Background: an optimization exercise with open tools, aiming at small area, a short achievable clock period and few clock cycles per item. Do not read the settings as production practice. Where RTL was checked, it was by simulation tests only, not by an equivalence proof against the original. The series may have gaps, and a smaller design here may also do less where the tests do not look. Only the layout flow was run in runs 2 to 10; the RTL was not checked for function there.

==> flow/constraint.sdc <==
create_clock -name core_clock -period 5.0 [get_ports {s00_axis_aclk}]
set_input_delay 1.0000 -clock core_clock [delete_from_list [all_inputs] [get_ports {s00_axis_aclk}]]
set_output_delay 1.0000 -clock core_clock [all_outputs]
set_load 0.01 [all_outputs]
==> flow/design.v <==
module arctan #
	(
		parameter integer C_S00_AXIS_TDATA_WIDTH	= 32,
		parameter integer C_M00_AXIS_TDATA_WIDTH	= 32,
    parameter integer ITERATIONS = 16
	)
	(
		input wire  s00_axis_aclk, s00_axis_aresetn,
		input wire  s00_axis_tlast, s00_axis_tvalid,
		input wire [C_S00_AXIS_TDATA_WIDTH-1 : 0] s00_axis_tdata,
		input wire [(C_S00_AXIS_TDATA_WIDTH/8)-1: 0] s00_axis_tstrb,
		output logic  s00_axis_tready,
		input wire  m00_axis_aclk, m00_axis_aresetn,
		input wire  m00_axis_tready,
		output logic  m00_axis_tvalid, m00_axis_tlast,
		output logic [C_M00_AXIS_TDATA_WIDTH-1 : 0] m00_axis_tdata,
		output logic [(C_M00_AXIS_TDATA_WIDTH/8)-1: 0] m00_axis_tstrb
	);
  parameter int PI_15 = 102943;
  logic m00_axis_tvalid_reg, m00_axis_tlast_reg;
  logic [C_M00_AXIS_TDATA_WIDTH-1 : 0] m00_axis_tdata_reg;
  logic [(C_M00_AXIS_TDATA_WIDTH/8)-1: 0] m00_axis_tstrb_reg;
  logic signed [(C_S00_AXIS_TDATA_WIDTH/2)-1:0] x_pipe [ITERATIONS-1:0];
  logic signed [(C_S00_AXIS_TDATA_WIDTH/2)-1:0] y_pipe [ITERATIONS-1:0];
  logic signed [(C_S00_AXIS_TDATA_WIDTH)-1:0] phase [ITERATIONS-1:0];
  logic [ITERATIONS-1:0] valid_pipe, tlast_pipe;
  logic [(C_S00_AXIS_TDATA_WIDTH/8)-1:0] strobe_pipe [ITERATIONS-1:0];
  assign s00_axis_tready = m00_axis_tready || ~valid_pipe[ITERATIONS-1];
  assign m00_axis_tvalid = valid_pipe[ITERATIONS-1];
  assign m00_axis_tlast = tlast_pipe[ITERATIONS-1];
  assign m00_axis_tstrb = strobe_pipe[ITERATIONS-1];
  logic signed [(C_S00_AXIS_TDATA_WIDTH/2)-1:0] atan_lut [ITERATIONS-1:0];
  always_comb begin
        atan_lut[0] = 16'h6487;   
        atan_lut[1] = 16'h3B58;   
        atan_lut[2] = 16'h1F5B;   
        atan_lut[3] = 16'h0FEA;   
        atan_lut[4] = 16'h07FD;   
        atan_lut[5] = 16'h03FF;   
        atan_lut[6] = 16'h01FF;   
        atan_lut[7] = 16'h00FF;   
        atan_lut[8] = 16'h007F;   
        atan_lut[9] = 16'h003F;   
        atan_lut[10] = 16'h001F;   
        atan_lut[11] = 16'h000F;   
        atan_lut[12] = 16'h0007;   
        atan_lut[13] = 16'h0003;   
        atan_lut[14] = 16'h0001;   
        atan_lut[15] = 16'h0000;   
  end
  wire signed [(C_S00_AXIS_TDATA_WIDTH/2)-1:0] x_in = s00_axis_tdata[(C_S00_AXIS_TDATA_WIDTH/2)-1: 0];
  wire signed [(C_S00_AXIS_TDATA_WIDTH/2)-1:0] y_in = s00_axis_tdata[C_S00_AXIS_TDATA_WIDTH-1:(C_S00_AXIS_TDATA_WIDTH/2)];
  assign m00_axis_tdata = phase[ITERATIONS-1];
  always_ff @(posedge s00_axis_aclk)begin
    if (s00_axis_aresetn==0)begin
      for (int i = 0; i < ITERATIONS; i++) begin
                x_pipe[i] <= '0;
                y_pipe[i] <= '0;
                phase[i] <= '0;
                valid_pipe[i] <= 1'b0;
                strobe_pipe[i] <= '0;
                tlast_pipe[i] <= 1'b0;
      end
    end else begin
      if (s00_axis_tready)begin
        if (s00_axis_tvalid) begin
            if ((x_in < 0 ) && (y_in< 0)) begin
              x_pipe[0] <= -x_in;
              y_pipe[0] <= -y_in;
              phase[0] <= -PI_15;
            end else if ((x_in < 0 ) && (y_in >= 0)) begin
              x_pipe[0] <= -x_in;
              y_pipe[0] <= -y_in;
              phase[0] <= PI_15;
            end else begin
              x_pipe[0] <= x_in;
              y_pipe[0] <= y_in;
              phase[0] <= '0;
            end
            valid_pipe[0] <= 1'b1;
            tlast_pipe[0] <= s00_axis_tlast;
            strobe_pipe[0] <= s00_axis_tstrb;
        end else begin
            valid_pipe[0] <= 1'b0;
            tlast_pipe[0] <= 1'b0;
            strobe_pipe[0] <= '0;
        end
        for (int i = 1; i < ITERATIONS; i++) begin
            if (valid_pipe[i-1]) begin
              if (y_pipe[i-1] >= 0) begin
                x_pipe[i] <= x_pipe[i-1] + (y_pipe[i-1] >>> i-1);
                y_pipe[i] <= y_pipe[i-1] - (x_pipe[i-1] >>> i-1);
                phase[i] <= phase[i-1] + atan_lut[i-1];
              end else begin
                x_pipe[i] <= x_pipe[i-1] - (y_pipe[i-1] >>> i-1);
                y_pipe[i] <= y_pipe[i-1] + (x_pipe[i-1] >>> i-1);
                phase[i] <= phase[i-1] - atan_lut[i-1];
              end
              valid_pipe[i] <= valid_pipe[i-1];
              strobe_pipe[i] <= strobe_pipe[i-1];
              tlast_pipe[i] <= tlast_pipe[i-1];
            end else begin
              valid_pipe[i] <= 0;
              strobe_pipe[i] <= 0;
              tlast_pipe[i] <= 0;
            end
        end
      end
    end
  end
endmodule
==> flow/run.sh <==
#!/bin/bash
# synth_recipe.tcl (not shown) runs the flow's synth.tcl, then flattens the netlist and writes it again
# the make line also repeats each setting of config.mk as NAME=value (left out here)
make -C /OpenROAD-flow-scripts/flow DESIGN_CONFIG=/design/flow/config.mk WORK_HOME=/design/flow/orfs CLKGATE_MAP_FILE= SYNTH_SCRIPT=/design/flow/synth_recipe.tcl finish
==> flow/config.mk <==
export PLATFORM = sky130hd
export DESIGN_NAME = arctan
export DESIGN_NICKNAME = arctan
export VERILOG_FILES = /design/flow/design.v
export SDC_FILE = /design/flow/constraint.sdc
export NUM_CORES = 4
export LEC_CHECK = 0
export CAP_MARGIN = 20
export CORE_MARGIN = 2
export CORE_UTILIZATION = 40
export SLEW_MARGIN = 20
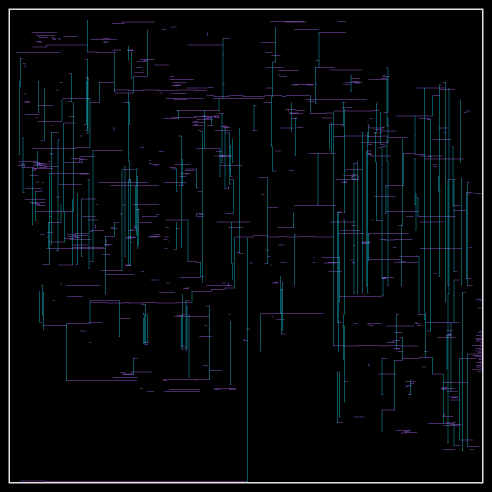
**Above:** run 1 (wiring by layer).
Two of the layers only.
cyan -> M4  # wire length 10,100 um
purple -> M3  # wire length 6,640 um
routed via count: 73.3k
Routed Wire Length: 227,000 um
WL/cell: 17.3 um

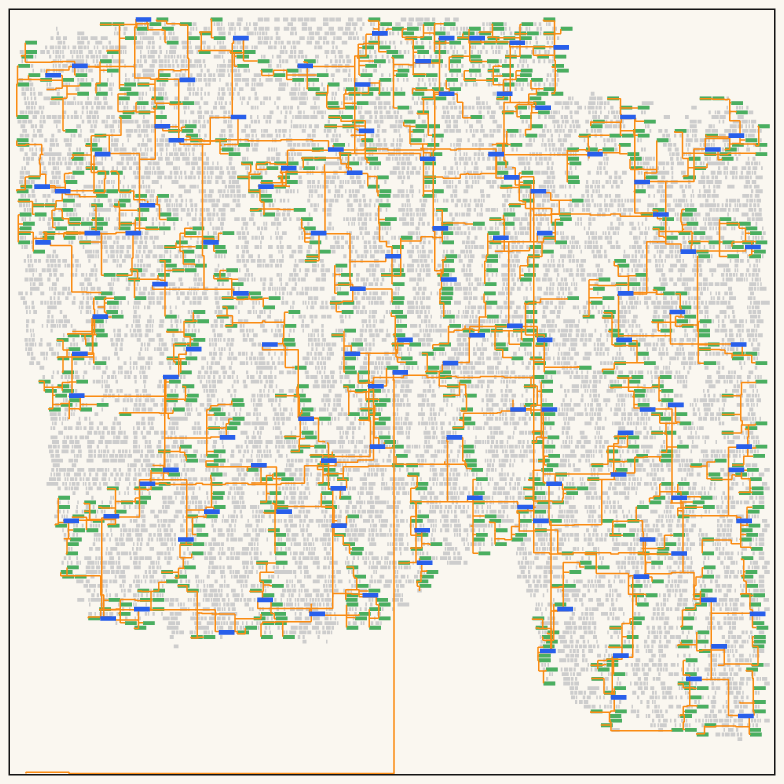
**Above:** run 1 (clock network drawn from the DEF).
green -> flip-flops  # count 1,014
orange -> clock wires  # length 15,100 um
blue -> clock-net drivers  # count 120
routed clock nets = 121
flops lie = widely spread
clk_skew: 0.0399 ns
Clk Latency, worst-skew pair: 0.79 ns

==> results.toml, run 1 <==
[synthesis]
synth.most_common_cell = "nand2_1"
post_synth_mux_area_share_pct = 1.34
synth-seq-area-share_pct = 25.8
ys_top_cells_by_count = "nand2_1, a21oi_1, dfxtp_1"
syn_avg_cell_area_sq_um = 7.36
synth_warnings = 6
netlist_instances = 10700
synth_top_flop_cell = "dfxtp_1"
synth-compound-area-share_pct = 22.6
synth_edf_count = 0
synth_top_family_by_area = "simple AND/OR/NAND/NOR gates"
synth_xor_area_share_pct = 10.2
synthArstFlopShare_pct = 0
synth-adder-area-share_pct = 11.0

[worst_hold_path]
min_delay_worst_endpoint = "strobe_pipe[6][1]"
hold_start = "strobe_pipe[6][1]"
whs_path_depth = 2
hp-class = "reg -> reg"

[setup_path]
regToRegEndpoint = "x_pipe[12][15]"
critical_path_required_ns = 5.61
crit_end = "x_pipe[12][15]"
crit_family = "compound AO/OA/AOI/OAI gates"
r2r_cells = 15
crit_slowest_cell = "a2111oi_0"
cp_num_cells = 15
critPathCaptureType = "register"
critPathKind = "reg -> reg"
critical_path.max_stage_delay_ns = 0.59
cp.arrival_ns = 4.58
start_kind = "register"
cp_num_buf_inv = 1
r2r_slack_ns = 1.03

[placement]
placed_area_sq_um = 81400
place_congestion = 0.908
port_buffers = 79

[final_layout]
clkbuf_count = 157
n_sequential_cell = 1014
mostFrequentLayoutCell = "nand2_1"
multiInputGateArea_sq_um = 54800
nNonClkBuffers = 203
fillers = 20000
layout.nonclk_buf_share_pct = 2.10
largest_class = "multi-input gates"
clk_share_pct = 5.03
antenna_cells = 1
multi_input_area_share_pct = 63.9
seq_area_sq_um = 20300

[sta]
hold_slack_ns = 0.451
setup_viol = 0
fin_crit_ns = 3.97
tns_ns = 0
drv_slew = 0
worst_slack_ns = 1.03
relSlewSlack_pct = 35.0
fin_crit_sh_pct = 79.4
rsz0062_at_grt = "no"
hold_viol = 0

[route]
drt_pass1_iterations = 8
vias_per_cell = 5.59
drc = 0
drtIter0Drc = 4545
drtAntennaViolNets = 0

[floorplanning]
fp.dieH_um = 448
start_util_pct = 40.3
rows = 162
ios = 82
chipWidth_um = 448
tap_cells = 2624

[outcome]
status = "timing/DRC/antenna clean"

[global_route]
overflow = 0
use_met2_pct = 39.5
busiest_layer = "met2"
antenna_found_initial = 1
first_global_vias = 69500
grt_first_pass_wirelength_um = 367000

[clocking]
cts_tree = "built"
clock_tree.buffer_depth = 3
cts_root_buf = "clkbuf_16"
hold_buffers = 0
cts_made_buffers = 120
path_clk_slew_ns = 0.06
postCtsResizedCells = 0
cts.sinks = 1014

[flow_run]
maxCapViolations = 0
Testbench counts for the RTL of run 1, summed over its fixed seeds: cycles 16,128, items 16,000.
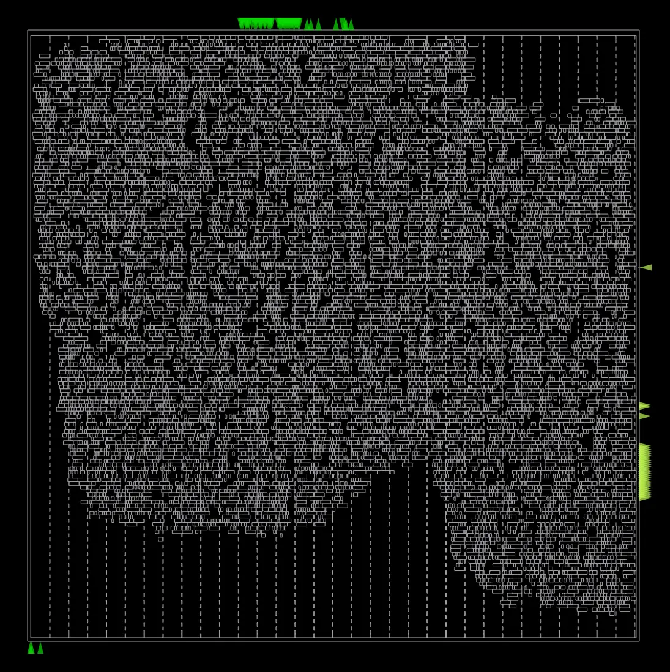
**Above:** run 1 (cell placement).
Finished Core Util: 43.9%
Core Area: 195,000 sq um

**Run 1: placement density heat map**

Bar = 100 um. The die is cut into 22 by 22 equal tiles; black is low, pale yellow is high, 0 to 100% covered.
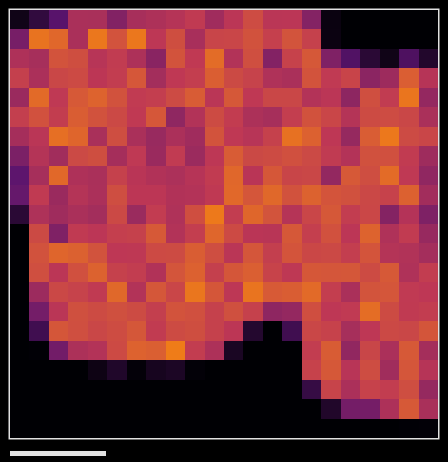

## Run 2: files that changed since run 1, shown whole
==> flow/design.v <==
module arctan #
	(
		parameter integer C_S00_AXIS_TDATA_WIDTH	= 32,
		parameter integer C_M00_AXIS_TDATA_WIDTH	= 32,
    parameter integer ITERATIONS = 16
	)
	(
		input wire  s00_axis_aclk, s00_axis_aresetn,
		input wire  s00_axis_tlast, s00_axis_tvalid,
		input wire [C_S00_AXIS_TDATA_WIDTH-1 : 0] s00_axis_tdata,
		input wire [(C_S00_AXIS_TDATA_WIDTH/8)-1: 0] s00_axis_tstrb,
		output logic  s00_axis_tready,
		input wire  m00_axis_aclk, m00_axis_aresetn,
		input wire  m00_axis_tready,
		output logic  m00_axis_tvalid, m00_axis_tlast,
		output logic [C_M00_AXIS_TDATA_WIDTH-1 : 0] m00_axis_tdata,
		output logic [(C_M00_AXIS_TDATA_WIDTH/8)-1: 0] m00_axis_tstrb
	);
  logic sv;   
  logic ov;   
  wire adv = ~sv;
  assign s00_axis_tready = adv;
  logic s0_v;
  logic [4:0] s0_side;
  logic signed [15:0] s0_x, s0_y;
  logic s1_v;
  logic [4:0] s1_side;
  logic signed [15:0] s1_x, s1_y;
  logic [1:0] s1_q;
  logic [0:0] s1_b;
  logic s2_v;
  logic [4:0] s2_side;
  logic signed [15:0] s2_x, s2_y;
  logic [1:0] s2_q;
  logic [1:0] s2_b;
  logic s3_v;
  logic [4:0] s3_side;
  logic signed [15:0] s3_x, s3_y;
  logic [1:0] s3_q;
  logic [2:0] s3_b;
  logic s4_v;
  logic [4:0] s4_side;
  logic signed [15:0] s4_x, s4_y;
  logic [1:0] s4_q;
  logic [3:0] s4_b;
  logic s5_v;
  logic [4:0] s5_side;
  logic signed [15:0] s5_x, s5_y;
  logic [1:0] s5_q;
  logic [4:0] s5_b;
  logic s6_v;
  logic [4:0] s6_side;
  logic signed [15:0] s6_x, s6_y;
  logic [1:0] s6_q;
  logic [5:0] s6_b;
  logic s7_v;
  logic [4:0] s7_side;
  logic signed [15:0] s7_x, s7_y;
  logic [1:0] s7_q;
  logic [6:0] s7_b;
  logic s8_v;
  logic [4:0] s8_side;
  logic signed [15:0] s8_x, s8_y;
  logic [1:0] s8_q;
  logic [7:0] s8_b;
  logic s9_v;
  logic [4:0] s9_side;
  logic signed [15:0] s9_x, s9_y;
  logic [1:0] s9_q;
  logic [8:0] s9_b;
  logic s10_v;
  logic [4:0] s10_side;
  logic signed [15:0] s10_x, s10_y;
  logic [1:0] s10_q;
  logic [9:0] s10_b;
  logic s11_v;
  logic [4:0] s11_side;
  logic signed [15:0] s11_x, s11_y;
  logic [1:0] s11_q;
  logic [10:0] s11_b;
  logic s12_v;
  logic [4:0] s12_side;
  logic signed [15:0] s12_x, s12_y;
  logic [1:0] s12_q;
  logic [11:0] s12_b;
  logic s13_v;
  logic [4:0] s13_side;
  logic signed [15:0] s13_x, s13_y;
  logic [1:0] s13_q;
  logic [12:0] s13_b;
  logic s14_v;
  logic [4:0] s14_side;
  logic signed [18:0] s14_r;
  logic [1:0] s14_bl;
  always_ff @(posedge s00_axis_aclk) begin
    if (s00_axis_aresetn == 1'b0) s0_v <= 1'b0;
    else if (adv) s0_v <= s00_axis_tvalid;
  end
  always_ff @(posedge s00_axis_aclk) begin
    if (adv) begin
      s0_x <= s00_axis_tdata[15:0];
      s0_y <= s00_axis_tdata[31:16];
      s0_side <= {s00_axis_tlast, s00_axis_tstrb};
    end
  end
  wire c1_neg = s0_x[15];
  wire c1_yneg = s0_y[15];
  logic signed [15:0] c1_xf, c1_yf;
  assign c1_xf = (s0_x ^ {16{c1_neg}}) + 16'(c1_neg);
  assign c1_yf = (s0_y ^ {16{c1_neg}}) + 16'(c1_neg);
  wire c1_d0 = ~c1_yf[15];   
  logic signed [15:0] c1_x1, c1_y1;
  logic signed [15:0] c1_x1_op;
  assign c1_x1_op = (c1_yf >>> 0);
  logic [16:0] c1_x1_s;
  assign c1_x1_s = {c1_xf, 1'b1} + {c1_x1_op ^ {16{~c1_d0}}, ~c1_d0};
  assign c1_x1 = c1_x1_s[16:1];
  logic signed [15:0] c1_y1_op;
  assign c1_y1_op = (c1_xf >>> 0);
  logic [16:0] c1_y1_s;
  assign c1_y1_s = {c1_yf, 1'b1} + {c1_y1_op ^ {16{c1_d0}}, c1_d0};
  assign c1_y1 = c1_y1_s[16:1];
  logic [0:0] c1_b;
  assign c1_b = {c1_d0};
  always_ff @(posedge s00_axis_aclk) begin
    if (s00_axis_aresetn == 1'b0) s1_v <= 1'b0;
    else if (adv) s1_v <= s0_v;
  end
  always_ff @(posedge s00_axis_aclk) begin
    if (adv) begin
      s1_x <= c1_x1;
      s1_y <= c1_y1;
      s1_q <= {c1_neg, c1_yneg};
      s1_b <= c1_b;
      s1_side <= s0_side;
    end
  end
  wire c2_d1 = ~s1_y[15];   
  logic signed [15:0] c2_x2, c2_y2;
  logic signed [15:0] c2_x2_op;
  assign c2_x2_op = (s1_y >>> 1);
  logic [16:0] c2_x2_s;
  assign c2_x2_s = {s1_x, 1'b1} + {c2_x2_op ^ {16{~c2_d1}}, ~c2_d1};
  assign c2_x2 = c2_x2_s[16:1];
  logic signed [15:0] c2_y2_op;
  assign c2_y2_op = (s1_x >>> 1);
  logic [16:0] c2_y2_s;
  assign c2_y2_s = {s1_y, 1'b1} + {c2_y2_op ^ {16{c2_d1}}, c2_d1};
  assign c2_y2 = c2_y2_s[16:1];
  logic [1:0] c2_b;
  assign c2_b = {c2_d1, s1_b};
  always_ff @(posedge s00_axis_aclk) begin
    if (s00_axis_aresetn == 1'b0) s2_v <= 1'b0;
    else if (adv) s2_v <= s1_v;
  end
  always_ff @(posedge s00_axis_aclk) begin
    if (adv) begin
      s2_x <= c2_x2;
      s2_y <= c2_y2;
      s2_q <= s1_q;
      s2_b <= c2_b;
      s2_side <= s1_side;
    end
  end
  wire c3_d2 = ~s2_y[15];   
  logic signed [15:0] c3_x3, c3_y3;
  logic signed [15:0] c3_x3_op;
  assign c3_x3_op = (s2_y >>> 2);
  logic [16:0] c3_x3_s;
  assign c3_x3_s = {s2_x, 1'b1} + {c3_x3_op ^ {16{~c3_d2}}, ~c3_d2};
  assign c3_x3 = c3_x3_s[16:1];
  logic signed [15:0] c3_y3_op;
  assign c3_y3_op = (s2_x >>> 2);
  logic [16:0] c3_y3_s;
  assign c3_y3_s = {s2_y, 1'b1} + {c3_y3_op ^ {16{c3_d2}}, c3_d2};
  assign c3_y3 = c3_y3_s[16:1];
  logic [2:0] c3_b;
  assign c3_b = {c3_d2, s2_b};
  always_ff @(posedge s00_axis_aclk) begin
    if (s00_axis_aresetn == 1'b0) s3_v <= 1'b0;
    else if (adv) s3_v <= s2_v;
  end
  always_ff @(posedge s00_axis_aclk) begin
    if (adv) begin
      s3_x <= c3_x3;
      s3_y <= c3_y3;
      s3_q <= s2_q;
      s3_b <= c3_b;
      s3_side <= s2_side;
    end
  end
  wire c4_d3 = ~s3_y[15];   
  logic signed [15:0] c4_x4, c4_y4;
  logic signed [15:0] c4_x4_op;
  assign c4_x4_op = (s3_y >>> 3);
  logic [16:0] c4_x4_s;
  assign c4_x4_s = {s3_x, 1'b1} + {c4_x4_op ^ {16{~c4_d3}}, ~c4_d3};
  assign c4_x4 = c4_x4_s[16:1];
  logic signed [15:0] c4_y4_op;
  assign c4_y4_op = (s3_x >>> 3);
  logic [16:0] c4_y4_s;
  assign c4_y4_s = {s3_y, 1'b1} + {c4_y4_op ^ {16{c4_d3}}, c4_d3};
  assign c4_y4 = c4_y4_s[16:1];
  logic [3:0] c4_b;
  assign c4_b = {c4_d3, s3_b};
  always_ff @(posedge s00_axis_aclk) begin
    if (s00_axis_aresetn == 1'b0) s4_v <= 1'b0;
    else if (adv) s4_v <= s3_v;
  end
  always_ff @(posedge s00_axis_aclk) begin
    if (adv) begin
      s4_x <= c4_x4;
      s4_y <= c4_y4;
      s4_q <= s3_q;
      s4_b <= c4_b;
      s4_side <= s3_side;
    end
  end
  wire c5_d4 = ~s4_y[15];   
  logic signed [15:0] c5_x5, c5_y5;
  logic signed [15:0] c5_x5_op;
  assign c5_x5_op = (s4_y >>> 4);
  logic [16:0] c5_x5_s;
  assign c5_x5_s = {s4_x, 1'b1} + {c5_x5_op ^ {16{~c5_d4}}, ~c5_d4};
  assign c5_x5 = c5_x5_s[16:1];
  logic signed [15:0] c5_y5_op;
  assign c5_y5_op = (s4_x >>> 4);
  logic [16:0] c5_y5_s;
  assign c5_y5_s = {s4_y, 1'b1} + {c5_y5_op ^ {16{c5_d4}}, c5_d4};
  assign c5_y5 = c5_y5_s[16:1];
  logic [4:0] c5_b;
  assign c5_b = {c5_d4, s4_b};
  always_ff @(posedge s00_axis_aclk) begin
    if (s00_axis_aresetn == 1'b0) s5_v <= 1'b0;
    else if (adv) s5_v <= s4_v;
  end
  always_ff @(posedge s00_axis_aclk) begin
    if (adv) begin
      s5_x <= c5_x5;
      s5_y <= c5_y5;
      s5_q <= s4_q;
      s5_b <= c5_b;
      s5_side <= s4_side;
    end
  end
  wire c6_d5 = ~s5_y[15];   
  logic signed [15:0] c6_x6, c6_y6;
  logic signed [15:0] c6_x6_op;
  assign c6_x6_op = (s5_y >>> 5);
  logic [16:0] c6_x6_s;
  assign c6_x6_s = {s5_x, 1'b1} + {c6_x6_op ^ {16{~c6_d5}}, ~c6_d5};
  assign c6_x6 = c6_x6_s[16:1];
  logic signed [15:0] c6_y6_op;
  assign c6_y6_op = (s5_x >>> 5);
  logic [16:0] c6_y6_s;
  assign c6_y6_s = {s5_y, 1'b1} + {c6_y6_op ^ {16{c6_d5}}, c6_d5};
  assign c6_y6 = c6_y6_s[16:1];
  logic [5:0] c6_b;
  assign c6_b = {c6_d5, s5_b};
  always_ff @(posedge s00_axis_aclk) begin
    if (s00_axis_aresetn == 1'b0) s6_v <= 1'b0;
    else if (adv) s6_v <= s5_v;
  end
  always_ff @(posedge s00_axis_aclk) begin
    if (adv) begin
      s6_x <= c6_x6;
      s6_y <= c6_y6;
      s6_q <= s5_q;
      s6_b <= c6_b;
      s6_side <= s5_side;
    end
  end
  wire c7_d6 = ~s6_y[15];   
  logic signed [15:0] c7_x7, c7_y7;
  logic signed [15:0] c7_x7_op;
  assign c7_x7_op = (s6_y >>> 6);
  logic [16:0] c7_x7_s;
  assign c7_x7_s = {s6_x, 1'b1} + {c7_x7_op ^ {16{~c7_d6}}, ~c7_d6};
  assign c7_x7 = c7_x7_s[16:1];
  logic signed [15:0] c7_y7_op;
  assign c7_y7_op = (s6_x >>> 6);
  logic [16:0] c7_y7_s;
  assign c7_y7_s = {s6_y, 1'b1} + {c7_y7_op ^ {16{c7_d6}}, c7_d6};
  assign c7_y7 = c7_y7_s[16:1];
  logic [6:0] c7_b;
  assign c7_b = {c7_d6, s6_b};
  always_ff @(posedge s00_axis_aclk) begin
    if (s00_axis_aresetn == 1'b0) s7_v <= 1'b0;
    else if (adv) s7_v <= s6_v;
  end
  always_ff @(posedge s00_axis_aclk) begin
    if (adv) begin
      s7_x <= c7_x7;
      s7_y <= c7_y7;
      s7_q <= s6_q;
      s7_b <= c7_b;
      s7_side <= s6_side;
    end
  end
  wire c8_d7 = ~s7_y[15];   
  logic signed [15:0] c8_x8, c8_y8;
  logic signed [15:0] c8_x8_op;
  assign c8_x8_op = (s7_y >>> 7);
  logic [16:0] c8_x8_s;
  assign c8_x8_s = {s7_x, 1'b1} + {c8_x8_op ^ {16{~c8_d7}}, ~c8_d7};
  assign c8_x8 = c8_x8_s[16:1];
  logic signed [15:0] c8_y8_op;
  assign c8_y8_op = (s7_x >>> 7);
  logic [16:0] c8_y8_s;
  assign c8_y8_s = {s7_y, 1'b1} + {c8_y8_op ^ {16{c8_d7}}, c8_d7};
  assign c8_y8 = c8_y8_s[16:1];
  logic [7:0] c8_b;
  assign c8_b = {c8_d7, s7_b};
  always_ff @(posedge s00_axis_aclk) begin
    if (s00_axis_aresetn == 1'b0) s8_v <= 1'b0;
    else if (adv) s8_v <= s7_v;
  end
  always_ff @(posedge s00_axis_aclk) begin
    if (adv) begin
      s8_x <= c8_x8;
      s8_y <= c8_y8;
      s8_q <= s7_q;
      s8_b <= c8_b;
      s8_side <= s7_side;
    end
  end
  wire c9_d8 = ~s8_y[15];   
  logic signed [15:0] c9_x9, c9_y9;
  logic signed [15:0] c9_x9_op;
  assign c9_x9_op = (s8_y >>> 8);
  logic [16:0] c9_x9_s;
  assign c9_x9_s = {s8_x, 1'b1} + {c9_x9_op ^ {16{~c9_d8}}, ~c9_d8};
  assign c9_x9 = c9_x9_s[16:1];
  logic signed [15:0] c9_y9_op;
  assign c9_y9_op = (s8_x >>> 8);
  logic [16:0] c9_y9_s;
  assign c9_y9_s = {s8_y, 1'b1} + {c9_y9_op ^ {16{c9_d8}}, c9_d8};
  assign c9_y9 = c9_y9_s[16:1];
  logic [8:0] c9_b;
  assign c9_b = {c9_d8, s8_b};
  always_ff @(posedge s00_axis_aclk) begin
    if (s00_axis_aresetn == 1'b0) s9_v <= 1'b0;
    else if (adv) s9_v <= s8_v;
  end
  always_ff @(posedge s00_axis_aclk) begin
    if (adv) begin
      s9_x <= c9_x9;
      s9_y <= c9_y9;
      s9_q <= s8_q;
      s9_b <= c9_b;
      s9_side <= s8_side;
    end
  end
  wire c10_d9 = ~s9_y[15];   
  logic signed [15:0] c10_x10, c10_y10;
  logic signed [15:0] c10_x10_op;
  assign c10_x10_op = (s9_y >>> 9);
  logic [16:0] c10_x10_s;
  assign c10_x10_s = {s9_x, 1'b1} + {c10_x10_op ^ {16{~c10_d9}}, ~c10_d9};
  assign c10_x10 = c10_x10_s[16:1];
  logic signed [15:0] c10_y10_op;
  assign c10_y10_op = (s9_x >>> 9);
  logic [16:0] c10_y10_s;
  assign c10_y10_s = {s9_y, 1'b1} + {c10_y10_op ^ {16{c10_d9}}, c10_d9};
  assign c10_y10 = c10_y10_s[16:1];
  logic [9:0] c10_b;
  assign c10_b = {c10_d9, s9_b};
  always_ff @(posedge s00_axis_aclk) begin
    if (s00_axis_aresetn == 1'b0) s10_v <= 1'b0;
    else if (adv) s10_v <= s9_v;
  end
  always_ff @(posedge s00_axis_aclk) begin
    if (adv) begin
      s10_x <= c10_x10;
      s10_y <= c10_y10;
      s10_q <= s9_q;
      s10_b <= c10_b;
      s10_side <= s9_side;
    end
  end
  wire c11_d10 = ~s10_y[15];   
  logic signed [15:0] c11_x11, c11_y11;
  logic signed [15:0] c11_x11_op;
  assign c11_x11_op = (s10_y >>> 10);
  logic [16:0] c11_x11_s;
  assign c11_x11_s = {s10_x, 1'b1} + {c11_x11_op ^ {16{~c11_d10}}, ~c11_d10};
  assign c11_x11 = c11_x11_s[16:1];
  logic signed [15:0] c11_y11_op;
  assign c11_y11_op = (s10_x >>> 10);
  logic [16:0] c11_y11_s;
  assign c11_y11_s = {s10_y, 1'b1} + {c11_y11_op ^ {16{c11_d10}}, c11_d10};
  assign c11_y11 = c11_y11_s[16:1];
  logic [10:0] c11_b;
  assign c11_b = {c11_d10, s10_b};
  always_ff @(posedge s00_axis_aclk) begin
    if (s00_axis_aresetn == 1'b0) s11_v <= 1'b0;
    else if (adv) s11_v <= s10_v;
  end
  always_ff @(posedge s00_axis_aclk) begin
    if (adv) begin
      s11_x <= c11_x11;
      s11_y <= c11_y11;
      s11_q <= s10_q;
      s11_b <= c11_b;
      s11_side <= s10_side;
    end
  end
  wire c12_d11 = ~s11_y[15];   
  logic signed [15:0] c12_x12, c12_y12;
  logic signed [15:0] c12_x12_op;
  assign c12_x12_op = (s11_y >>> 11);
  logic [16:0] c12_x12_s;
  assign c12_x12_s = {s11_x, 1'b1} + {c12_x12_op ^ {16{~c12_d11}}, ~c12_d11};
  assign c12_x12 = c12_x12_s[16:1];
  logic signed [15:0] c12_y12_op;
  assign c12_y12_op = (s11_x >>> 11);
  logic [16:0] c12_y12_s;
  assign c12_y12_s = {s11_y, 1'b1} + {c12_y12_op ^ {16{c12_d11}}, c12_d11};
  assign c12_y12 = c12_y12_s[16:1];
  logic [11:0] c12_b;
  assign c12_b = {c12_d11, s11_b};
  always_ff @(posedge s00_axis_aclk) begin
    if (s00_axis_aresetn == 1'b0) s12_v <= 1'b0;
    else if (adv) s12_v <= s11_v;
  end
  always_ff @(posedge s00_axis_aclk) begin
    if (adv) begin
      s12_x <= c12_x12;
      s12_y <= c12_y12;
      s12_q <= s11_q;
      s12_b <= c12_b;
      s12_side <= s11_side;
    end
  end
  wire c13_d12 = ~s12_y[15];   
  logic signed [15:0] c13_x13, c13_y13;
  logic signed [15:0] c13_x13_op;
  assign c13_x13_op = (s12_y >>> 12);
  logic [16:0] c13_x13_s;
  assign c13_x13_s = {s12_x, 1'b1} + {c13_x13_op ^ {16{~c13_d12}}, ~c13_d12};
  assign c13_x13 = c13_x13_s[16:1];
  logic signed [15:0] c13_y13_op;
  assign c13_y13_op = (s12_x >>> 12);
  logic [16:0] c13_y13_s;
  assign c13_y13_s = {s12_y, 1'b1} + {c13_y13_op ^ {16{c13_d12}}, c13_d12};
  assign c13_y13 = c13_y13_s[16:1];
  logic [12:0] c13_b;
  assign c13_b = {c13_d12, s12_b};
  always_ff @(posedge s00_axis_aclk) begin
    if (s00_axis_aresetn == 1'b0) s13_v <= 1'b0;
    else if (adv) s13_v <= s12_v;
  end
  always_ff @(posedge s00_axis_aclk) begin
    if (adv) begin
      s13_x <= c13_x13;
      s13_y <= c13_y13;
      s13_q <= s12_q;
      s13_b <= c13_b;
      s13_side <= s12_side;
    end
  end
  wire c14_d13 = ~s13_y[15];   
  logic signed [15:0] c14_y14;
  logic signed [15:0] c14_y14_op;
  assign c14_y14_op = (s13_x >>> 13);
  logic [16:0] c14_y14_s;
  assign c14_y14_s = {s13_y, 1'b1} + {c14_y14_op ^ {16{c14_d13}}, c14_d13};
  assign c14_y14 = c14_y14_s[16:1];
  wire c14_d14 = ~c14_y14[15];   
  logic signed [18:0] c14_k;
  always_comb begin
    case ({s13_q, s13_b[4:0]})
      7'd0: c14_k = -19'sd57109;
      7'd1: c14_k = -19'sd5639;
      7'd2: c14_k = -19'sd26725;
      7'd3: c14_k = 19'sd24745;
      7'd4: c14_k = -19'sd41055;
      7'd5: c14_k = 19'sd10415;
      7'd6: c14_k = -19'sd10671;
      7'd7: c14_k = 19'sd40799;
      7'd8: c14_k = -19'sd48961;
      7'd9: c14_k = 19'sd2509;
      7'd10: c14_k = -19'sd18577;
      7'd11: c14_k = 19'sd32893;
      7'd12: c14_k = -19'sd32907;
      7'd13: c14_k = 19'sd18563;
      7'd14: c14_k = -19'sd2523;
      7'd15: c14_k = 19'sd48947;
      7'd16: c14_k = -19'sd53019;
      7'd17: c14_k = -19'sd1549;
      7'd18: c14_k = -19'sd22635;
      7'd19: c14_k = 19'sd28835;
      7'd20: c14_k = -19'sd36965;
      7'd21: c14_k = 19'sd14505;
      7'd22: c14_k = -19'sd6581;
      7'd23: c14_k = 19'sd44889;
      7'd24: c14_k = -19'sd44871;
      7'd25: c14_k = 19'sd6599;
      7'd26: c14_k = -19'sd14487;
      7'd27: c14_k = 19'sd36983;
      7'd28: c14_k = -19'sd28817;
      7'd29: c14_k = 19'sd22653;
      7'd30: c14_k = 19'sd1567;
      7'd31: c14_k = 19'sd53037;
      7'd32: c14_k = -19'sd57109;
      7'd33: c14_k = -19'sd5639;
      7'd34: c14_k = -19'sd26725;
      7'd35: c14_k = 19'sd24745;
      7'd36: c14_k = -19'sd41055;
      7'd37: c14_k = 19'sd10415;
      7'd38: c14_k = -19'sd10671;
      7'd39: c14_k = 19'sd40799;
      7'd40: c14_k = -19'sd48961;
      7'd41: c14_k = 19'sd2509;
      7'd42: c14_k = -19'sd18577;
      7'd43: c14_k = 19'sd32893;
      7'd44: c14_k = -19'sd32907;
      7'd45: c14_k = 19'sd18563;
      7'd46: c14_k = -19'sd2523;
      7'd47: c14_k = 19'sd48947;
      7'd48: c14_k = -19'sd53019;
      7'd49: c14_k = -19'sd1549;
      7'd50: c14_k = -19'sd22635;
      7'd51: c14_k = 19'sd28835;
      7'd52: c14_k = -19'sd36965;
      7'd53: c14_k = 19'sd14505;
      7'd54: c14_k = -19'sd6581;
      7'd55: c14_k = 19'sd44889;
      7'd56: c14_k = -19'sd44871;
      7'd57: c14_k = 19'sd6599;
      7'd58: c14_k = -19'sd14487;
      7'd59: c14_k = 19'sd36983;
      7'd60: c14_k = -19'sd28817;
      7'd61: c14_k = 19'sd22653;
      7'd62: c14_k = 19'sd1567;
      7'd63: c14_k = 19'sd53037;
      7'd64: c14_k = 19'sd45834;
      7'd65: c14_k = 19'sd97304;
      7'd66: c14_k = 19'sd76218;
      7'd67: c14_k = 19'sd127688;
      7'd68: c14_k = 19'sd61888;
      7'd69: c14_k = 19'sd113358;
      7'd70: c14_k = 19'sd92272;
      7'd71: c14_k = 19'sd143742;
      7'd72: c14_k = 19'sd53982;
      7'd73: c14_k = 19'sd105452;
      7'd74: c14_k = 19'sd84366;
      7'd75: c14_k = 19'sd135836;
      7'd76: c14_k = 19'sd70036;
      7'd77: c14_k = 19'sd121506;
      7'd78: c14_k = 19'sd100420;
      7'd79: c14_k = 19'sd151890;
      7'd80: c14_k = 19'sd49924;
      7'd81: c14_k = 19'sd101394;
      7'd82: c14_k = 19'sd80308;
      7'd83: c14_k = 19'sd131778;
      7'd84: c14_k = 19'sd65978;
      7'd85: c14_k = 19'sd117448;
      7'd86: c14_k = 19'sd96362;
      7'd87: c14_k = 19'sd147832;
      7'd88: c14_k = 19'sd58072;
      7'd89: c14_k = 19'sd109542;
      7'd90: c14_k = 19'sd88456;
      7'd91: c14_k = 19'sd139926;
      7'd92: c14_k = 19'sd74126;
      7'd93: c14_k = 19'sd125596;
      7'd94: c14_k = 19'sd104510;
      7'd95: c14_k = 19'sd155980;
      7'd96: c14_k = -19'sd160052;
      7'd97: c14_k = -19'sd108582;
      7'd98: c14_k = -19'sd129668;
      7'd99: c14_k = -19'sd78198;
      7'd100: c14_k = -19'sd143998;
      7'd101: c14_k = -19'sd92528;
      7'd102: c14_k = -19'sd113614;
      7'd103: c14_k = -19'sd62144;
      7'd104: c14_k = -19'sd151904;
      7'd105: c14_k = -19'sd100434;
      7'd106: c14_k = -19'sd121520;
      7'd107: c14_k = -19'sd70050;
      7'd108: c14_k = -19'sd135850;
      7'd109: c14_k = -19'sd84380;
      7'd110: c14_k = -19'sd105466;
      7'd111: c14_k = -19'sd53996;
      7'd112: c14_k = -19'sd155962;
      7'd113: c14_k = -19'sd104492;
      7'd114: c14_k = -19'sd125578;
      7'd115: c14_k = -19'sd74108;
      7'd116: c14_k = -19'sd139908;
      7'd117: c14_k = -19'sd88438;
      7'd118: c14_k = -19'sd109524;
      7'd119: c14_k = -19'sd58054;
      7'd120: c14_k = -19'sd147814;
      7'd121: c14_k = -19'sd96344;
      7'd122: c14_k = -19'sd117430;
      7'd123: c14_k = -19'sd65960;
      7'd124: c14_k = -19'sd131760;
      7'd125: c14_k = -19'sd80290;
      7'd126: c14_k = -19'sd101376;
      7'd127: c14_k = -19'sd49906;
      default: c14_k = '0;
    endcase
  end
  logic [18:0] c14_g0;
  always_comb begin
    case (s13_b[12:5])
      8'd0: c14_g0 = 19'd0;
      8'd1: c14_g0 = 19'd2046;
      8'd2: c14_g0 = 19'd1022;
      8'd3: c14_g0 = 19'd3068;
      8'd4: c14_g0 = 19'd510;
      8'd5: c14_g0 = 19'd2556;
      8'd6: c14_g0 = 19'd1532;
      8'd7: c14_g0 = 19'd3578;
      8'd8: c14_g0 = 19'd254;
      8'd9: c14_g0 = 19'd2300;
      8'd10: c14_g0 = 19'd1276;
      8'd11: c14_g0 = 19'd3322;
      8'd12: c14_g0 = 19'd764;
      8'd13: c14_g0 = 19'd2810;
      8'd14: c14_g0 = 19'd1786;
      8'd15: c14_g0 = 19'd3832;
      8'd16: c14_g0 = 19'd126;
      8'd17: c14_g0 = 19'd2172;
      8'd18: c14_g0 = 19'd1148;
      8'd19: c14_g0 = 19'd3194;
      8'd20: c14_g0 = 19'd636;
      8'd21: c14_g0 = 19'd2682;
      8'd22: c14_g0 = 19'd1658;
      8'd23: c14_g0 = 19'd3704;
      8'd24: c14_g0 = 19'd380;
      8'd25: c14_g0 = 19'd2426;
      8'd26: c14_g0 = 19'd1402;
      8'd27: c14_g0 = 19'd3448;
      8'd28: c14_g0 = 19'd890;
      8'd29: c14_g0 = 19'd2936;
      8'd30: c14_g0 = 19'd1912;
      8'd31: c14_g0 = 19'd3958;
      8'd32: c14_g0 = 19'd62;
      8'd33: c14_g0 = 19'd2108;
      8'd34: c14_g0 = 19'd1084;
      8'd35: c14_g0 = 19'd3130;
      8'd36: c14_g0 = 19'd572;
      8'd37: c14_g0 = 19'd2618;
      8'd38: c14_g0 = 19'd1594;
      8'd39: c14_g0 = 19'd3640;
      8'd40: c14_g0 = 19'd316;
      8'd41: c14_g0 = 19'd2362;
      8'd42: c14_g0 = 19'd1338;
      8'd43: c14_g0 = 19'd3384;
      8'd44: c14_g0 = 19'd826;
      8'd45: c14_g0 = 19'd2872;
      8'd46: c14_g0 = 19'd1848;
      8'd47: c14_g0 = 19'd3894;
      8'd48: c14_g0 = 19'd188;
      8'd49: c14_g0 = 19'd2234;
      8'd50: c14_g0 = 19'd1210;
      8'd51: c14_g0 = 19'd3256;
      8'd52: c14_g0 = 19'd698;
      8'd53: c14_g0 = 19'd2744;
      8'd54: c14_g0 = 19'd1720;
      8'd55: c14_g0 = 19'd3766;
      8'd56: c14_g0 = 19'd442;
      8'd57: c14_g0 = 19'd2488;
      8'd58: c14_g0 = 19'd1464;
      8'd59: c14_g0 = 19'd3510;
      8'd60: c14_g0 = 19'd952;
      8'd61: c14_g0 = 19'd2998;
      8'd62: c14_g0 = 19'd1974;
      8'd63: c14_g0 = 19'd4020;
      8'd64: c14_g0 = 19'd30;
      8'd65: c14_g0 = 19'd2076;
      8'd66: c14_g0 = 19'd1052;
      8'd67: c14_g0 = 19'd3098;
      8'd68: c14_g0 = 19'd540;
      8'd69: c14_g0 = 19'd2586;
      8'd70: c14_g0 = 19'd1562;
      8'd71: c14_g0 = 19'd3608;
      8'd72: c14_g0 = 19'd284;
      8'd73: c14_g0 = 19'd2330;
      8'd74: c14_g0 = 19'd1306;
      8'd75: c14_g0 = 19'd3352;
      8'd76: c14_g0 = 19'd794;
      8'd77: c14_g0 = 19'd2840;
      8'd78: c14_g0 = 19'd1816;
      8'd79: c14_g0 = 19'd3862;
      8'd80: c14_g0 = 19'd156;
      8'd81: c14_g0 = 19'd2202;
      8'd82: c14_g0 = 19'd1178;
      8'd83: c14_g0 = 19'd3224;
      8'd84: c14_g0 = 19'd666;
      8'd85: c14_g0 = 19'd2712;
      8'd86: c14_g0 = 19'd1688;
      8'd87: c14_g0 = 19'd3734;
      8'd88: c14_g0 = 19'd410;
      8'd89: c14_g0 = 19'd2456;
      8'd90: c14_g0 = 19'd1432;
      8'd91: c14_g0 = 19'd3478;
      8'd92: c14_g0 = 19'd920;
      8'd93: c14_g0 = 19'd2966;
      8'd94: c14_g0 = 19'd1942;
      8'd95: c14_g0 = 19'd3988;
      8'd96: c14_g0 = 19'd92;
      8'd97: c14_g0 = 19'd2138;
      8'd98: c14_g0 = 19'd1114;
      8'd99: c14_g0 = 19'd3160;
      8'd100: c14_g0 = 19'd602;
      8'd101: c14_g0 = 19'd2648;
      8'd102: c14_g0 = 19'd1624;
      8'd103: c14_g0 = 19'd3670;
      8'd104: c14_g0 = 19'd346;
      8'd105: c14_g0 = 19'd2392;
      8'd106: c14_g0 = 19'd1368;
      8'd107: c14_g0 = 19'd3414;
      8'd108: c14_g0 = 19'd856;
      8'd109: c14_g0 = 19'd2902;
      8'd110: c14_g0 = 19'd1878;
      8'd111: c14_g0 = 19'd3924;
      8'd112: c14_g0 = 19'd218;
      8'd113: c14_g0 = 19'd2264;
      8'd114: c14_g0 = 19'd1240;
      8'd115: c14_g0 = 19'd3286;
      8'd116: c14_g0 = 19'd728;
      8'd117: c14_g0 = 19'd2774;
      8'd118: c14_g0 = 19'd1750;
      8'd119: c14_g0 = 19'd3796;
      8'd120: c14_g0 = 19'd472;
      8'd121: c14_g0 = 19'd2518;
      8'd122: c14_g0 = 19'd1494;
      8'd123: c14_g0 = 19'd3540;
      8'd124: c14_g0 = 19'd982;
      8'd125: c14_g0 = 19'd3028;
      8'd126: c14_g0 = 19'd2004;
      8'd127: c14_g0 = 19'd4050;
      8'd128: c14_g0 = 19'd14;
      8'd129: c14_g0 = 19'd2060;
      8'd130: c14_g0 = 19'd1036;
      8'd131: c14_g0 = 19'd3082;
      8'd132: c14_g0 = 19'd524;
      8'd133: c14_g0 = 19'd2570;
      8'd134: c14_g0 = 19'd1546;
      8'd135: c14_g0 = 19'd3592;
      8'd136: c14_g0 = 19'd268;
      8'd137: c14_g0 = 19'd2314;
      8'd138: c14_g0 = 19'd1290;
      8'd139: c14_g0 = 19'd3336;
      8'd140: c14_g0 = 19'd778;
      8'd141: c14_g0 = 19'd2824;
      8'd142: c14_g0 = 19'd1800;
      8'd143: c14_g0 = 19'd3846;
      8'd144: c14_g0 = 19'd140;
      8'd145: c14_g0 = 19'd2186;
      8'd146: c14_g0 = 19'd1162;
      8'd147: c14_g0 = 19'd3208;
      8'd148: c14_g0 = 19'd650;
      8'd149: c14_g0 = 19'd2696;
      8'd150: c14_g0 = 19'd1672;
      8'd151: c14_g0 = 19'd3718;
      8'd152: c14_g0 = 19'd394;
      8'd153: c14_g0 = 19'd2440;
      8'd154: c14_g0 = 19'd1416;
      8'd155: c14_g0 = 19'd3462;
      8'd156: c14_g0 = 19'd904;
      8'd157: c14_g0 = 19'd2950;
      8'd158: c14_g0 = 19'd1926;
      8'd159: c14_g0 = 19'd3972;
      8'd160: c14_g0 = 19'd76;
      8'd161: c14_g0 = 19'd2122;
      8'd162: c14_g0 = 19'd1098;
      8'd163: c14_g0 = 19'd3144;
      8'd164: c14_g0 = 19'd586;
      8'd165: c14_g0 = 19'd2632;
      8'd166: c14_g0 = 19'd1608;
      8'd167: c14_g0 = 19'd3654;
      8'd168: c14_g0 = 19'd330;
      8'd169: c14_g0 = 19'd2376;
      8'd170: c14_g0 = 19'd1352;
      8'd171: c14_g0 = 19'd3398;
      8'd172: c14_g0 = 19'd840;
      8'd173: c14_g0 = 19'd2886;
      8'd174: c14_g0 = 19'd1862;
      8'd175: c14_g0 = 19'd3908;
      8'd176: c14_g0 = 19'd202;
      8'd177: c14_g0 = 19'd2248;
      8'd178: c14_g0 = 19'd1224;
      8'd179: c14_g0 = 19'd3270;
      8'd180: c14_g0 = 19'd712;
      8'd181: c14_g0 = 19'd2758;
      8'd182: c14_g0 = 19'd1734;
      8'd183: c14_g0 = 19'd3780;
      8'd184: c14_g0 = 19'd456;
      8'd185: c14_g0 = 19'd2502;
      8'd186: c14_g0 = 19'd1478;
      8'd187: c14_g0 = 19'd3524;
      8'd188: c14_g0 = 19'd966;
      8'd189: c14_g0 = 19'd3012;
      8'd190: c14_g0 = 19'd1988;
      8'd191: c14_g0 = 19'd4034;
      8'd192: c14_g0 = 19'd44;
      8'd193: c14_g0 = 19'd2090;
      8'd194: c14_g0 = 19'd1066;
      8'd195: c14_g0 = 19'd3112;
      8'd196: c14_g0 = 19'd554;
      8'd197: c14_g0 = 19'd2600;
      8'd198: c14_g0 = 19'd1576;
      8'd199: c14_g0 = 19'd3622;
      8'd200: c14_g0 = 19'd298;
      8'd201: c14_g0 = 19'd2344;
      8'd202: c14_g0 = 19'd1320;
      8'd203: c14_g0 = 19'd3366;
      8'd204: c14_g0 = 19'd808;
      8'd205: c14_g0 = 19'd2854;
      8'd206: c14_g0 = 19'd1830;
      8'd207: c14_g0 = 19'd3876;
      8'd208: c14_g0 = 19'd170;
      8'd209: c14_g0 = 19'd2216;
      8'd210: c14_g0 = 19'd1192;
      8'd211: c14_g0 = 19'd3238;
      8'd212: c14_g0 = 19'd680;
      8'd213: c14_g0 = 19'd2726;
      8'd214: c14_g0 = 19'd1702;
      8'd215: c14_g0 = 19'd3748;
      8'd216: c14_g0 = 19'd424;
      8'd217: c14_g0 = 19'd2470;
      8'd218: c14_g0 = 19'd1446;
      8'd219: c14_g0 = 19'd3492;
      8'd220: c14_g0 = 19'd934;
      8'd221: c14_g0 = 19'd2980;
      8'd222: c14_g0 = 19'd1956;
      8'd223: c14_g0 = 19'd4002;
      8'd224: c14_g0 = 19'd106;
      8'd225: c14_g0 = 19'd2152;
      8'd226: c14_g0 = 19'd1128;
      8'd227: c14_g0 = 19'd3174;
      8'd228: c14_g0 = 19'd616;
      8'd229: c14_g0 = 19'd2662;
      8'd230: c14_g0 = 19'd1638;
      8'd231: c14_g0 = 19'd3684;
      8'd232: c14_g0 = 19'd360;
      8'd233: c14_g0 = 19'd2406;
      8'd234: c14_g0 = 19'd1382;
      8'd235: c14_g0 = 19'd3428;
      8'd236: c14_g0 = 19'd870;
      8'd237: c14_g0 = 19'd2916;
      8'd238: c14_g0 = 19'd1892;
      8'd239: c14_g0 = 19'd3938;
      8'd240: c14_g0 = 19'd232;
      8'd241: c14_g0 = 19'd2278;
      8'd242: c14_g0 = 19'd1254;
      8'd243: c14_g0 = 19'd3300;
      8'd244: c14_g0 = 19'd742;
      8'd245: c14_g0 = 19'd2788;
      8'd246: c14_g0 = 19'd1764;
      8'd247: c14_g0 = 19'd3810;
      8'd248: c14_g0 = 19'd486;
      8'd249: c14_g0 = 19'd2532;
      8'd250: c14_g0 = 19'd1508;
      8'd251: c14_g0 = 19'd3554;
      8'd252: c14_g0 = 19'd996;
      8'd253: c14_g0 = 19'd3042;
      8'd254: c14_g0 = 19'd2018;
      8'd255: c14_g0 = 19'd4064;
      default: c14_g0 = '0;
    endcase
  end
  logic signed [18:0] c14_r;
  assign c14_r = c14_k + c14_g0;
  logic [14:0] c14_b;
  assign c14_b = {c14_d14, c14_d13, s13_b};
  always_ff @(posedge s00_axis_aclk) begin
    if (s00_axis_aresetn == 1'b0) s14_v <= 1'b0;
    else if (adv) s14_v <= s13_v;
  end
  always_ff @(posedge s00_axis_aclk) begin
    if (adv) begin
      s14_r <= c14_r;
      s14_bl <= c14_b[14:13];
      s14_side <= s13_side;
    end
  end
  logic signed [18:0] c15_ph;
  assign c15_ph = s14_r + 19'({s14_bl[0] & s14_bl[1], s14_bl[0] & ~s14_bl[1], s14_bl[0] ^ s14_bl[1], 1'b0});
  logic signed [18:0] o_ph, k_ph;
  logic [4:0] o_side, k_side;
  wire push = adv & s14_v;
  wire load_o = m00_axis_tready | ~ov;
  always_ff @(posedge s00_axis_aclk) begin
    if (s00_axis_aresetn == 1'b0) begin
      ov <= 1'b0;
      sv <= 1'b0;
    end else if (load_o) begin
      ov <= sv | push;
      sv <= 1'b0;
    end else begin
      sv <= sv | push;
    end
  end
  always_ff @(posedge s00_axis_aclk) begin
    if (load_o) begin
      o_ph <= sv ? k_ph : c15_ph;
      o_side <= sv ? k_side : s14_side;
    end
    if (adv) begin
      k_ph <= c15_ph;
      k_side <= s14_side;
    end
  end
  assign m00_axis_tvalid = ov;
  assign m00_axis_tdata = {{(C_M00_AXIS_TDATA_WIDTH-19){o_ph[18]}}, o_ph};
  assign m00_axis_tlast = o_side[4];
  assign m00_axis_tstrb = o_side[3:0];
endmodule
==> flow/config.mk <==
export PLATFORM = sky130hd
export DESIGN_NAME = arctan
export DESIGN_NICKNAME = arctan
export VERILOG_FILES = /design/flow/design.v
export SDC_FILE = /design/flow/constraint.sdc
export NUM_CORES = 4
export LEC_CHECK = 0
export CAP_MARGIN = 20
export CORE_MARGIN = 2
export CORE_UTILIZATION = 50
export SETUP_SLACK_MARGIN = 2.3
export SLEW_MARGIN = 20
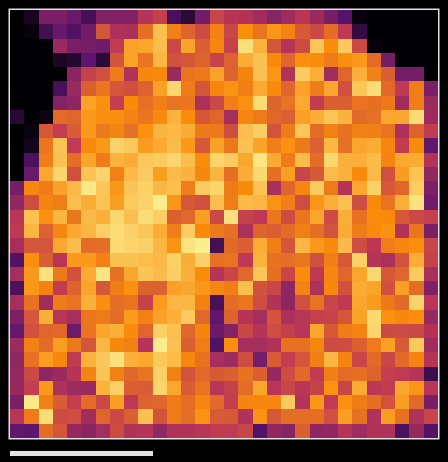
**Above:** run 2 (placement density heat map).
Bar = 100 um. The die is cut into 30 by 30 equal tiles; black is low, pale yellow is high, 0 to 100% covered.
mean over tiles = 62%
emptiest ninth of the die = north-west
tiles over 75% full = 32%
Core Area: 86,900 sq um
Finished Core Util: 65.9%

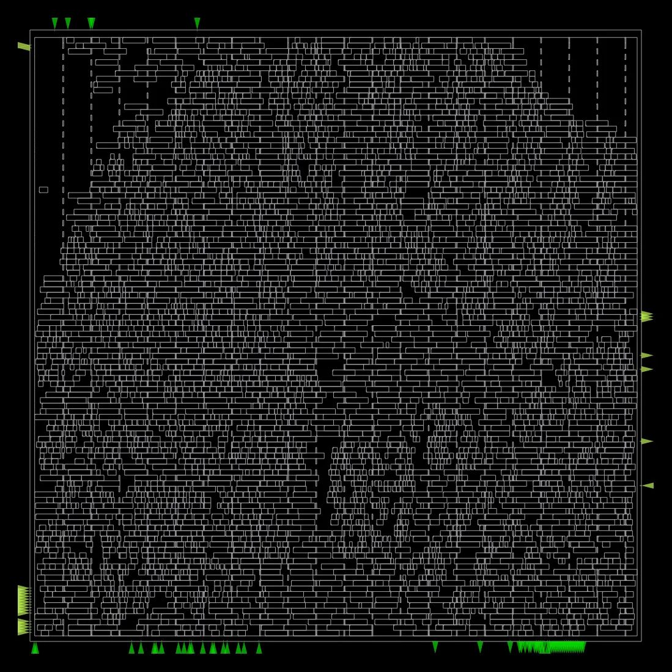
**Above:** run 2 (cell placement).
Well-Tap Cells: 1,155
row cnt: 108
num sequential: 743

==> run 2 against run 1 <==
  * Sequential cell count decreased by 271
  * Highest routed layer unchanged
  * Fmax decreased by 8.2%
  * Via count decreased by 58%
  * Clock skew decreased by 0.019 ns
  * Critical endpoint is now s1_y[12]
  * Still clean on timing, DRC and antenna
  * Final cell count decreased by 56%
==> results.toml, run 2 <==
[outcome]
status = "timing/DRC/antenna clean"

[final_layout]
nNonClkBuffers = 647
antenna_cells = 0
largest_class = "multi-input gates"
sh_seq_area_pct = 37.7
clk_share_pct = 5.04
mostFrequentLayoutCell = "edfxtp_1"
fillers = 6507
multiInputGateArea_sq_um = 24900
clkbuf_count = 100
layout.nonclk_buf_share_pct = 10.5
multi_input_area_share_pct = 43.4
seq_area_sq_um = 21600

[flow_run]
maxCapViolations = 0

[sta]
fin_crit_sh_pct = 86.5
hold_viol = 0
tightest_slew_ns = 1.02
fin_crit_ns = 4.32
setup_viol = 0
drv_slew = 0
skew_ns = 0.0207
rsz0062_at_grt = "yes"
worst_slack_ns = 0.676
tns_ns = 0
relSlewSlack_pct = 31.7
hold_slack_ns = 0.410

[clocking]
cts_root_buf = "clkbuf_16"
cts_tree = "built"
path_clk_slew_ns = 0.06
hold_buffers = 0
clock_latency_ns = 0.65
cts_made_buffers = 86
clock_tree.buffer_depth = 3
postCtsResizedCells = 434
cts.sinks = 743

[worst_hold_path]
hp-class = "reg -> reg"
hold_start = "c14_k[0]"
whs_path_depth = 0
min_delay_worst_endpoint = "s14_r[0]"

[synthesis]
synth-adder-area-share_pct = 10.6
syn_avg_cell_area_sq_um = 11.3
synth-simple-area-share_pct = 10.6
post_synth_mux_area_share_pct = 1.57
synth_xor_area_share_pct = 13.8
ys_top_cells_by_count = "edfxtp_1, xnor2_1, ha_1"
synth_top_flop_cell = "edfxtp_1"
synth_top_family_by_area = "XOR/XNOR gates"
synth_edf_count = 672
synth-compound-area-share_pct = 12.0
synthArstFlopShare_pct = 0
synth_warnings = 1
synth-seq-area-share_pct = 49.3
synth.most_common_cell = "edfxtp_1"
netlist_instances = 3870

[global_route]
grt_use_met1_pct = 25.7
use_met2_pct = 36.8
busiest_layer = "met2"
overflow = 0
gr-usage-met3_pct = 2.57
grt_first_pass_wirelength_um = 150000
first_global_vias = 29500
antenna_found_initial = 0

[floorplanning]
chipWidth_um = 300
fp.dieH_um = 300
die_area_sq_um = 90100
ios = 82
start_util_pct = 50.5

[setup_path]
regToRegEndpoint = "s1_y[12]"
critical_path.max_stage_delay_ns = 0.47
crit_end = "s1_y[12]"
r2r_cells = 17
cp_common_cell = "buf_6"
r2r_slack_ns = 0.68
critical_path_required_ns = 5.40
startpoint = "s0_x[15]"
cp.arrival_ns = 4.73
critPathCaptureType = "register"
crit_slowest_cell = "edfxtp_1"
critPathKind = "reg -> reg"
start_kind = "register"
crit_family = "compound AO/OA/AOI/OAI gates"
cp_num_cells = 17
cp_num_buf_inv = 5

[route]
drtIter0Drc = 1623
vias_per_cell = 5.34
via_count = 30600
drtAntennaViolNets = 0
drc = 0
drt_pass1_iterations = 5
totalWireLength_um = 96400
wire_per_inst_um = 16.9

[placement]
post-place-ws_ns = 0.489
place_congestion = 0.842
port_buffers = 79
placed_area_sq_um = 46300
**Run 2: cell sizes after repair**

Bar = 100 um.
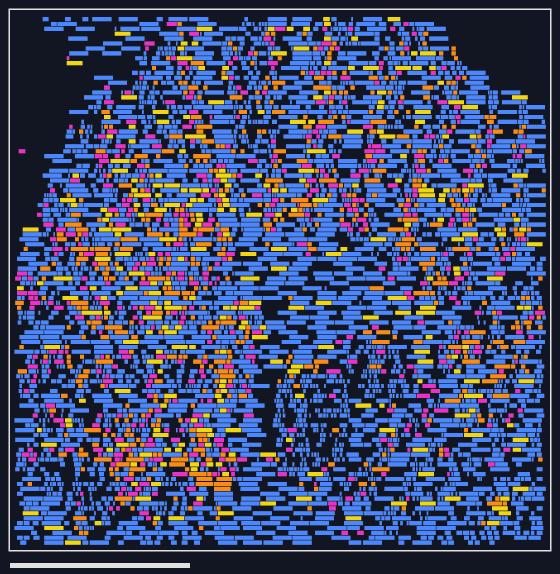

## Run 3: what changed since run 2
--- a/flow/config.mk
+++ b/flow/config.mk
@@ -9,4 +9,3 @@
 export CORE_MARGIN = 2
-export CORE_UTILIZATION = 50
-export SETUP_SLACK_MARGIN = 2.3
+export CORE_UTILIZATION = 40
 export SLEW_MARGIN = 20
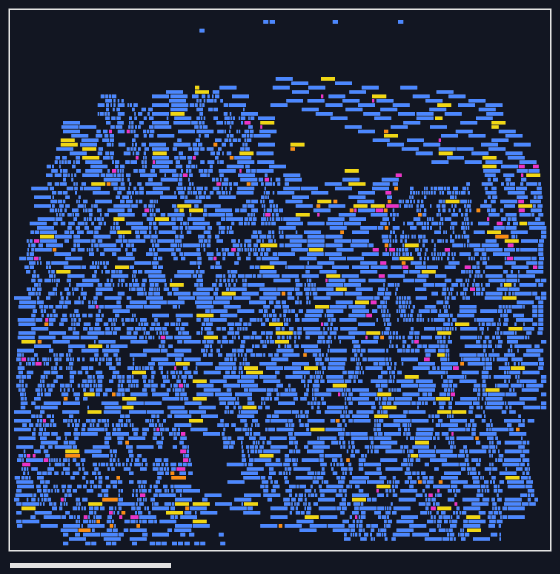
**Above:** run 3 (cell sizes after repair).
Bar = 100 um.
yellow -> x6 and larger  # cells 111
orange -> x3 and x4  # cells 47
magenta -> x2  # cells 86
blue -> x1 and smaller  # cells 3,790
Design Area, Final: 49,100 sq um
final worst slack: 0.275 ns
synth-to-layout area growth: 12.1%
Repair and plain buffers: 120

==> run 3 against run 2 <==
  * Synthesized cell count is the same
  * Hold slack worse by 0.0036 ns
  * Sequential cell count unchanged
  * Fmax fell by 8.5%
  * Via count down 8.5%
  * Die area is 25% higher
  * Critical path type unchanged
==> results.toml, run 3 <==
[outcome]
status = "timing/DRC/antenna clean"

[floorplanning]
start_util_pct = 40.3
die_area_sq_um = 112000
fp.dieH_um = 335
ios = 82
chipWidth_um = 335

[synthesis]
synth-compound-area-share_pct = 12.0
syn_avg_cell_area_sq_um = 11.3
synth-simple-area-share_pct = 10.6
synth_edf_count = 672
synth-seq-area-share_pct = 49.3
synth_top_flop_cell = "edfxtp_1"
synth_xor_area_share_pct = 13.8
synth_warnings = 1
synth.most_common_cell = "edfxtp_1"
ys_top_cells_by_count = "edfxtp_1, xnor2_1, ha_1"
synth-adder-area-share_pct = 10.6
post_synth_mux_area_share_pct = 1.57
netlist_instances = 3870
synthArstFlopShare_pct = 0

[route]
drt_pass1_iterations = 5
routed-wl-met2_um = 41400
via_count = 28000
totalWireLength_um = 84300
vias_per_cell = 5.14
wire_per_inst_um = 15.5
drc = 0
drtAntennaViolNets = 0
drtIter0Drc = 1582

[clocking]
cts_tree = "built"
hold_buffers = 0
cts_root_buf = "clkbuf_16"
post_cts_buffers = 0
postCtsResizedCells = 0
clock_latency_ns = 0.65
cts.sinks = 743
cts_made_buffers = 84
clock_tree.buffer_depth = 3

[global_route]
antenna_found_initial = 0
use_met2_pct = 26.5
grt_use_met1_pct = 19.0
first_global_vias = 27100
gr-usage-met3_pct = 2.26
overflow = 0
grt_first_pass_wirelength_um = 139000
busiest_layer = "met2"

[flow_run]
maxCapViolations = 0

[setup_path]
startpoint = "s0_x[15]"
critPathKind = "reg -> reg"
crit_end = "s1_x[14]"
cp_num_cells = 16
start_kind = "register"
cp.arrival_ns = 5.11
crit_family = "compound AO/OA/AOI/OAI gates"
critical_path_required_ns = 5.39
r2r_slack_ns = 0.28
critical_path.max_stage_delay_ns = 0.57
cp_num_buf_inv = 1
regToRegEndpoint = "s1_x[14]"
r2r_cells = 16
crit_slowest_cell = "edfxtp_1"

[placement]
place_congestion = 0.849
port_buffers = 79

[worst_hold_path]
whs_path_depth = 0
min_delay_worst_endpoint = "s8_q[1]"
hp-class = "reg -> reg"
hold_start = "s7_q[1]"

[final_layout]
sh_seq_area_pct = 44.0
layout.nonclk_buf_share_pct = 2.29
multiInputGateArea_sq_um = 21300
n_sequential_cell = 743
finish.utilization_pct = 45.1
seq_area_sq_um = 21600
multi_input_area_share_pct = 43.4
mostFrequentLayoutCell = "edfxtp_1"
clk_share_pct = 5.85
antenna_cells = 0
largest_class = "flip-flops and latches"
clkbuf_count = 109

[sta]
relSlewSlack_pct = 33.9
skew_ns = 0.0204
drv_slew = 0
fin_crit_sh_pct = 94.5
hold_viol = 0
hold_slack_ns = 0.406
fmax_ghz = 0.212
fin_crit_ns = 4.72
setup_viol = 0
tns_ns = 0
rsz0062_at_grt = "no"
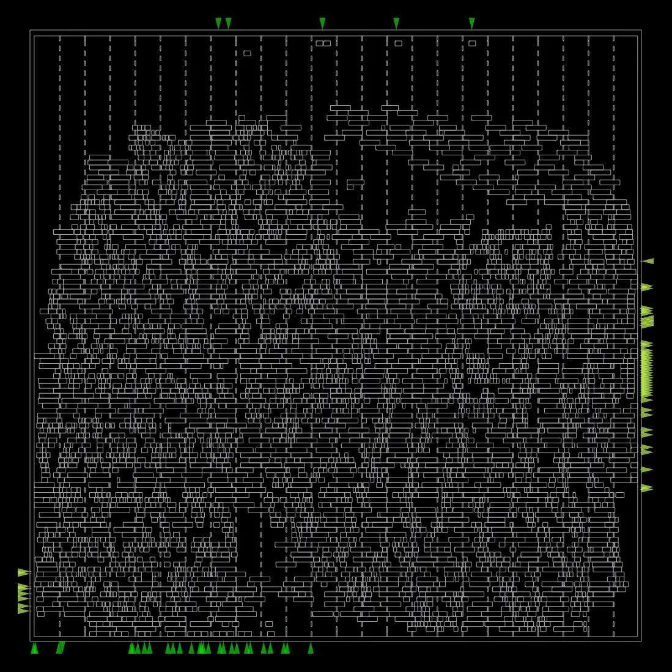
**Above:** run 3 (cell placement).
Fillers: 10.0k
row cnt: 121
Core Area: 109,000 sq um
Well-Tap Cells: 1,414

**Run 3: placement density heat map**

Bar = 100 um. The die is cut into 34 by 34 equal tiles; black is low, pale yellow is high, 0 to 100% covered.
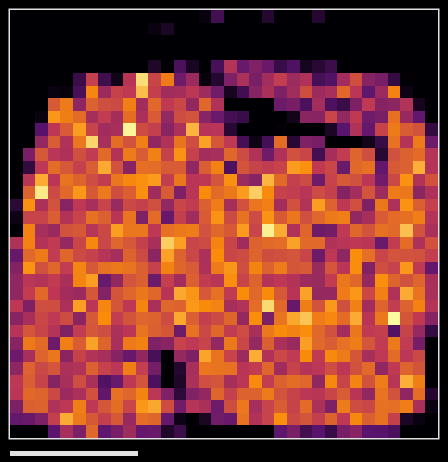

## Run 4: what changed since run 3
--- a/flow/design.v
+++ b/flow/design.v
@@ -18,5 +18,4 @@
 	);
-  logic sv;   
   logic ov;   
-  wire adv = ~sv;
+  wire adv = m00_axis_tready | ~ov;
   assign s00_axis_tready = adv;
@@ -25,2 +24,3 @@
   logic signed [15:0] s0_x, s0_y;
+  logic [1:0] s0_q;
   logic s1_v;
@@ -94,2 +94,7 @@
   logic [1:0] s14_bl;
+  wire c0_neg = s00_axis_tdata[15:0][15];
+  wire c0_yneg = s00_axis_tdata[31:16][15];
+  logic signed [15:0] c0_xf, c0_yf;
+  assign c0_xf = (s00_axis_tdata[15:0] ^ {16{c0_neg}}) + 16'(c0_neg);
+  assign c0_yf = (s00_axis_tdata[31:16] ^ {16{c0_neg}}) + 16'(c0_neg);
   always_ff @(posedge s00_axis_aclk) begin
@@ -100,4 +105,5 @@
     if (adv) begin
-      s0_x <= s00_axis_tdata[15:0];
-      s0_y <= s00_axis_tdata[31:16];
+      s0_x <= c0_xf;
+      s0_y <= c0_yf;
+      s0_q <= {c0_neg, c0_yneg};
       s0_side <= {s00_axis_tlast, s00_axis_tstrb};
@@ -105,18 +111,13 @@
   end
-  wire c1_neg = s0_x[15];
-  wire c1_yneg = s0_y[15];
-  logic signed [15:0] c1_xf, c1_yf;
-  assign c1_xf = (s0_x ^ {16{c1_neg}}) + 16'(c1_neg);
-  assign c1_yf = (s0_y ^ {16{c1_neg}}) + 16'(c1_neg);
-  wire c1_d0 = ~c1_yf[15];   
+  wire c1_d0 = ~s0_y[15];   
   logic signed [15:0] c1_x1, c1_y1;
   logic signed [15:0] c1_x1_op;
-  assign c1_x1_op = (c1_yf >>> 0);
+  assign c1_x1_op = (s0_y >>> 0);
   logic [16:0] c1_x1_s;
-  assign c1_x1_s = {c1_xf, 1'b1} + {c1_x1_op ^ {16{~c1_d0}}, ~c1_d0};
+  assign c1_x1_s = {s0_x, 1'b1} + {c1_x1_op ^ {16{~c1_d0}}, ~c1_d0};
   assign c1_x1 = c1_x1_s[16:1];
   logic signed [15:0] c1_y1_op;
-  assign c1_y1_op = (c1_xf >>> 0);
+  assign c1_y1_op = (s0_x >>> 0);
   logic [16:0] c1_y1_s;
-  assign c1_y1_s = {c1_yf, 1'b1} + {c1_y1_op ^ {16{c1_d0}}, c1_d0};
+  assign c1_y1_s = {s0_y, 1'b1} + {c1_y1_op ^ {16{c1_d0}}, c1_d0};
   assign c1_y1 = c1_y1_s[16:1];
@@ -132,3 +133,3 @@
       s1_y <= c1_y1;
-      s1_q <= {c1_neg, c1_yneg};
+      s1_q <= s0_q;
       s1_b <= c1_b;
@@ -882,25 +883,12 @@
   assign c15_ph = s14_r + 19'({s14_bl[0] & s14_bl[1], s14_bl[0] & ~s14_bl[1], s14_bl[0] ^ s14_bl[1], 1'b0});
-  logic signed [18:0] o_ph, k_ph;
-  logic [4:0] o_side, k_side;
-  wire push = adv & s14_v;
-  wire load_o = m00_axis_tready | ~ov;
+  logic signed [18:0] o_ph;
+  logic [4:0] o_side;
   always_ff @(posedge s00_axis_aclk) begin
-    if (s00_axis_aresetn == 1'b0) begin
-      ov <= 1'b0;
-      sv <= 1'b0;
-    end else if (load_o) begin
-      ov <= sv | push;
-      sv <= 1'b0;
-    end else begin
-      sv <= sv | push;
-    end
+    if (s00_axis_aresetn == 1'b0) ov <= 1'b0;
+    else if (adv) ov <= s14_v;
   end
   always_ff @(posedge s00_axis_aclk) begin
-    if (load_o) begin
-      o_ph <= sv ? k_ph : c15_ph;
-      o_side <= sv ? k_side : s14_side;
-    end
     if (adv) begin
-      k_ph <= c15_ph;
-      k_side <= s14_side;
+      o_ph <= c15_ph;
+      o_side <= s14_side;
     end
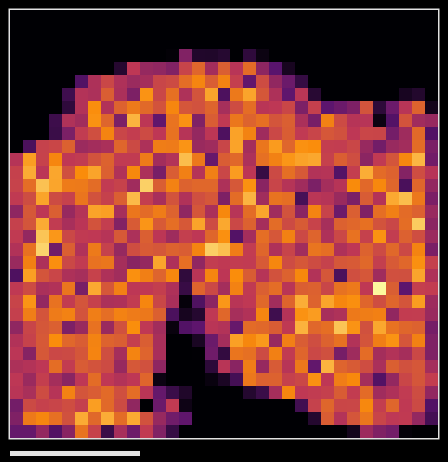
**Above:** run 4 (placement density heat map).
Bar = 100 um. The die is cut into 33 by 33 equal tiles; black is low, pale yellow is high, 0 to 100% covered.
tiles over 75% full = 7.3%
mean over tiles = 42%
emptiest ninth of the die = north-east
fullest tile = 99%
nearly empty tiles = 21%

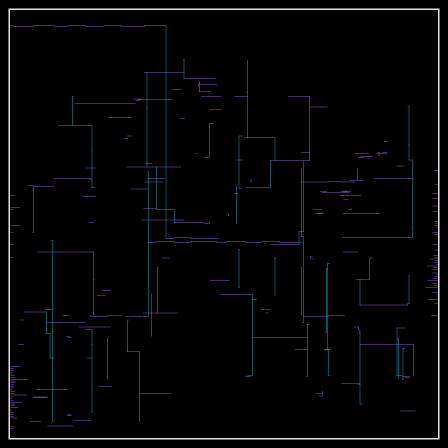
**Above:** run 4 (wiring by layer).
Two of the layers only.
Routed Wire Length: 81,200 um
Tot GR Track Use: 15.1%
routed via count: 26.8k
WL/cell: 15.4 um

==> run 4 against run 3 <==
  * Still clean
  * Critical endpoint is now s00_axis_tready
  * Largest cell class is now multi-input gates
  * Worst setup slack improved by 0.93 ns
  * First-iteration DRC count fell by 11%
==> results.toml, run 4 <==
[final_layout]
fillers = 9730
mostFrequentLayoutCell = "edfxtp_1"
sh_seq_area_pct = 43.8
n_sequential_cell = 706
final_cell_area_sq_um = 47300
multi_input_area_share_pct = 43.9
largest_class = "multi-input gates"
seq_area_sq_um = 20700
nNonClkBuffers = 109
clk_share_pct = 5.55
clkbuf_count = 95

[synthesis]
synth_top_flop_cell = "edfxtp_1"
synth-adder-area-share_pct = 11.0
synth_warnings = 1
synth_xor_area_share_pct = 14.2
synth-seq-area-share_pct = 49.0
synth.most_common_cell = "edfxtp_1"
post_synth_mux_area_share_pct = 1.00
netlist_instances = 3724

[floorplanning]
tap_cells = 1391
fp.dieH_um = 329
rows = 119
ios = 82

[clocking]
hold_buffers = 0
postCtsResizedCells = 0
post_cts_buffers = 0
cts_root_buf = "clkbuf_16"

[global_route]
gr-usage-met3_pct = 2.03
first_global_vias = 25900
overflow = 0
grt_use_met1_pct = 18.4
busiest_layer = "met2"

[setup_path]
start_kind = "primary input"
cp.arrival_ns = 2.79
cp_num_cells = 4
crit_end = "s00_axis_tready"
crit_family = "buffers and inverters"
r2r_slack_ns = 1.34
critical_path.max_stage_delay_ns = 0.84
startpoint = "m00_axis_tready"
critical_path_required_ns = 4.00

[outcome]
status = "timing/DRC/antenna clean"

[route]
drtIter0Drc = 1414
drt_pass1_iterations = 7
routed-wl-met2_um = 41200

[sta]
fmax_ghz = 0.264
tns_ns = 0
hold_slack_ns = 0.415

[placement]
place_congestion = 0.826

[flow_run]
maxCapViolations = 0

[worst_hold_path]
hp-class = "reg -> reg"
**Run 4: cell placement**

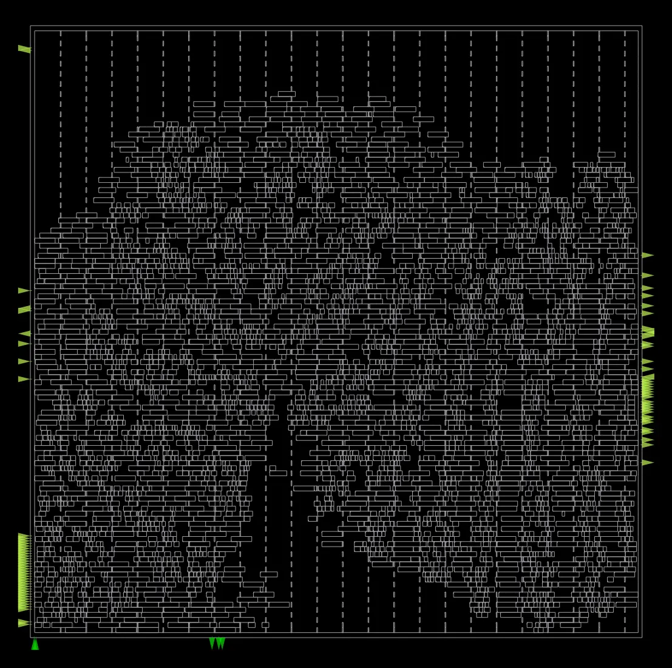

## Run 5: what changed since run 4
--- a/flow/config.mk
+++ b/flow/config.mk
@@ -10,2 +10,3 @@
 export CORE_UTILIZATION = 40
+export SETUP_SLACK_MARGIN = 1.3
 export SLEW_MARGIN = 20
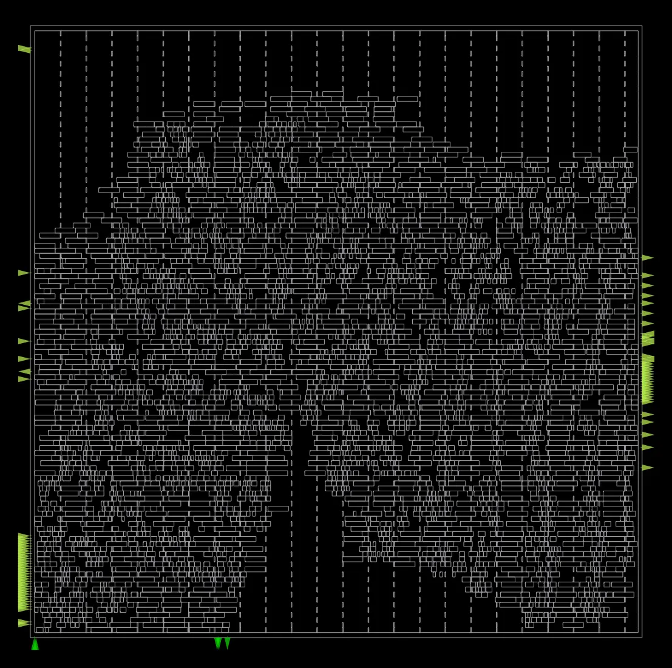
**Above:** run 5 (cell placement).
num sequential: 706
Fillers: 9,692
Finished Layout Cells: 5,301
Core Area: 105,000 sq um

==> run 5 against run 4 <==
  * Sequential share of layout area decreased by 0.19 points
  * First-iteration DRC count is 11% lower
  * Critical path depth is 6 higher
  * Critical endpoint is now s6_y[15]
==> results.toml, run 5 <==
[placement]
port_buffers = 79
placed_area_sq_um = 44700
place_congestion = 0.848
post-place-ws_ns = 0.890
placed_cells = 5144
dp_hpwl_um = 61000

[global_route]
antenna_found_initial = 0
track_usage_pct = 15.1
overflow = 0
busiest_layer = "met2"
first_global_vias = 26100
grt_use_met1_pct = 18.2
gr-usage-met3_pct = 2.16
use_met2_pct = 27.3

[final_layout]
nNonClkBuffers = 133
clk_share_pct = 5.45
clkbuf_count = 102
layout.nonclk_buf_share_pct = 2.65
final_cell_area_sq_um = 47600
multi_input_area_share_pct = 43.7
sh_seq_area_pct = 43.6
largest_class = "multi-input gates"
seq_area_sq_um = 20700
antenna_cells = 0
fin_nets = 4265
mostFrequentLayoutCell = "edfxtp_1"
multi_input_cells = 2824

[sta]
tightest_slew_ns = 0.859
fmax_ghz = 0.291
tns_ns = 0
rsz0062_at_grt = "no"
setup_viol = 0
drv_slew = 0
worst_slack_ns = 1.56
relSlewSlack_pct = 42.0
hold_slack_ns = 0.415
skew_ns = 0.0149

[setup_path]
r2r_slack_ns = 1.56
crit_end = "s6_y[15]"
crit_family = "compound AO/OA/AOI/OAI gates"
critical_path.max_stage_delay_ns = 0.75
cp_num_cells = 10
cp_num_buf_inv = 1
critical_path_required_ns = 5.39
cp.arrival_ns = 3.83
startpoint = "s5_y[15]"
start_kind = "register"
worstPathCellList = "buf_4, xnor2_1, ha_1, a21o_1, a21o_1, a21o_1, a221o_1, a221o_1, a21oi_1, xor2_1"
cp_common_cell = "a21o_1"
worstPathMaxFanout = 16
r2r-start = "s5_y[15]"
critPathCaptureType = "register"

[clocking]
post_cts_buffers = 3
path_clk_slew_ns = 0.06
cts.sinks = 706
hold_buffers = 0
postCtsResizedCells = 2
cts_tree = "built"
cts_made_buffers = 78
cts_root_buf = "clkbuf_16"

[route]
drtIter0Drc = 1265
totalWireLength_um = 81500
routed-wl-met2_um = 41000
drt_pass1_iterations = 5
via_count = 26900
wire_per_inst_um = 15.4
vias_per_cell = 5.08
drc = 0

[floorplanning]
tap_cells = 1391
fp.dieH_um = 329
ios = 82
chipWidth_um = 329
rows = 119

[synthesis]
synth_xor_area_share_pct = 14.2
netlist_instances = 3724
synth-adder-area-share_pct = 11.0
synth_top_area_share_pct = 46.9
synth-seq-area-share_pct = 49.0
synth_warnings = 1
post_synth_mux_area_share_pct = 1.00
post-synth-top-area-cell = "edfxtp_1"
ys_ff_latch = 706
synth_top_flop_cell = "edfxtp_1"
syn_avg_cell_area_sq_um = 11.4
synth_top_family_by_area = "XOR/XNOR gates"
synth_cell_types = 71
synth-simple-area-share_pct = 9.53
synth.most_common_cell = "edfxtp_1"

[flow_run]
maxCapViolations = 0

[worst_hold_path]
min_delay_worst_endpoint = "s6_b[4]"
whs_path_depth = 0
hp-class = "reg -> reg"

[outcome]
status = "timing/DRC/antenna clean"
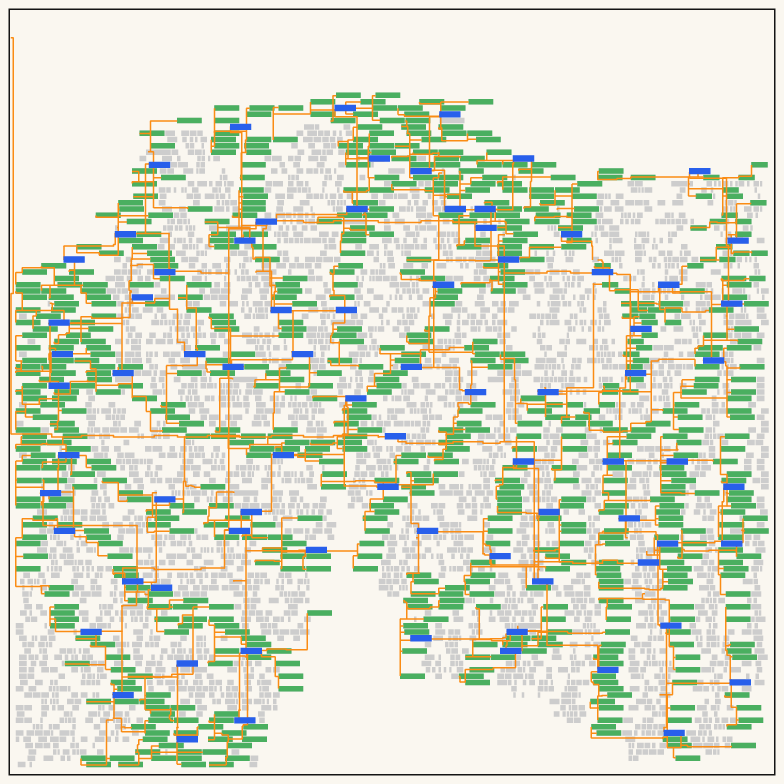
**Above:** run 5 (clock network drawn from the DEF).
orange -> clock wires  # length 9,520 um
green -> flip-flops  # count 706
blue -> clock-net drivers  # count 78
routed clock nets = 79

**Run 5: signal routing as the flow saved it**

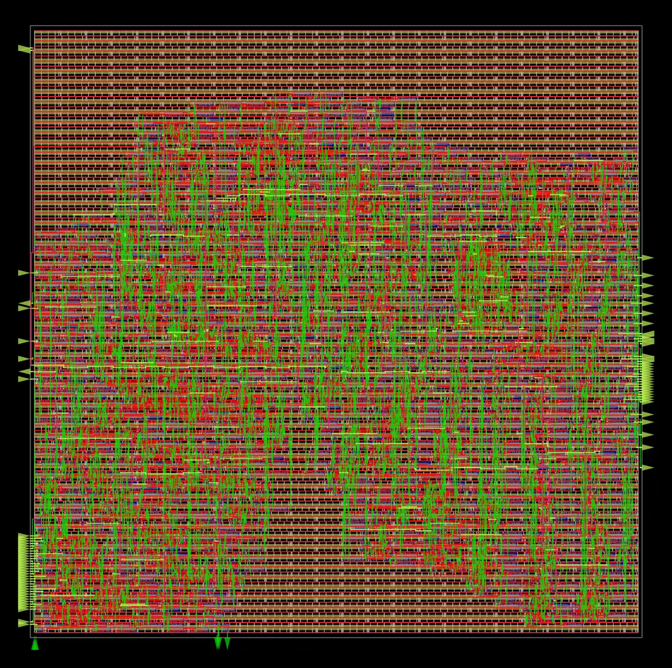

## Run 6: what changed since run 5
--- a/flow/config.mk
+++ b/flow/config.mk
@@ -10,3 +10,3 @@
 export CORE_UTILIZATION = 40
-export SETUP_SLACK_MARGIN = 1.3
+export SETUP_SLACK_MARGIN = 1.7
 export SLEW_MARGIN = 20
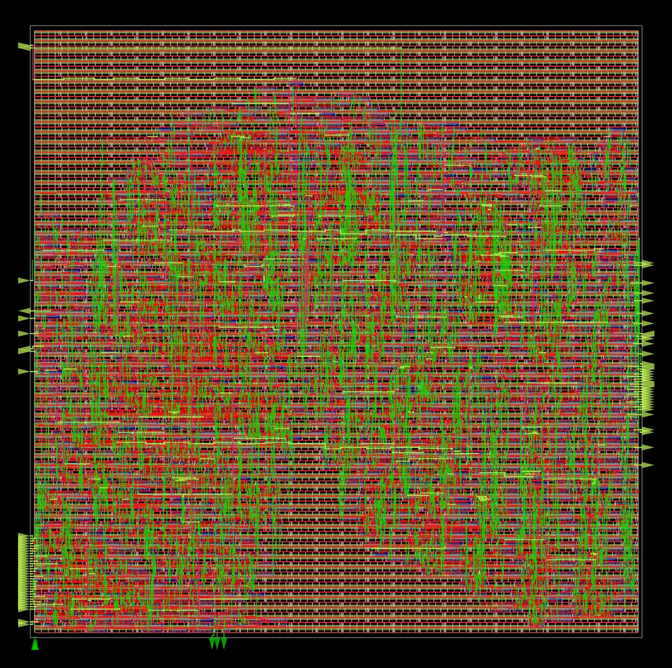
**Above:** run 6 (signal routing as the flow saved it).
wl on met1: 37,100 um
routed via count: 27.1k
max layer used: met4

==> run 6 against run 5 <==
  * Count of clock-buffer cells in the layout increased by 2
  * Register-to-register slack improved by 0.25 ns
  * Final cell count increased by 0.68%
  * Highest routed layer unchanged
  * Critical path depth increased by 1
  * Hold slack got worse by 0.0080 ns
  * Sequential cell count unchanged
  * Via count increased by 0.60%
  * Synthesized cell count unchanged
  * Clock skew increased by 0.014 ns
==> results.toml, run 6 <==
[outcome]
status = "timing/DRC/antenna clean"

[final_layout]
layout.nonclk_buf_share_pct = 3.16
multi_input_area_share_pct = 43.7
largest_class = "multi-input gates"
n_sequential_cell = 706
clkbuf_count = 104
multi_input_cells = 2824
fillers = 9717
clk_share_pct = 5.55

[route]
wire_per_inst_um = 15.5
routed-wl-met2_um = 41000
totalWireLength_um = 82900

[sta]
hold_slack_ns = 0.407
setup_viol = 0
skew_ns = 0.0284
relSlewSlack_pct = 28.7
rsz0062_at_grt = "yes"
fmax_ghz = 0.313

[floorplanning]
ios = 82
fp.dieH_um = 329
chipWidth_um = 329
core-area_sq_um = 105000

[worst_hold_path]
whs_path_depth = 0
hp-class = "reg -> reg"

[placement]
place_congestion = 0.818
post-place-ws_ns = 0.705

[synthesis]
synth_warnings = 1
synth_top_family_by_area = "XOR/XNOR gates"
synth-seq-area-share_pct = 49.0
synth.most_common_cell = "edfxtp_1"
synth-adder-area-share_pct = 11.0
synth_xor_area_share_pct = 14.2
post-synth-top-area-cell = "edfxtp_1"

[global_route]
overflow = 0
use_met2_pct = 27.3
busiest_layer = "met2"
gr-usage-met3_pct = 2.57
first_global_vias = 26300

[setup_path]
r2r_slack_ns = 1.81
startpoint = "s1_y[15]"
critical_path.max_stage_delay_ns = 0.42
start_kind = "register"
worstPathMaxFanout = 7
crit_end = "s2_x[14]"
cp.arrival_ns = 3.58
crit_family = "compound AO/OA/AOI/OAI gates"
cp_num_buf_inv = 1

[clocking]
cts.sinks = 706
postCtsResizedCells = 21
cts_tree = "built"
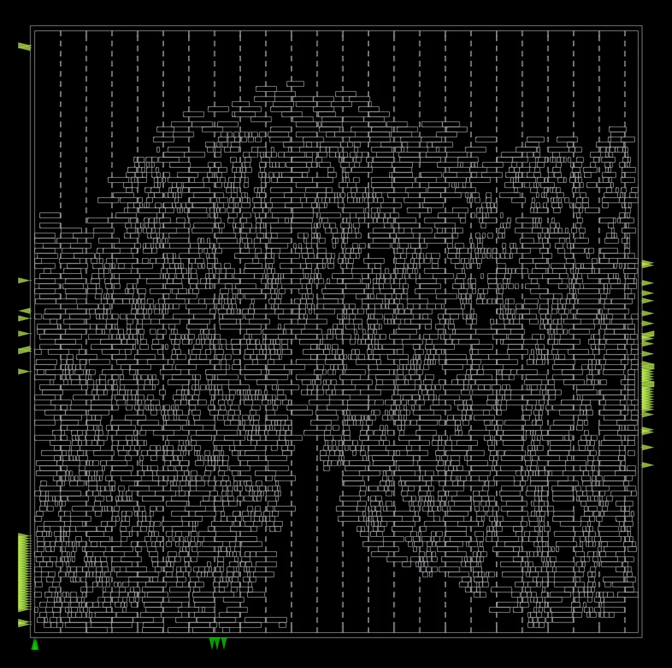
**Above:** run 6 (cell placement).
Well-Tap Cells: 1,391
Seq/total area: 43.1%
row cnt: 119
Finished Core Util: 45.8%
Finished Layout Cells: 5,337

**Run 6: clock network drawn from the DEF**

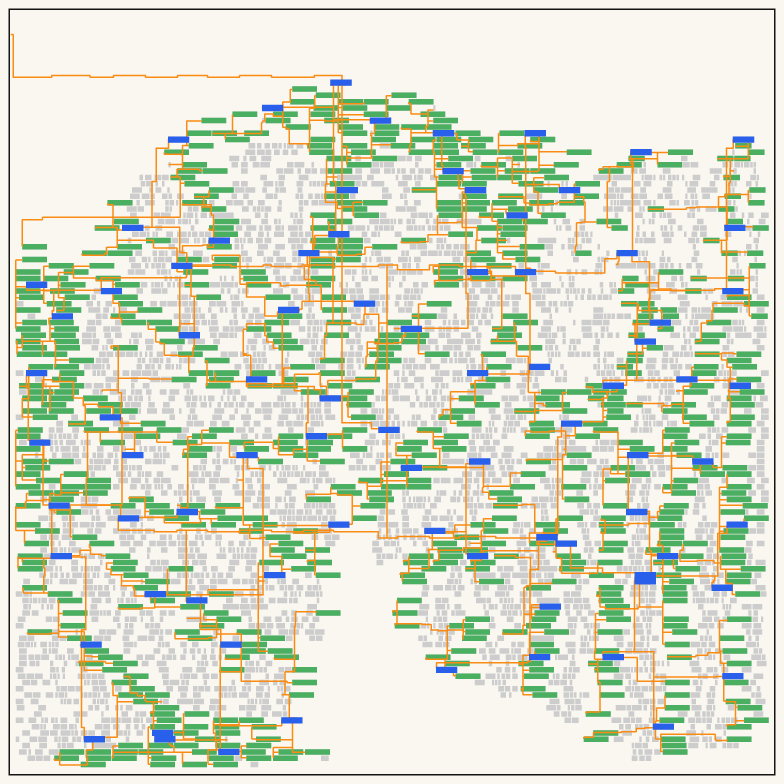

## Run 7: what changed since run 6
--- a/flow/config.mk
+++ b/flow/config.mk
@@ -9,4 +9,4 @@
 export CORE_MARGIN = 2
-export CORE_UTILIZATION = 40
-export SETUP_SLACK_MARGIN = 1.7
+export CORE_UTILIZATION = 60
+export PLACE_DENSITY = 0.7
 export SLEW_MARGIN = 20
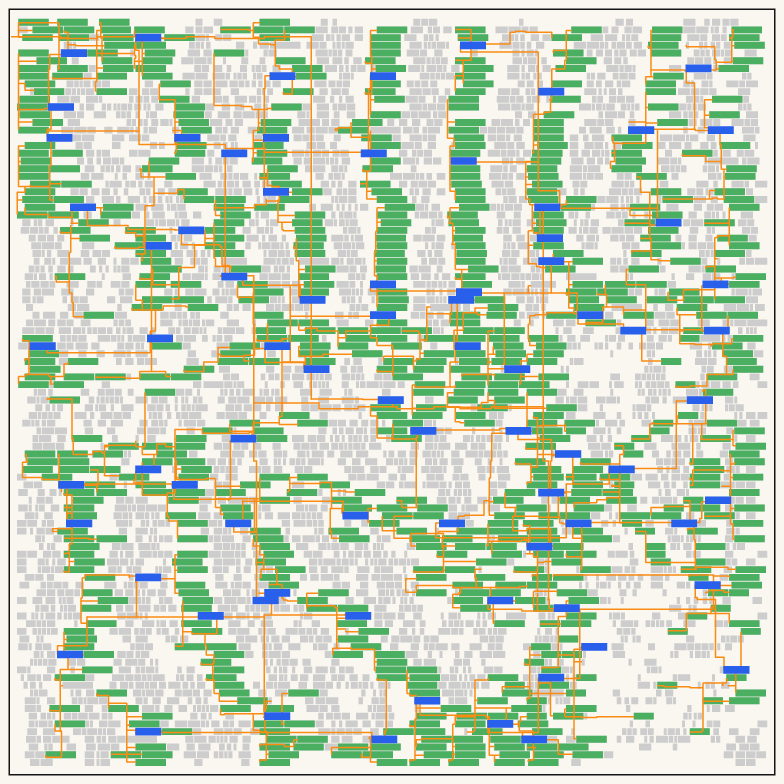
**Above:** run 7 (clock network drawn from the DEF).
orange -> clock wires  # length 8,180 um
blue -> clock-net drivers  # count 77
green -> flip-flops  # count 706
routed clock nets = 78
flops lie = widely spread
Clk Latency, worst-skew pair: 0.62 ns
clk_skew: 0.0272 ns

==> run 7 against run 6 <==
  * Final cell count shrank 9.4%
  * Still clean on timing, DRC and antenna
  * Sequential share of layout area grew 1.3 points
  * Via count up 1.9%
==> results.toml, run 7 <==
[outcome]
status = "timing/DRC/antenna clean"

[placement]
placed_cells = 4695
placed_area_sq_um = 44200
place_congestion = 0.872
post-place-ws_ns = 0.709

[global_route]
gr-usage-met3_pct = 3.30
use_met2_pct = 39.7
busiest_layer = "met2"
overflow = 0
grt_first_pass_wirelength_um = 138000
track_usage_pct = 22.9
first_global_vias = 27800
grt_use_met1_pct = 29.8
grt_max_degree = 157

[setup_path]
worstPathMaxFanout = 42
r2r_slack_ns = 1.19
cp.arrival_ns = 3.08
cp_common_cell = "clkdlybuf4s50_1"
critPathKind = "in -> out"
r2r_cells = 10
critical_path.max_stage_delay_ns = 0.76
cp_num_buf_inv = 3
crit_slowest_cell = "clkdlybuf4s50_1"
start_kind = "primary input"
crit_end = "s00_axis_tready"
crit_family = "buffers and inverters"
startpoint = "m00_axis_tready"

[synthesis]
synth_warnings = 1
ys_top_cells_by_count = "edfxtp_1, xnor2_1, ha_1"
post-synth-top-area-cell = "edfxtp_1"
synth_xor_area_share_pct = 14.2
post_synth_mux_area_share_pct = 1.00
synth-compound-area-share_pct = 13.4
synth_cell_types = 71
yosys-top-cells-area = "edfxtp_1, ha_1, xnor2_1"
synth.most_common_cell = "edfxtp_1"
synth-adder-area-share_pct = 11.0
synth-seq-area-share_pct = 49.0
synth_top_family_by_area = "XOR/XNOR gates"

[sta]
hold_viol = 0
hold_slack_ns = 0.411
fmax_ghz = 0.245
setup_viol = 0
relSlewSlack_pct = 31.7
drv_slew = 0
rsz0062_at_grt = "no"

[clocking]
cts_made_buffers = 77
clock_tree.buffer_depth = 3
cts_tree = "built"
cts.sinks = 706
postCtsResizedCells = 0

[floorplanning]
chipWidth_um = 270
rows = 97
start_util_pct = 60.5
ios = 82
fp.dieH_um = 270

[route]
wire_per_inst_um = 17.2
routed-wl-met2_um = 40100
via_count = 27600
drt-met1-wl_um = 37600
totalWireLength_um = 83100
top_layer = "met4"

[final_layout]
clk_share_pct = 5.47
fillers = 5310
multi_input_cells = 2824
sh_seq_area_pct = 44.4
clkbuf_count = 102
largest_class = "multi-input gates"
multi_input_area_share_pct = 44.4
layout.nonclk_buf_share_pct = 2.33
n_sequential_cell = 706
seq_area_sq_um = 20700
drive_gt1_share_pct = 4.90

[worst_hold_path]
whs_path_depth = 0
hold_start = "s11_b[6]"
hp-class = "reg -> reg"

[flow_run]
maxCapViolations = 0
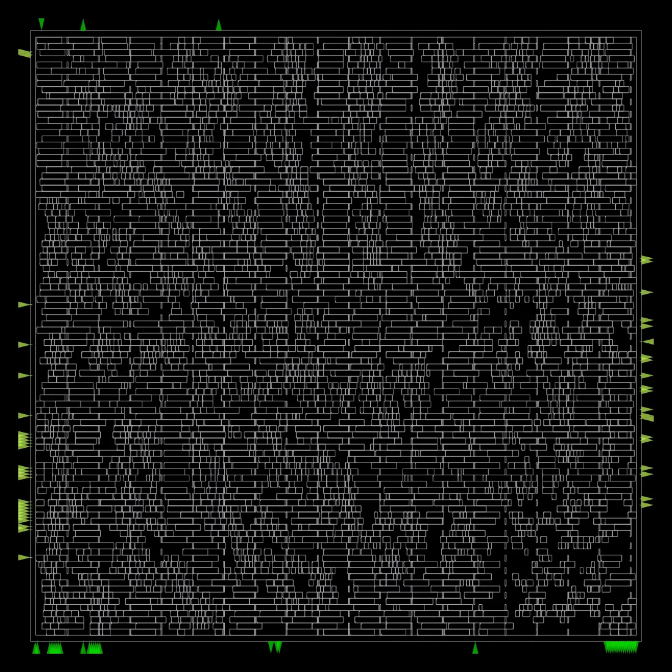
**Above:** run 7 (cell placement).
Well-Tap Cells: 940
Finished Core Util: 66.9%
Core Area: 69,900 sq um
Finished Layout Cells: 4,837

**Run 7: cell sizes after repair**

Bar = 100 um.
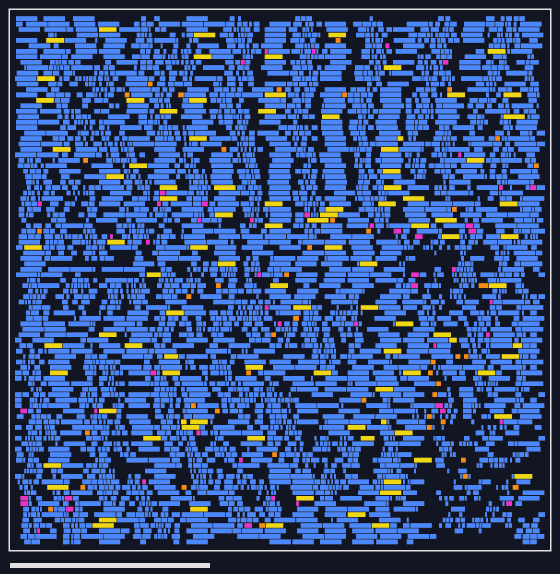

## Run 8: what changed since run 7
--- a/flow/design.v
+++ b/flow/design.v
@@ -25,2 +25,3 @@
   logic [1:0] s0_q;
+  logic [0:0] s0_b;
   logic s1_v;
@@ -29,3 +30,3 @@
   logic [1:0] s1_q;
-  logic [0:0] s1_b;
+  logic [1:0] s1_b;
   logic s2_v;
@@ -34,3 +35,3 @@
   logic [1:0] s2_q;
-  logic [1:0] s2_b;
+  logic [2:0] s2_b;
   logic s3_v;
@@ -39,3 +40,3 @@
   logic [1:0] s3_q;
-  logic [2:0] s3_b;
+  logic [3:0] s3_b;
   logic s4_v;
@@ -44,3 +45,3 @@
   logic [1:0] s4_q;
-  logic [3:0] s4_b;
+  logic [4:0] s4_b;
   logic s5_v;
@@ -49,3 +50,3 @@
   logic [1:0] s5_q;
-  logic [4:0] s5_b;
+  logic [5:0] s5_b;
   logic s6_v;
@@ -54,3 +55,3 @@
   logic [1:0] s6_q;
-  logic [5:0] s6_b;
+  logic [6:0] s6_b;
   logic s7_v;
@@ -59,3 +60,3 @@
   logic [1:0] s7_q;
-  logic [6:0] s7_b;
+  logic [7:0] s7_b;
   logic s8_v;
@@ -64,3 +65,3 @@
   logic [1:0] s8_q;
-  logic [7:0] s8_b;
+  logic [8:0] s8_b;
   logic s9_v;
@@ -69,3 +70,3 @@
   logic [1:0] s9_q;
-  logic [8:0] s9_b;
+  logic [9:0] s9_b;
   logic s10_v;
@@ -74,3 +75,3 @@
   logic [1:0] s10_q;
-  logic [9:0] s10_b;
+  logic [10:0] s10_b;
   logic s11_v;
@@ -79,3 +80,3 @@
   logic [1:0] s11_q;
-  logic [10:0] s11_b;
+  logic [11:0] s11_b;
   logic s12_v;
@@ -84,3 +85,3 @@
   logic [1:0] s12_q;
-  logic [11:0] s12_b;
+  logic [12:0] s12_b;
   logic s13_v;
@@ -89,3 +90,3 @@
   logic [1:0] s13_q;
-  logic [12:0] s13_b;
+  logic [13:0] s13_b;
   logic s14_v;
@@ -99,2 +100,5 @@
   assign c0_yf = (s00_axis_tdata[31:16] ^ {16{c0_neg}}) + 16'(c0_neg);
+  wire c0_dn0 = ~c0_yf[15];   
+  logic [0:0] c0_b;
+  assign c0_b = {c0_dn0};
   always_ff @(posedge s00_axis_aclk) begin
@@ -108,2 +112,3 @@
       s0_q <= {c0_neg, c0_yneg};
+      s0_b <= c0_b;
       s0_side <= {s00_axis_tlast, s00_axis_tstrb};
@@ -111,3 +116,3 @@
   end
-  wire c1_d0 = ~s0_y[15];   
+  wire c1_d0 = s0_b[0];   
   logic signed [15:0] c1_x1, c1_y1;
@@ -116,3 +121,3 @@
   logic [16:0] c1_x1_s;
-  assign c1_x1_s = {s0_x, 1'b1} + {c1_x1_op ^ {16{~c1_d0}}, ~c1_d0};
+  assign c1_x1_s = {s0_x, 1'b1} + {c1_x1_op ^ {16{s0_y[15]}}, s0_y[15]};
   assign c1_x1 = c1_x1_s[16:1];
@@ -123,4 +128,5 @@
   assign c1_y1 = c1_y1_s[16:1];
-  logic [0:0] c1_b;
-  assign c1_b = {c1_d0};
+  wire c1_dn1 = ~c1_y1[15];   
+  logic [1:0] c1_b;
+  assign c1_b = {c1_dn1, s0_b};
   always_ff @(posedge s00_axis_aclk) begin
@@ -138,3 +144,3 @@
   end
-  wire c2_d1 = ~s1_y[15];   
+  wire c2_d1 = s1_b[1];   
   logic signed [15:0] c2_x2, c2_y2;
@@ -143,3 +149,3 @@
   logic [16:0] c2_x2_s;
-  assign c2_x2_s = {s1_x, 1'b1} + {c2_x2_op ^ {16{~c2_d1}}, ~c2_d1};
+  assign c2_x2_s = {s1_x, 1'b1} + {c2_x2_op ^ {16{s1_y[15]}}, s1_y[15]};
   assign c2_x2 = c2_x2_s[16:1];
@@ -150,4 +156,5 @@
   assign c2_y2 = c2_y2_s[16:1];
-  logic [1:0] c2_b;
-  assign c2_b = {c2_d1, s1_b};
+  wire c2_dn2 = ~c2_y2[15];   
+  logic [2:0] c2_b;
+  assign c2_b = {c2_dn2, s1_b};
   always_ff @(posedge s00_axis_aclk) begin
@@ -165,3 +172,3 @@
   end
-  wire c3_d2 = ~s2_y[15];   
+  wire c3_d2 = s2_b[2];   
   logic signed [15:0] c3_x3, c3_y3;
@@ -170,3 +177,3 @@
   logic [16:0] c3_x3_s;
-  assign c3_x3_s = {s2_x, 1'b1} + {c3_x3_op ^ {16{~c3_d2}}, ~c3_d2};
+  assign c3_x3_s = {s2_x, 1'b1} + {c3_x3_op ^ {16{s2_y[15]}}, s2_y[15]};
   assign c3_x3 = c3_x3_s[16:1];
@@ -177,4 +184,5 @@
   assign c3_y3 = c3_y3_s[16:1];
-  logic [2:0] c3_b;
-  assign c3_b = {c3_d2, s2_b};
+  wire c3_dn3 = ~c3_y3[15];   
+  logic [3:0] c3_b;
+  assign c3_b = {c3_dn3, s2_b};
   always_ff @(posedge s00_axis_aclk) begin
@@ -192,3 +200,3 @@
   end
-  wire c4_d3 = ~s3_y[15];   
+  wire c4_d3 = s3_b[3];   
   logic signed [15:0] c4_x4, c4_y4;
@@ -197,3 +205,3 @@
   logic [16:0] c4_x4_s;
-  assign c4_x4_s = {s3_x, 1'b1} + {c4_x4_op ^ {16{~c4_d3}}, ~c4_d3};
+  assign c4_x4_s = {s3_x, 1'b1} + {c4_x4_op ^ {16{s3_y[15]}}, s3_y[15]};
   assign c4_x4 = c4_x4_s[16:1];
@@ -204,4 +212,5 @@
   assign c4_y4 = c4_y4_s[16:1];
-  logic [3:0] c4_b;
-  assign c4_b = {c4_d3, s3_b};
+  wire c4_dn4 = ~c4_y4[15];   
+  logic [4:0] c4_b;
+  assign c4_b = {c4_dn4, s3_b};
   always_ff @(posedge s00_axis_aclk) begin
@@ -219,3 +228,3 @@
   end
-  wire c5_d4 = ~s4_y[15];   
+  wire c5_d4 = s4_b[4];   
   logic signed [15:0] c5_x5, c5_y5;
@@ -224,3 +233,3 @@
   logic [16:0] c5_x5_s;
-  assign c5_x5_s = {s4_x, 1'b1} + {c5_x5_op ^ {16{~c5_d4}}, ~c5_d4};
+  assign c5_x5_s = {s4_x, 1'b1} + {c5_x5_op ^ {16{s4_y[15]}}, s4_y[15]};
   assign c5_x5 = c5_x5_s[16:1];
@@ -231,4 +240,5 @@
   assign c5_y5 = c5_y5_s[16:1];
-  logic [4:0] c5_b;
-  assign c5_b = {c5_d4, s4_b};
+  wire c5_dn5 = ~c5_y5[15];   
+  logic [5:0] c5_b;
+  assign c5_b = {c5_dn5, s4_b};
   always_ff @(posedge s00_axis_aclk) begin
@@ -246,3 +256,3 @@
   end
-  wire c6_d5 = ~s5_y[15];   
+  wire c6_d5 = s5_b[5];   
   logic signed [15:0] c6_x6, c6_y6;
@@ -251,3 +261,3 @@
   logic [16:0] c6_x6_s;
-  assign c6_x6_s = {s5_x, 1'b1} + {c6_x6_op ^ {16{~c6_d5}}, ~c6_d5};
+  assign c6_x6_s = {s5_x, 1'b1} + {c6_x6_op ^ {16{s5_y[15]}}, s5_y[15]};
   assign c6_x6 = c6_x6_s[16:1];
@@ -258,4 +268,5 @@
   assign c6_y6 = c6_y6_s[16:1];
-  logic [5:0] c6_b;
-  assign c6_b = {c6_d5, s5_b};
+  wire c6_dn6 = ~c6_y6[15];   
+  logic [6:0] c6_b;
+  assign c6_b = {c6_dn6, s5_b};
   always_ff @(posedge s00_axis_aclk) begin
@@ -273,3 +284,3 @@
   end
-  wire c7_d6 = ~s6_y[15];   
+  wire c7_d6 = s6_b[6];   
   logic signed [15:0] c7_x7, c7_y7;
@@ -278,3 +289,3 @@
   logic [16:0] c7_x7_s;
-  assign c7_x7_s = {s6_x, 1'b1} + {c7_x7_op ^ {16{~c7_d6}}, ~c7_d6};
+  assign c7_x7_s = {s6_x, 1'b1} + {c7_x7_op ^ {16{s6_y[15]}}, s6_y[15]};
   assign c7_x7 = c7_x7_s[16:1];
@@ -285,4 +296,5 @@
   assign c7_y7 = c7_y7_s[16:1];
-  logic [6:0] c7_b;
-  assign c7_b = {c7_d6, s6_b};
+  wire c7_dn7 = ~c7_y7[15];   
+  logic [7:0] c7_b;
+  assign c7_b = {c7_dn7, s6_b};
   always_ff @(posedge s00_axis_aclk) begin
@@ -300,3 +312,3 @@
   end
-  wire c8_d7 = ~s7_y[15];   
+  wire c8_d7 = s7_b[7];   
   logic signed [15:0] c8_x8, c8_y8;
@@ -305,3 +317,3 @@
   logic [16:0] c8_x8_s;
-  assign c8_x8_s = {s7_x, 1'b1} + {c8_x8_op ^ {16{~c8_d7}}, ~c8_d7};
+  assign c8_x8_s = {s7_x, 1'b1} + {c8_x8_op ^ {16{s7_y[15]}}, s7_y[15]};
   assign c8_x8 = c8_x8_s[16:1];
@@ -312,4 +324,5 @@
   assign c8_y8 = c8_y8_s[16:1];
-  logic [7:0] c8_b;
-  assign c8_b = {c8_d7, s7_b};
+  wire c8_dn8 = ~c8_y8[15];   
+  logic [8:0] c8_b;
+  assign c8_b = {c8_dn8, s7_b};
   always_ff @(posedge s00_axis_aclk) begin
@@ -327,3 +340,3 @@
   end
-  wire c9_d8 = ~s8_y[15];   
+  wire c9_d8 = s8_b[8];   
   logic signed [15:0] c9_x9, c9_y9;
@@ -332,3 +345,3 @@
   logic [16:0] c9_x9_s;
-  assign c9_x9_s = {s8_x, 1'b1} + {c9_x9_op ^ {16{~c9_d8}}, ~c9_d8};
+  assign c9_x9_s = {s8_x, 1'b1} + {c9_x9_op ^ {16{s8_y[15]}}, s8_y[15]};
   assign c9_x9 = c9_x9_s[16:1];
@@ -339,4 +352,5 @@
   assign c9_y9 = c9_y9_s[16:1];
-  logic [8:0] c9_b;
-  assign c9_b = {c9_d8, s8_b};
+  wire c9_dn9 = ~c9_y9[15];   
+  logic [9:0] c9_b;
+  assign c9_b = {c9_dn9, s8_b};
   always_ff @(posedge s00_axis_aclk) begin
@@ -354,3 +368,3 @@
   end
-  wire c10_d9 = ~s9_y[15];   
+  wire c10_d9 = s9_b[9];   
   logic signed [15:0] c10_x10, c10_y10;
@@ -359,3 +373,3 @@
   logic [16:0] c10_x10_s;
-  assign c10_x10_s = {s9_x, 1'b1} + {c10_x10_op ^ {16{~c10_d9}}, ~c10_d9};
+  assign c10_x10_s = {s9_x, 1'b1} + {c10_x10_op ^ {16{s9_y[15]}}, s9_y[15]};
   assign c10_x10 = c10_x10_s[16:1];
@@ -366,4 +380,5 @@
   assign c10_y10 = c10_y10_s[16:1];
-  logic [9:0] c10_b;
-  assign c10_b = {c10_d9, s9_b};
+  wire c10_dn10 = ~c10_y10[15];   
+  logic [10:0] c10_b;
+  assign c10_b = {c10_dn10, s9_b};
   always_ff @(posedge s00_axis_aclk) begin
@@ -381,3 +396,3 @@
   end
-  wire c11_d10 = ~s10_y[15];   
+  wire c11_d10 = s10_b[10];   
   logic signed [15:0] c11_x11, c11_y11;
@@ -386,3 +401,3 @@
   logic [16:0] c11_x11_s;
-  assign c11_x11_s = {s10_x, 1'b1} + {c11_x11_op ^ {16{~c11_d10}}, ~c11_d10};
+  assign c11_x11_s = {s10_x, 1'b1} + {c11_x11_op ^ {16{s10_y[15]}}, s10_y[15]};
   assign c11_x11 = c11_x11_s[16:1];
@@ -393,4 +408,5 @@
   assign c11_y11 = c11_y11_s[16:1];
-  logic [10:0] c11_b;
-  assign c11_b = {c11_d10, s10_b};
+  wire c11_dn11 = ~c11_y11[15];   
+  logic [11:0] c11_b;
+  assign c11_b = {c11_dn11, s10_b};
   always_ff @(posedge s00_axis_aclk) begin
@@ -408,3 +424,3 @@
   end
-  wire c12_d11 = ~s11_y[15];   
+  wire c12_d11 = s11_b[11];   
   logic signed [15:0] c12_x12, c12_y12;
@@ -413,3 +429,3 @@
   logic [16:0] c12_x12_s;
-  assign c12_x12_s = {s11_x, 1'b1} + {c12_x12_op ^ {16{~c12_d11}}, ~c12_d11};
+  assign c12_x12_s = {s11_x, 1'b1} + {c12_x12_op ^ {16{s11_y[15]}}, s11_y[15]};
   assign c12_x12 = c12_x12_s[16:1];
@@ -420,4 +436,5 @@
   assign c12_y12 = c12_y12_s[16:1];
-  logic [11:0] c12_b;
-  assign c12_b = {c12_d11, s11_b};
+  wire c12_dn12 = ~c12_y12[15];   
+  logic [12:0] c12_b;
+  assign c12_b = {c12_dn12, s11_b};
   always_ff @(posedge s00_axis_aclk) begin
@@ -435,3 +452,3 @@
   end
-  wire c13_d12 = ~s12_y[15];   
+  wire c13_d12 = s12_b[12];   
   logic signed [15:0] c13_x13, c13_y13;
@@ -440,3 +457,3 @@
   logic [16:0] c13_x13_s;
-  assign c13_x13_s = {s12_x, 1'b1} + {c13_x13_op ^ {16{~c13_d12}}, ~c13_d12};
+  assign c13_x13_s = {s12_x, 1'b1} + {c13_x13_op ^ {16{s12_y[15]}}, s12_y[15]};
   assign c13_x13 = c13_x13_s[16:1];
@@ -447,4 +464,5 @@
   assign c13_y13 = c13_y13_s[16:1];
-  logic [12:0] c13_b;
-  assign c13_b = {c13_d12, s12_b};
+  wire c13_dn13 = ~c13_y13[15];   
+  logic [13:0] c13_b;
+  assign c13_b = {c13_dn13, s12_b};
   always_ff @(posedge s00_axis_aclk) begin
@@ -462,3 +480,3 @@
   end
-  wire c14_d13 = ~s13_y[15];   
+  wire c14_d13 = s13_b[13];   
   logic signed [15:0] c14_y14;
@@ -869,3 +887,3 @@
   logic [14:0] c14_b;
-  assign c14_b = {c14_d14, c14_d13, s13_b};
+  assign c14_b = {c14_d14, s13_b};
   always_ff @(posedge s00_axis_aclk) begin
--- a/flow/config.mk
+++ b/flow/config.mk
@@ -9,4 +9,4 @@
 export CORE_MARGIN = 2
-export CORE_UTILIZATION = 60
-export PLACE_DENSITY = 0.7
+export CORE_UTILIZATION = 40
+export SETUP_SLACK_MARGIN = 2.1
 export SLEW_MARGIN = 20
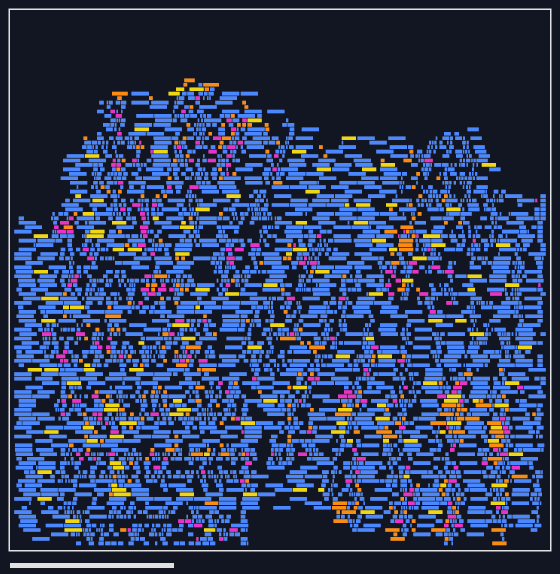
**Above:** run 8 (cell sizes after repair).
Bar = 100 um.
blue -> x1 and smaller  # cells 3,396
yellow -> x6 and larger  # cells 129
orange -> x3 and x4  # cells 262
magenta -> x2  # cells 196
Repair and plain buffers: 301
final worst slack: 1.96 ns
synth-to-layout area growth: 18.8%
Design Area, Final: 50,500 sq um

==> run 8 against run 7 <==
  * Critical endpoint is now s4_y[15]
  * Critical path type is now reg -> reg
  * Sequential cell count rose by 13
==> results.toml, run 8 <==
[outcome]
status = "timing/DRC/antenna clean"

[floorplanning]
tap_cells = 1391
rows = 119
chipWidth_um = 330
fp.dieH_um = 330
ios = 82
die_area_sq_um = 109000

[clocking]
clock_latency_ns = 0.64
cts_made_buffers = 78
cts_tree = "built"
cts.sinks = 719
postCtsResizedCells = 132
post_cts_buffers = 120
clock_tree.buffer_depth = 3

[sta]
setup_viol = 0
fmax_ghz = 0.329
skew_ns = 0.0287
drv_slew = 0
rsz0062_at_grt = "yes"
hold_slack_ns = 0.412
hold_viol = 0
relSlewSlack_pct = 39.5

[route]
drtIter0Drc = 1238
wire_per_inst_um = 15.8
drc = 0
totalWireLength_um = 85000
via_count = 27400
top_layer = "met4"
routed-wl-met2_um = 42900
drt-met1-wl_um = 37400

[synthesis]
synth-adder-area-share_pct = 10.9
synth-seq-area-share_pct = 49.7
synth.most_common_cell = "edfxtp_1"
post_synth_mux_area_share_pct = 1.45
synth_top_flop_cell = "edfxtp_1"
synth_xor_area_share_pct = 14.8
synth_top_family_by_area = "XOR/XNOR gates"
netlist_instances = 3628
post-synth-top-area-cell = "edfxtp_1"
synth_cell_types = 87
yosys-top-cells-area = "edfxtp_1, ha_1, xor2_1"
ys_top_cells_by_count = "edfxtp_1, xor2_1, ha_1"
synth-compound-area-share_pct = 13.3
synth_warnings = 1

[setup_path]
cp_common_cell = "a21oi_2"
critical_path.max_stage_delay_ns = 0.41
crit_end = "s4_y[15]"
worstPathMaxFanout = 7
r2r_slack_ns = 1.96
regToRegEndpoint = "s4_y[15]"
crit_slowest_cell = "o32a_4"
r2r_cells = 11
start_kind = "register"
crit_family = "compound AO/OA/AOI/OAI gates"
startpoint = "s3_b[3]"
critPathKind = "reg -> reg"
cp_num_buf_inv = 1
worstPathCellList = "buf_6, xor2_2, ha_1, a21oi_2, and2b_2, o32a_4, a311o_2, a211oi_2, o21bai_1, a21oi_2, xor2_1"
cp_num_cells = 11
r2r-start = "s3_b[3]"
cp.arrival_ns = 3.41

[global_route]
grt_first_pass_wirelength_um = 135000
gr-usage-met3_pct = 2.34
busiest_layer = "met2"
overflow = 0
use_met2_pct = 27.2
track_usage_pct = 15.2
first_global_vias = 26400
grt_use_met1_pct = 18.9
grt_max_degree = 141

[final_layout]
mostFrequentLayoutCell = "edfxtp_1"
sh_seq_area_pct = 41.9
clkbuf_count = 97
layout.nonclk_buf_share_pct = 5.41
seq_area_sq_um = 21100
drive_gt1_share_pct = 14.7
fillers = 9356
clk_share_pct = 4.98
stdcell_count = 5375
multi_input_area_share_pct = 43.5
multi_input_cells = 2732
n_sequential_cell = 719
largest_class = "multi-input gates"

[placement]
placed_cells = 5032
placed_area_sq_um = 44900
post-place-ws_ns = 0.705
port_buffers = 79
place_congestion = 0.793

[worst_hold_path]
whs_path_depth = 0
hp-class = "reg -> reg"
hold_start = "s11_q[0]"

[flow_run]
maxCapViolations = 0
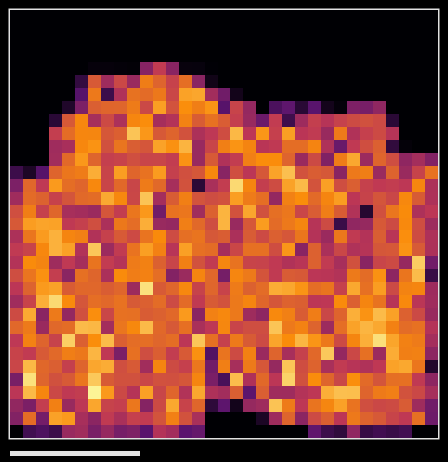
**Above:** run 8 (placement density heat map).
Bar = 100 um. The die is cut into 33 by 33 equal tiles; black is low, pale yellow is high, 0 to 100% covered.
mean over tiles = 45%
tiles over 75% full = 11%
nearly empty tiles = 23%
emptiest ninth of the die = north-east
fullest tile = 98%
Core Area: 105,000 sq um
Finished Core Util: 47.9%
Starting Density: 40.4%

**Run 8: clock network drawn from the DEF**

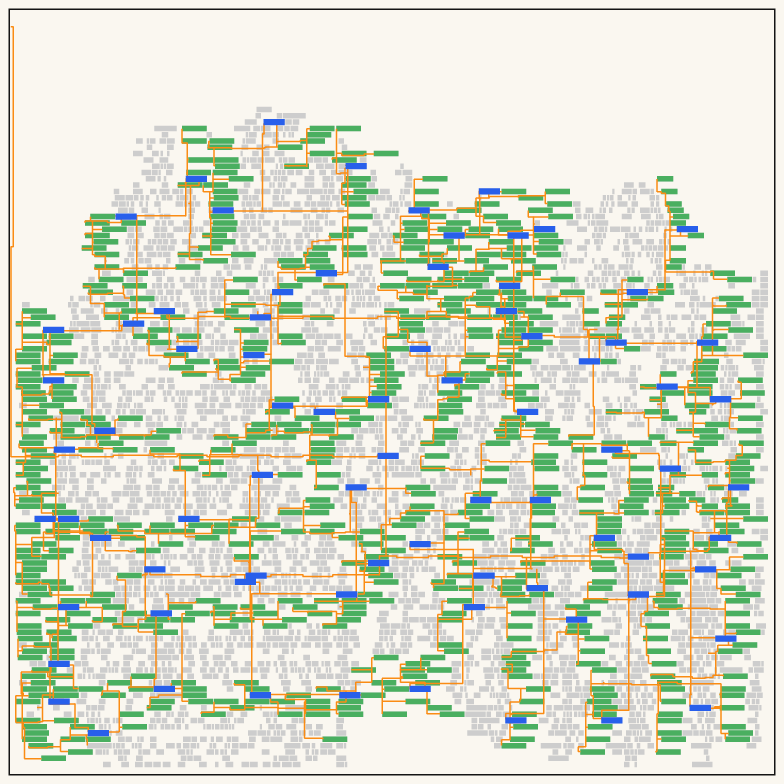

## Run 9: what changed since run 8
--- a/flow/config.mk
+++ b/flow/config.mk
@@ -10,3 +10,3 @@
 export CORE_UTILIZATION = 40
-export SETUP_SLACK_MARGIN = 2.1
+export SETUP_SLACK_MARGIN = 1.7
 export SLEW_MARGIN = 20
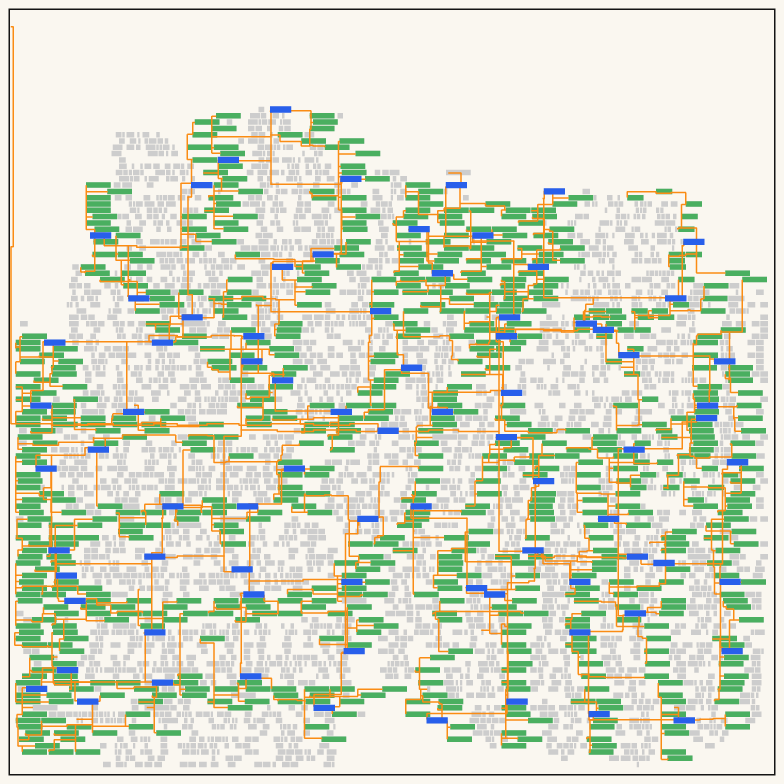
**Above:** run 9 (clock network drawn from the DEF).
clk_skew: 0.0225 ns
Clk Latency, worst-skew pair: 0.63 ns

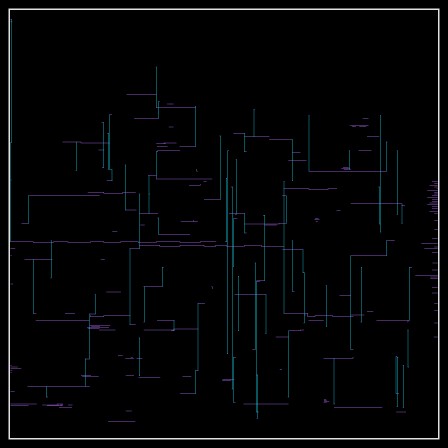
**Above:** run 9 (wiring by layer).
Two of the layers only.
purple -> M3  # wire length 2,140 um
cyan -> M4  # wire length 2,720 um

==> run 9 against run 8 <==
  * Fmax fell by 3.3%
  * Wire length down 4.3%
  * Non-clock buffer count decreased by 126
  * Final cell count is 2.3% lower
  * First-iteration DRC count increased by 6.6%
  * Die area unchanged
  * Register-to-register slack got worse by 0.10 ns
  * Count of clock-buffer cells in the layout fell by 4
  * Hold slack got worse by 0.0076 ns
  * Global-route usage is 0.27 points lower
  * Critical path type unchanged
==> results.toml, run 9 <==
[floorplanning]
fp.dieH_um = 330
start_util_pct = 40.4
tap_cells = 1391
chipWidth_um = 330
rows = 119

[placement]
post-place-ws_ns = 0.805

[global_route]
gr-usage-met3_pct = 2.07
grt_use_met1_pct = 18.5

[synthesis]
yosys-top-cells-area = "edfxtp_1, ha_1, xor2_1"
synth_top_flop_cell = "edfxtp_1"
synth_cell_types = 87
netlist_instances = 3628
post-synth-top-area-cell = "edfxtp_1"
synth-seq-area-share_pct = 49.7

[clocking]
cts_made_buffers = 79
cts_tree = "built"

[setup_path]
cp_common_cell = "xor2_1"
crit_slowest_cell = "a311o_2"
start_kind = "register"
crit_family = "compound AO/OA/AOI/OAI gates"
cp.arrival_ns = 3.50

[worst_hold_path]
hold_start = "s11_b[10]"
whs_path_depth = 0

[sta]
relSlewSlack_pct = 32.6
worst_slack_ns = 1.86
drv_slew = 0
hold_slack_ns = 0.404
rsz0062_at_grt = "yes"
setup_viol = 0

[final_layout]
sh_seq_area_pct = 43.8
mostFrequentLayoutCell = "edfxtp_1"
drive_gt1_share_pct = 7.38
fillers = 9572
largest_class = "flip-flops and latches"
multi_input_area_share_pct = 43.0

[outcome]
status = "timing/DRC/antenna clean"

[route]
totalWireLength_um = 81400
via_count = 26700
drtIter0Drc = 1320
top_layer = "met4"
**Run 9: cell sizes after repair**

Bar = 100 um.
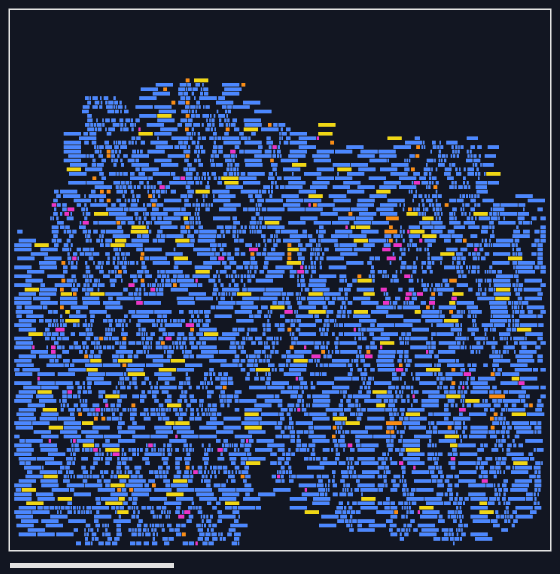

--- run 10: outline of the changes from run 9 ---
flow/design.v: 918 -> 546 lines; modules unchanged: 0
  arctan: edited, 918 -> 546 lines
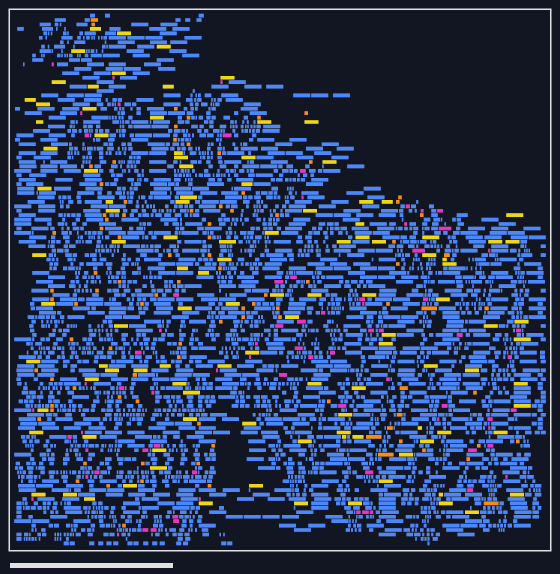
**Above:** run 10 (cell sizes after repair).
Bar = 100 um.
yellow -> x6 and larger  # cells 112
orange -> x3 and x4  # cells 93
magenta -> x2  # cells 73
blue -> x1 and smaller  # cells 3,606

==> run 10 against run 9 <==
  * Cell area rose by 0.68%
  * Sequential cell count fell by 13
  * First-iteration DRC count rose by 4.6%
  * Global-route usage fell by 0.46 points
  * Fmax rose by 0.20%
  * Die area rose by 0.77%
  * Non-clock buffer count fell by 13
  * Still clean
  * Worst setup slack improved by 0.0064 ns
  * Largest cell class unchanged
==> results.toml, run 10 <==
[clocking]
cts_root_buf = "clkbuf_16"
clock_latency_ns = 0.66
cts_tree = "built"
post_cts_buffers = 28
clock_tree.buffer_depth = 3
cts_made_buffers = 83
postCtsResizedCells = 6

[final_layout]
fin_nets = 4249
mostFrequentLayoutCell = "edfxtp_1"
multi_input_cells = 2728
clkbuf_count = 99
multiInputGateArea_sq_um = 21000
layout_common_cells = "edfxtp_1, xor2_1, ha_1"
syn2layout_area_growth_pct = 13.4
sh_seq_area_pct = 43.3
drive_gt1_share_pct = 7.16
clk_share_pct = 5.59
inverters_excl_clock = 133
largest_class = "flip-flops and latches"
finish.utilization_pct = 45.6
multi_input_area_share_pct = 43.2

[setup_path]
startpoint = "s2_y[15]"
critPathCaptureType = "register"
crit_slowest_cell = "edfxtp_1"
cp.arrival_ns = 3.53
worstPathCellList = "buf_4, xor2_1, ha_1, inv_1, o21bai_1, a21o_1, a211oi_1, nor3_1, o31ai_1, a21oi_1, xor2_1"
critical_path.max_stage_delay_ns = 0.52
regToRegEndpoint = "s3_x[15]"
cp_common_cell = "xor2_1"
crit_end = "s3_x[15]"
start_kind = "register"
cp_num_buf_inv = 2
crit_family = "compound AO/OA/AOI/OAI gates"

[synthesis]
netlist_area_sq_um = 42800
synth_warnings = 1
syn_avg_cell_area_sq_um = 11.7
synth_top_area_share_pct = 48.4
synth_top_family_by_area = "XOR/XNOR gates"
synth-simple-area-share_pct = 8.23
post_synth_mux_area_share_pct = 1.27
post-synth-top-area-cell = "edfxtp_1"
synth-seq-area-share_pct = 49.1
synth_xor_area_share_pct = 14.8
synthArstFlopShare_pct = 0
yosys-top-cells-area = "edfxtp_1, ha_1, xor2_1"
synth-adder-area-share_pct = 11.6
synth_top_flop_cell = "edfxtp_1"
netlist_instances = 3659
synth_cell_types = 83
synth.most_common_cell = "edfxtp_1"

[outcome]
status = "timing/DRC/antenna clean"

[global_route]
grt_first_pass_wirelength_um = 132000
first_global_vias = 25700
gr-usage-met3_pct = 2.13
grt_use_met1_pct = 18.3
busiest_layer = "met2"

[sta]
drv_slew = 0
tns_ns = 0
worst_slack_ns = 1.87
rsz0062_at_grt = "yes"
hold_slack_ns = 0.412
setup_viol = 0
tightest_slew_ns = 1.05
fmax_ghz = 0.319
relSlewSlack_pct = 30.2
skew_ns = 0.0297

[worst_hold_path]
hold_start = "s6_side[0]"
whs_path_depth = 0
hp-class = "reg -> reg"
min_delay_worst_endpoint = "s7_side[0]"

[placement]
placed_cells = 5065
post-place-ws_ns = 1.36
dp_hpwl_um = 58000
place_congestion = 0.810
port_buffers = 79

[route]
routed-wl-met2_um = 39700
drtIter0Drc = 1381
totalWireLength_um = 80500
drc = 0
vias_per_cell = 5.06
via_count = 26700
top_layer = "met4"

[floorplanning]
die_area_sq_um = 110000
chipWidth_um = 331
start_util_pct = 40.2
fp.dieH_um = 331
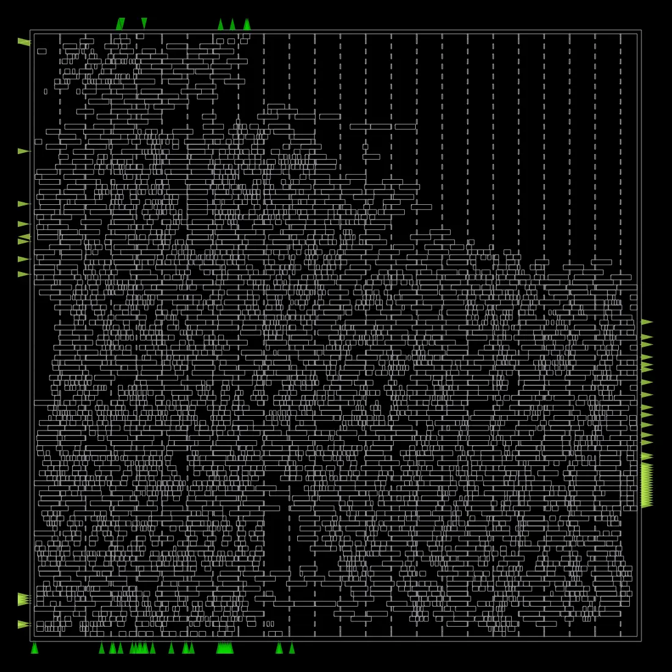
**Above:** run 10 (cell placement).
row cnt: 120
Fillers: 9,873
Well-Tap Cells: 1,403
Core Area: 107,000 sq um
Finished Layout Cells: 5,287

[separate check: timing with driven ports]
How much do the figures lean on ideal ports? The routed layouts below were timed once more, with nothing changed but the port constraints.
Step 1: set_driving_cell puts a clkbuf_16 on s00_axis_aclk and a buf_2 on each other input, an assumption about the parent block.
Step 2 times the ports against the registers' clock, not the clock port: input delays grow and output delays shrink by t, the midpoint of the rising clock arrivals with the driver on.
Slacks: no drivers / after step 1 / after step 2; pairs: no drivers / after step 1.
| run | t (ns) | slack for setup (ns) | clock arrival spread, ns | cell pins on the clock port's net |
|---|---|---|---|---|
| run 1 | 0.861 | 1.029 / 1.029 / 1.015 | 0.063 / 0.063 | 1 |
| run 2 | 0.712 | 0.676 / 0.676 / 0.676 | 0.030 / 0.030 | 1 |
| run 3 | 0.699 | 0.275 / 0.275 / 0.275 | 0.023 / 0.023 | 1 |
| run 4 | 0.691 | 1.209 / 1.136 / 0.775 | 0.031 / 0.031 | 1 |
| run 5 | 0.705 | 1.561 / 1.505 / 0.878 | 0.022 / 0.022 | 1 |
| run 6 | 0.699 | 1.810 / 1.810 / 1.172 | 0.030 / 0.031 | 1 |
| run 7 | 0.667 | 0.923 / 0.889 / 0.652 | 0.029 / 0.029 | 1 |
| run 8 | 0.701 | 1.965 / 1.965 / 1.574 | 0.032 / 0.031 | 1 |
| run 9 | 0.691 | 1.861 / 1.861 / 1.322 | 0.023 / 0.022 | 1 |
| run 10 | 0.712 | 1.867 / 1.867 / 1.358 | 0.033 / 0.034 | 1 |
After both steps setup and hold are still met in every run listed. The setup slack of run 5, which loses most, moves by -0.056 ns with the drivers and by -0.683 ns with both steps.
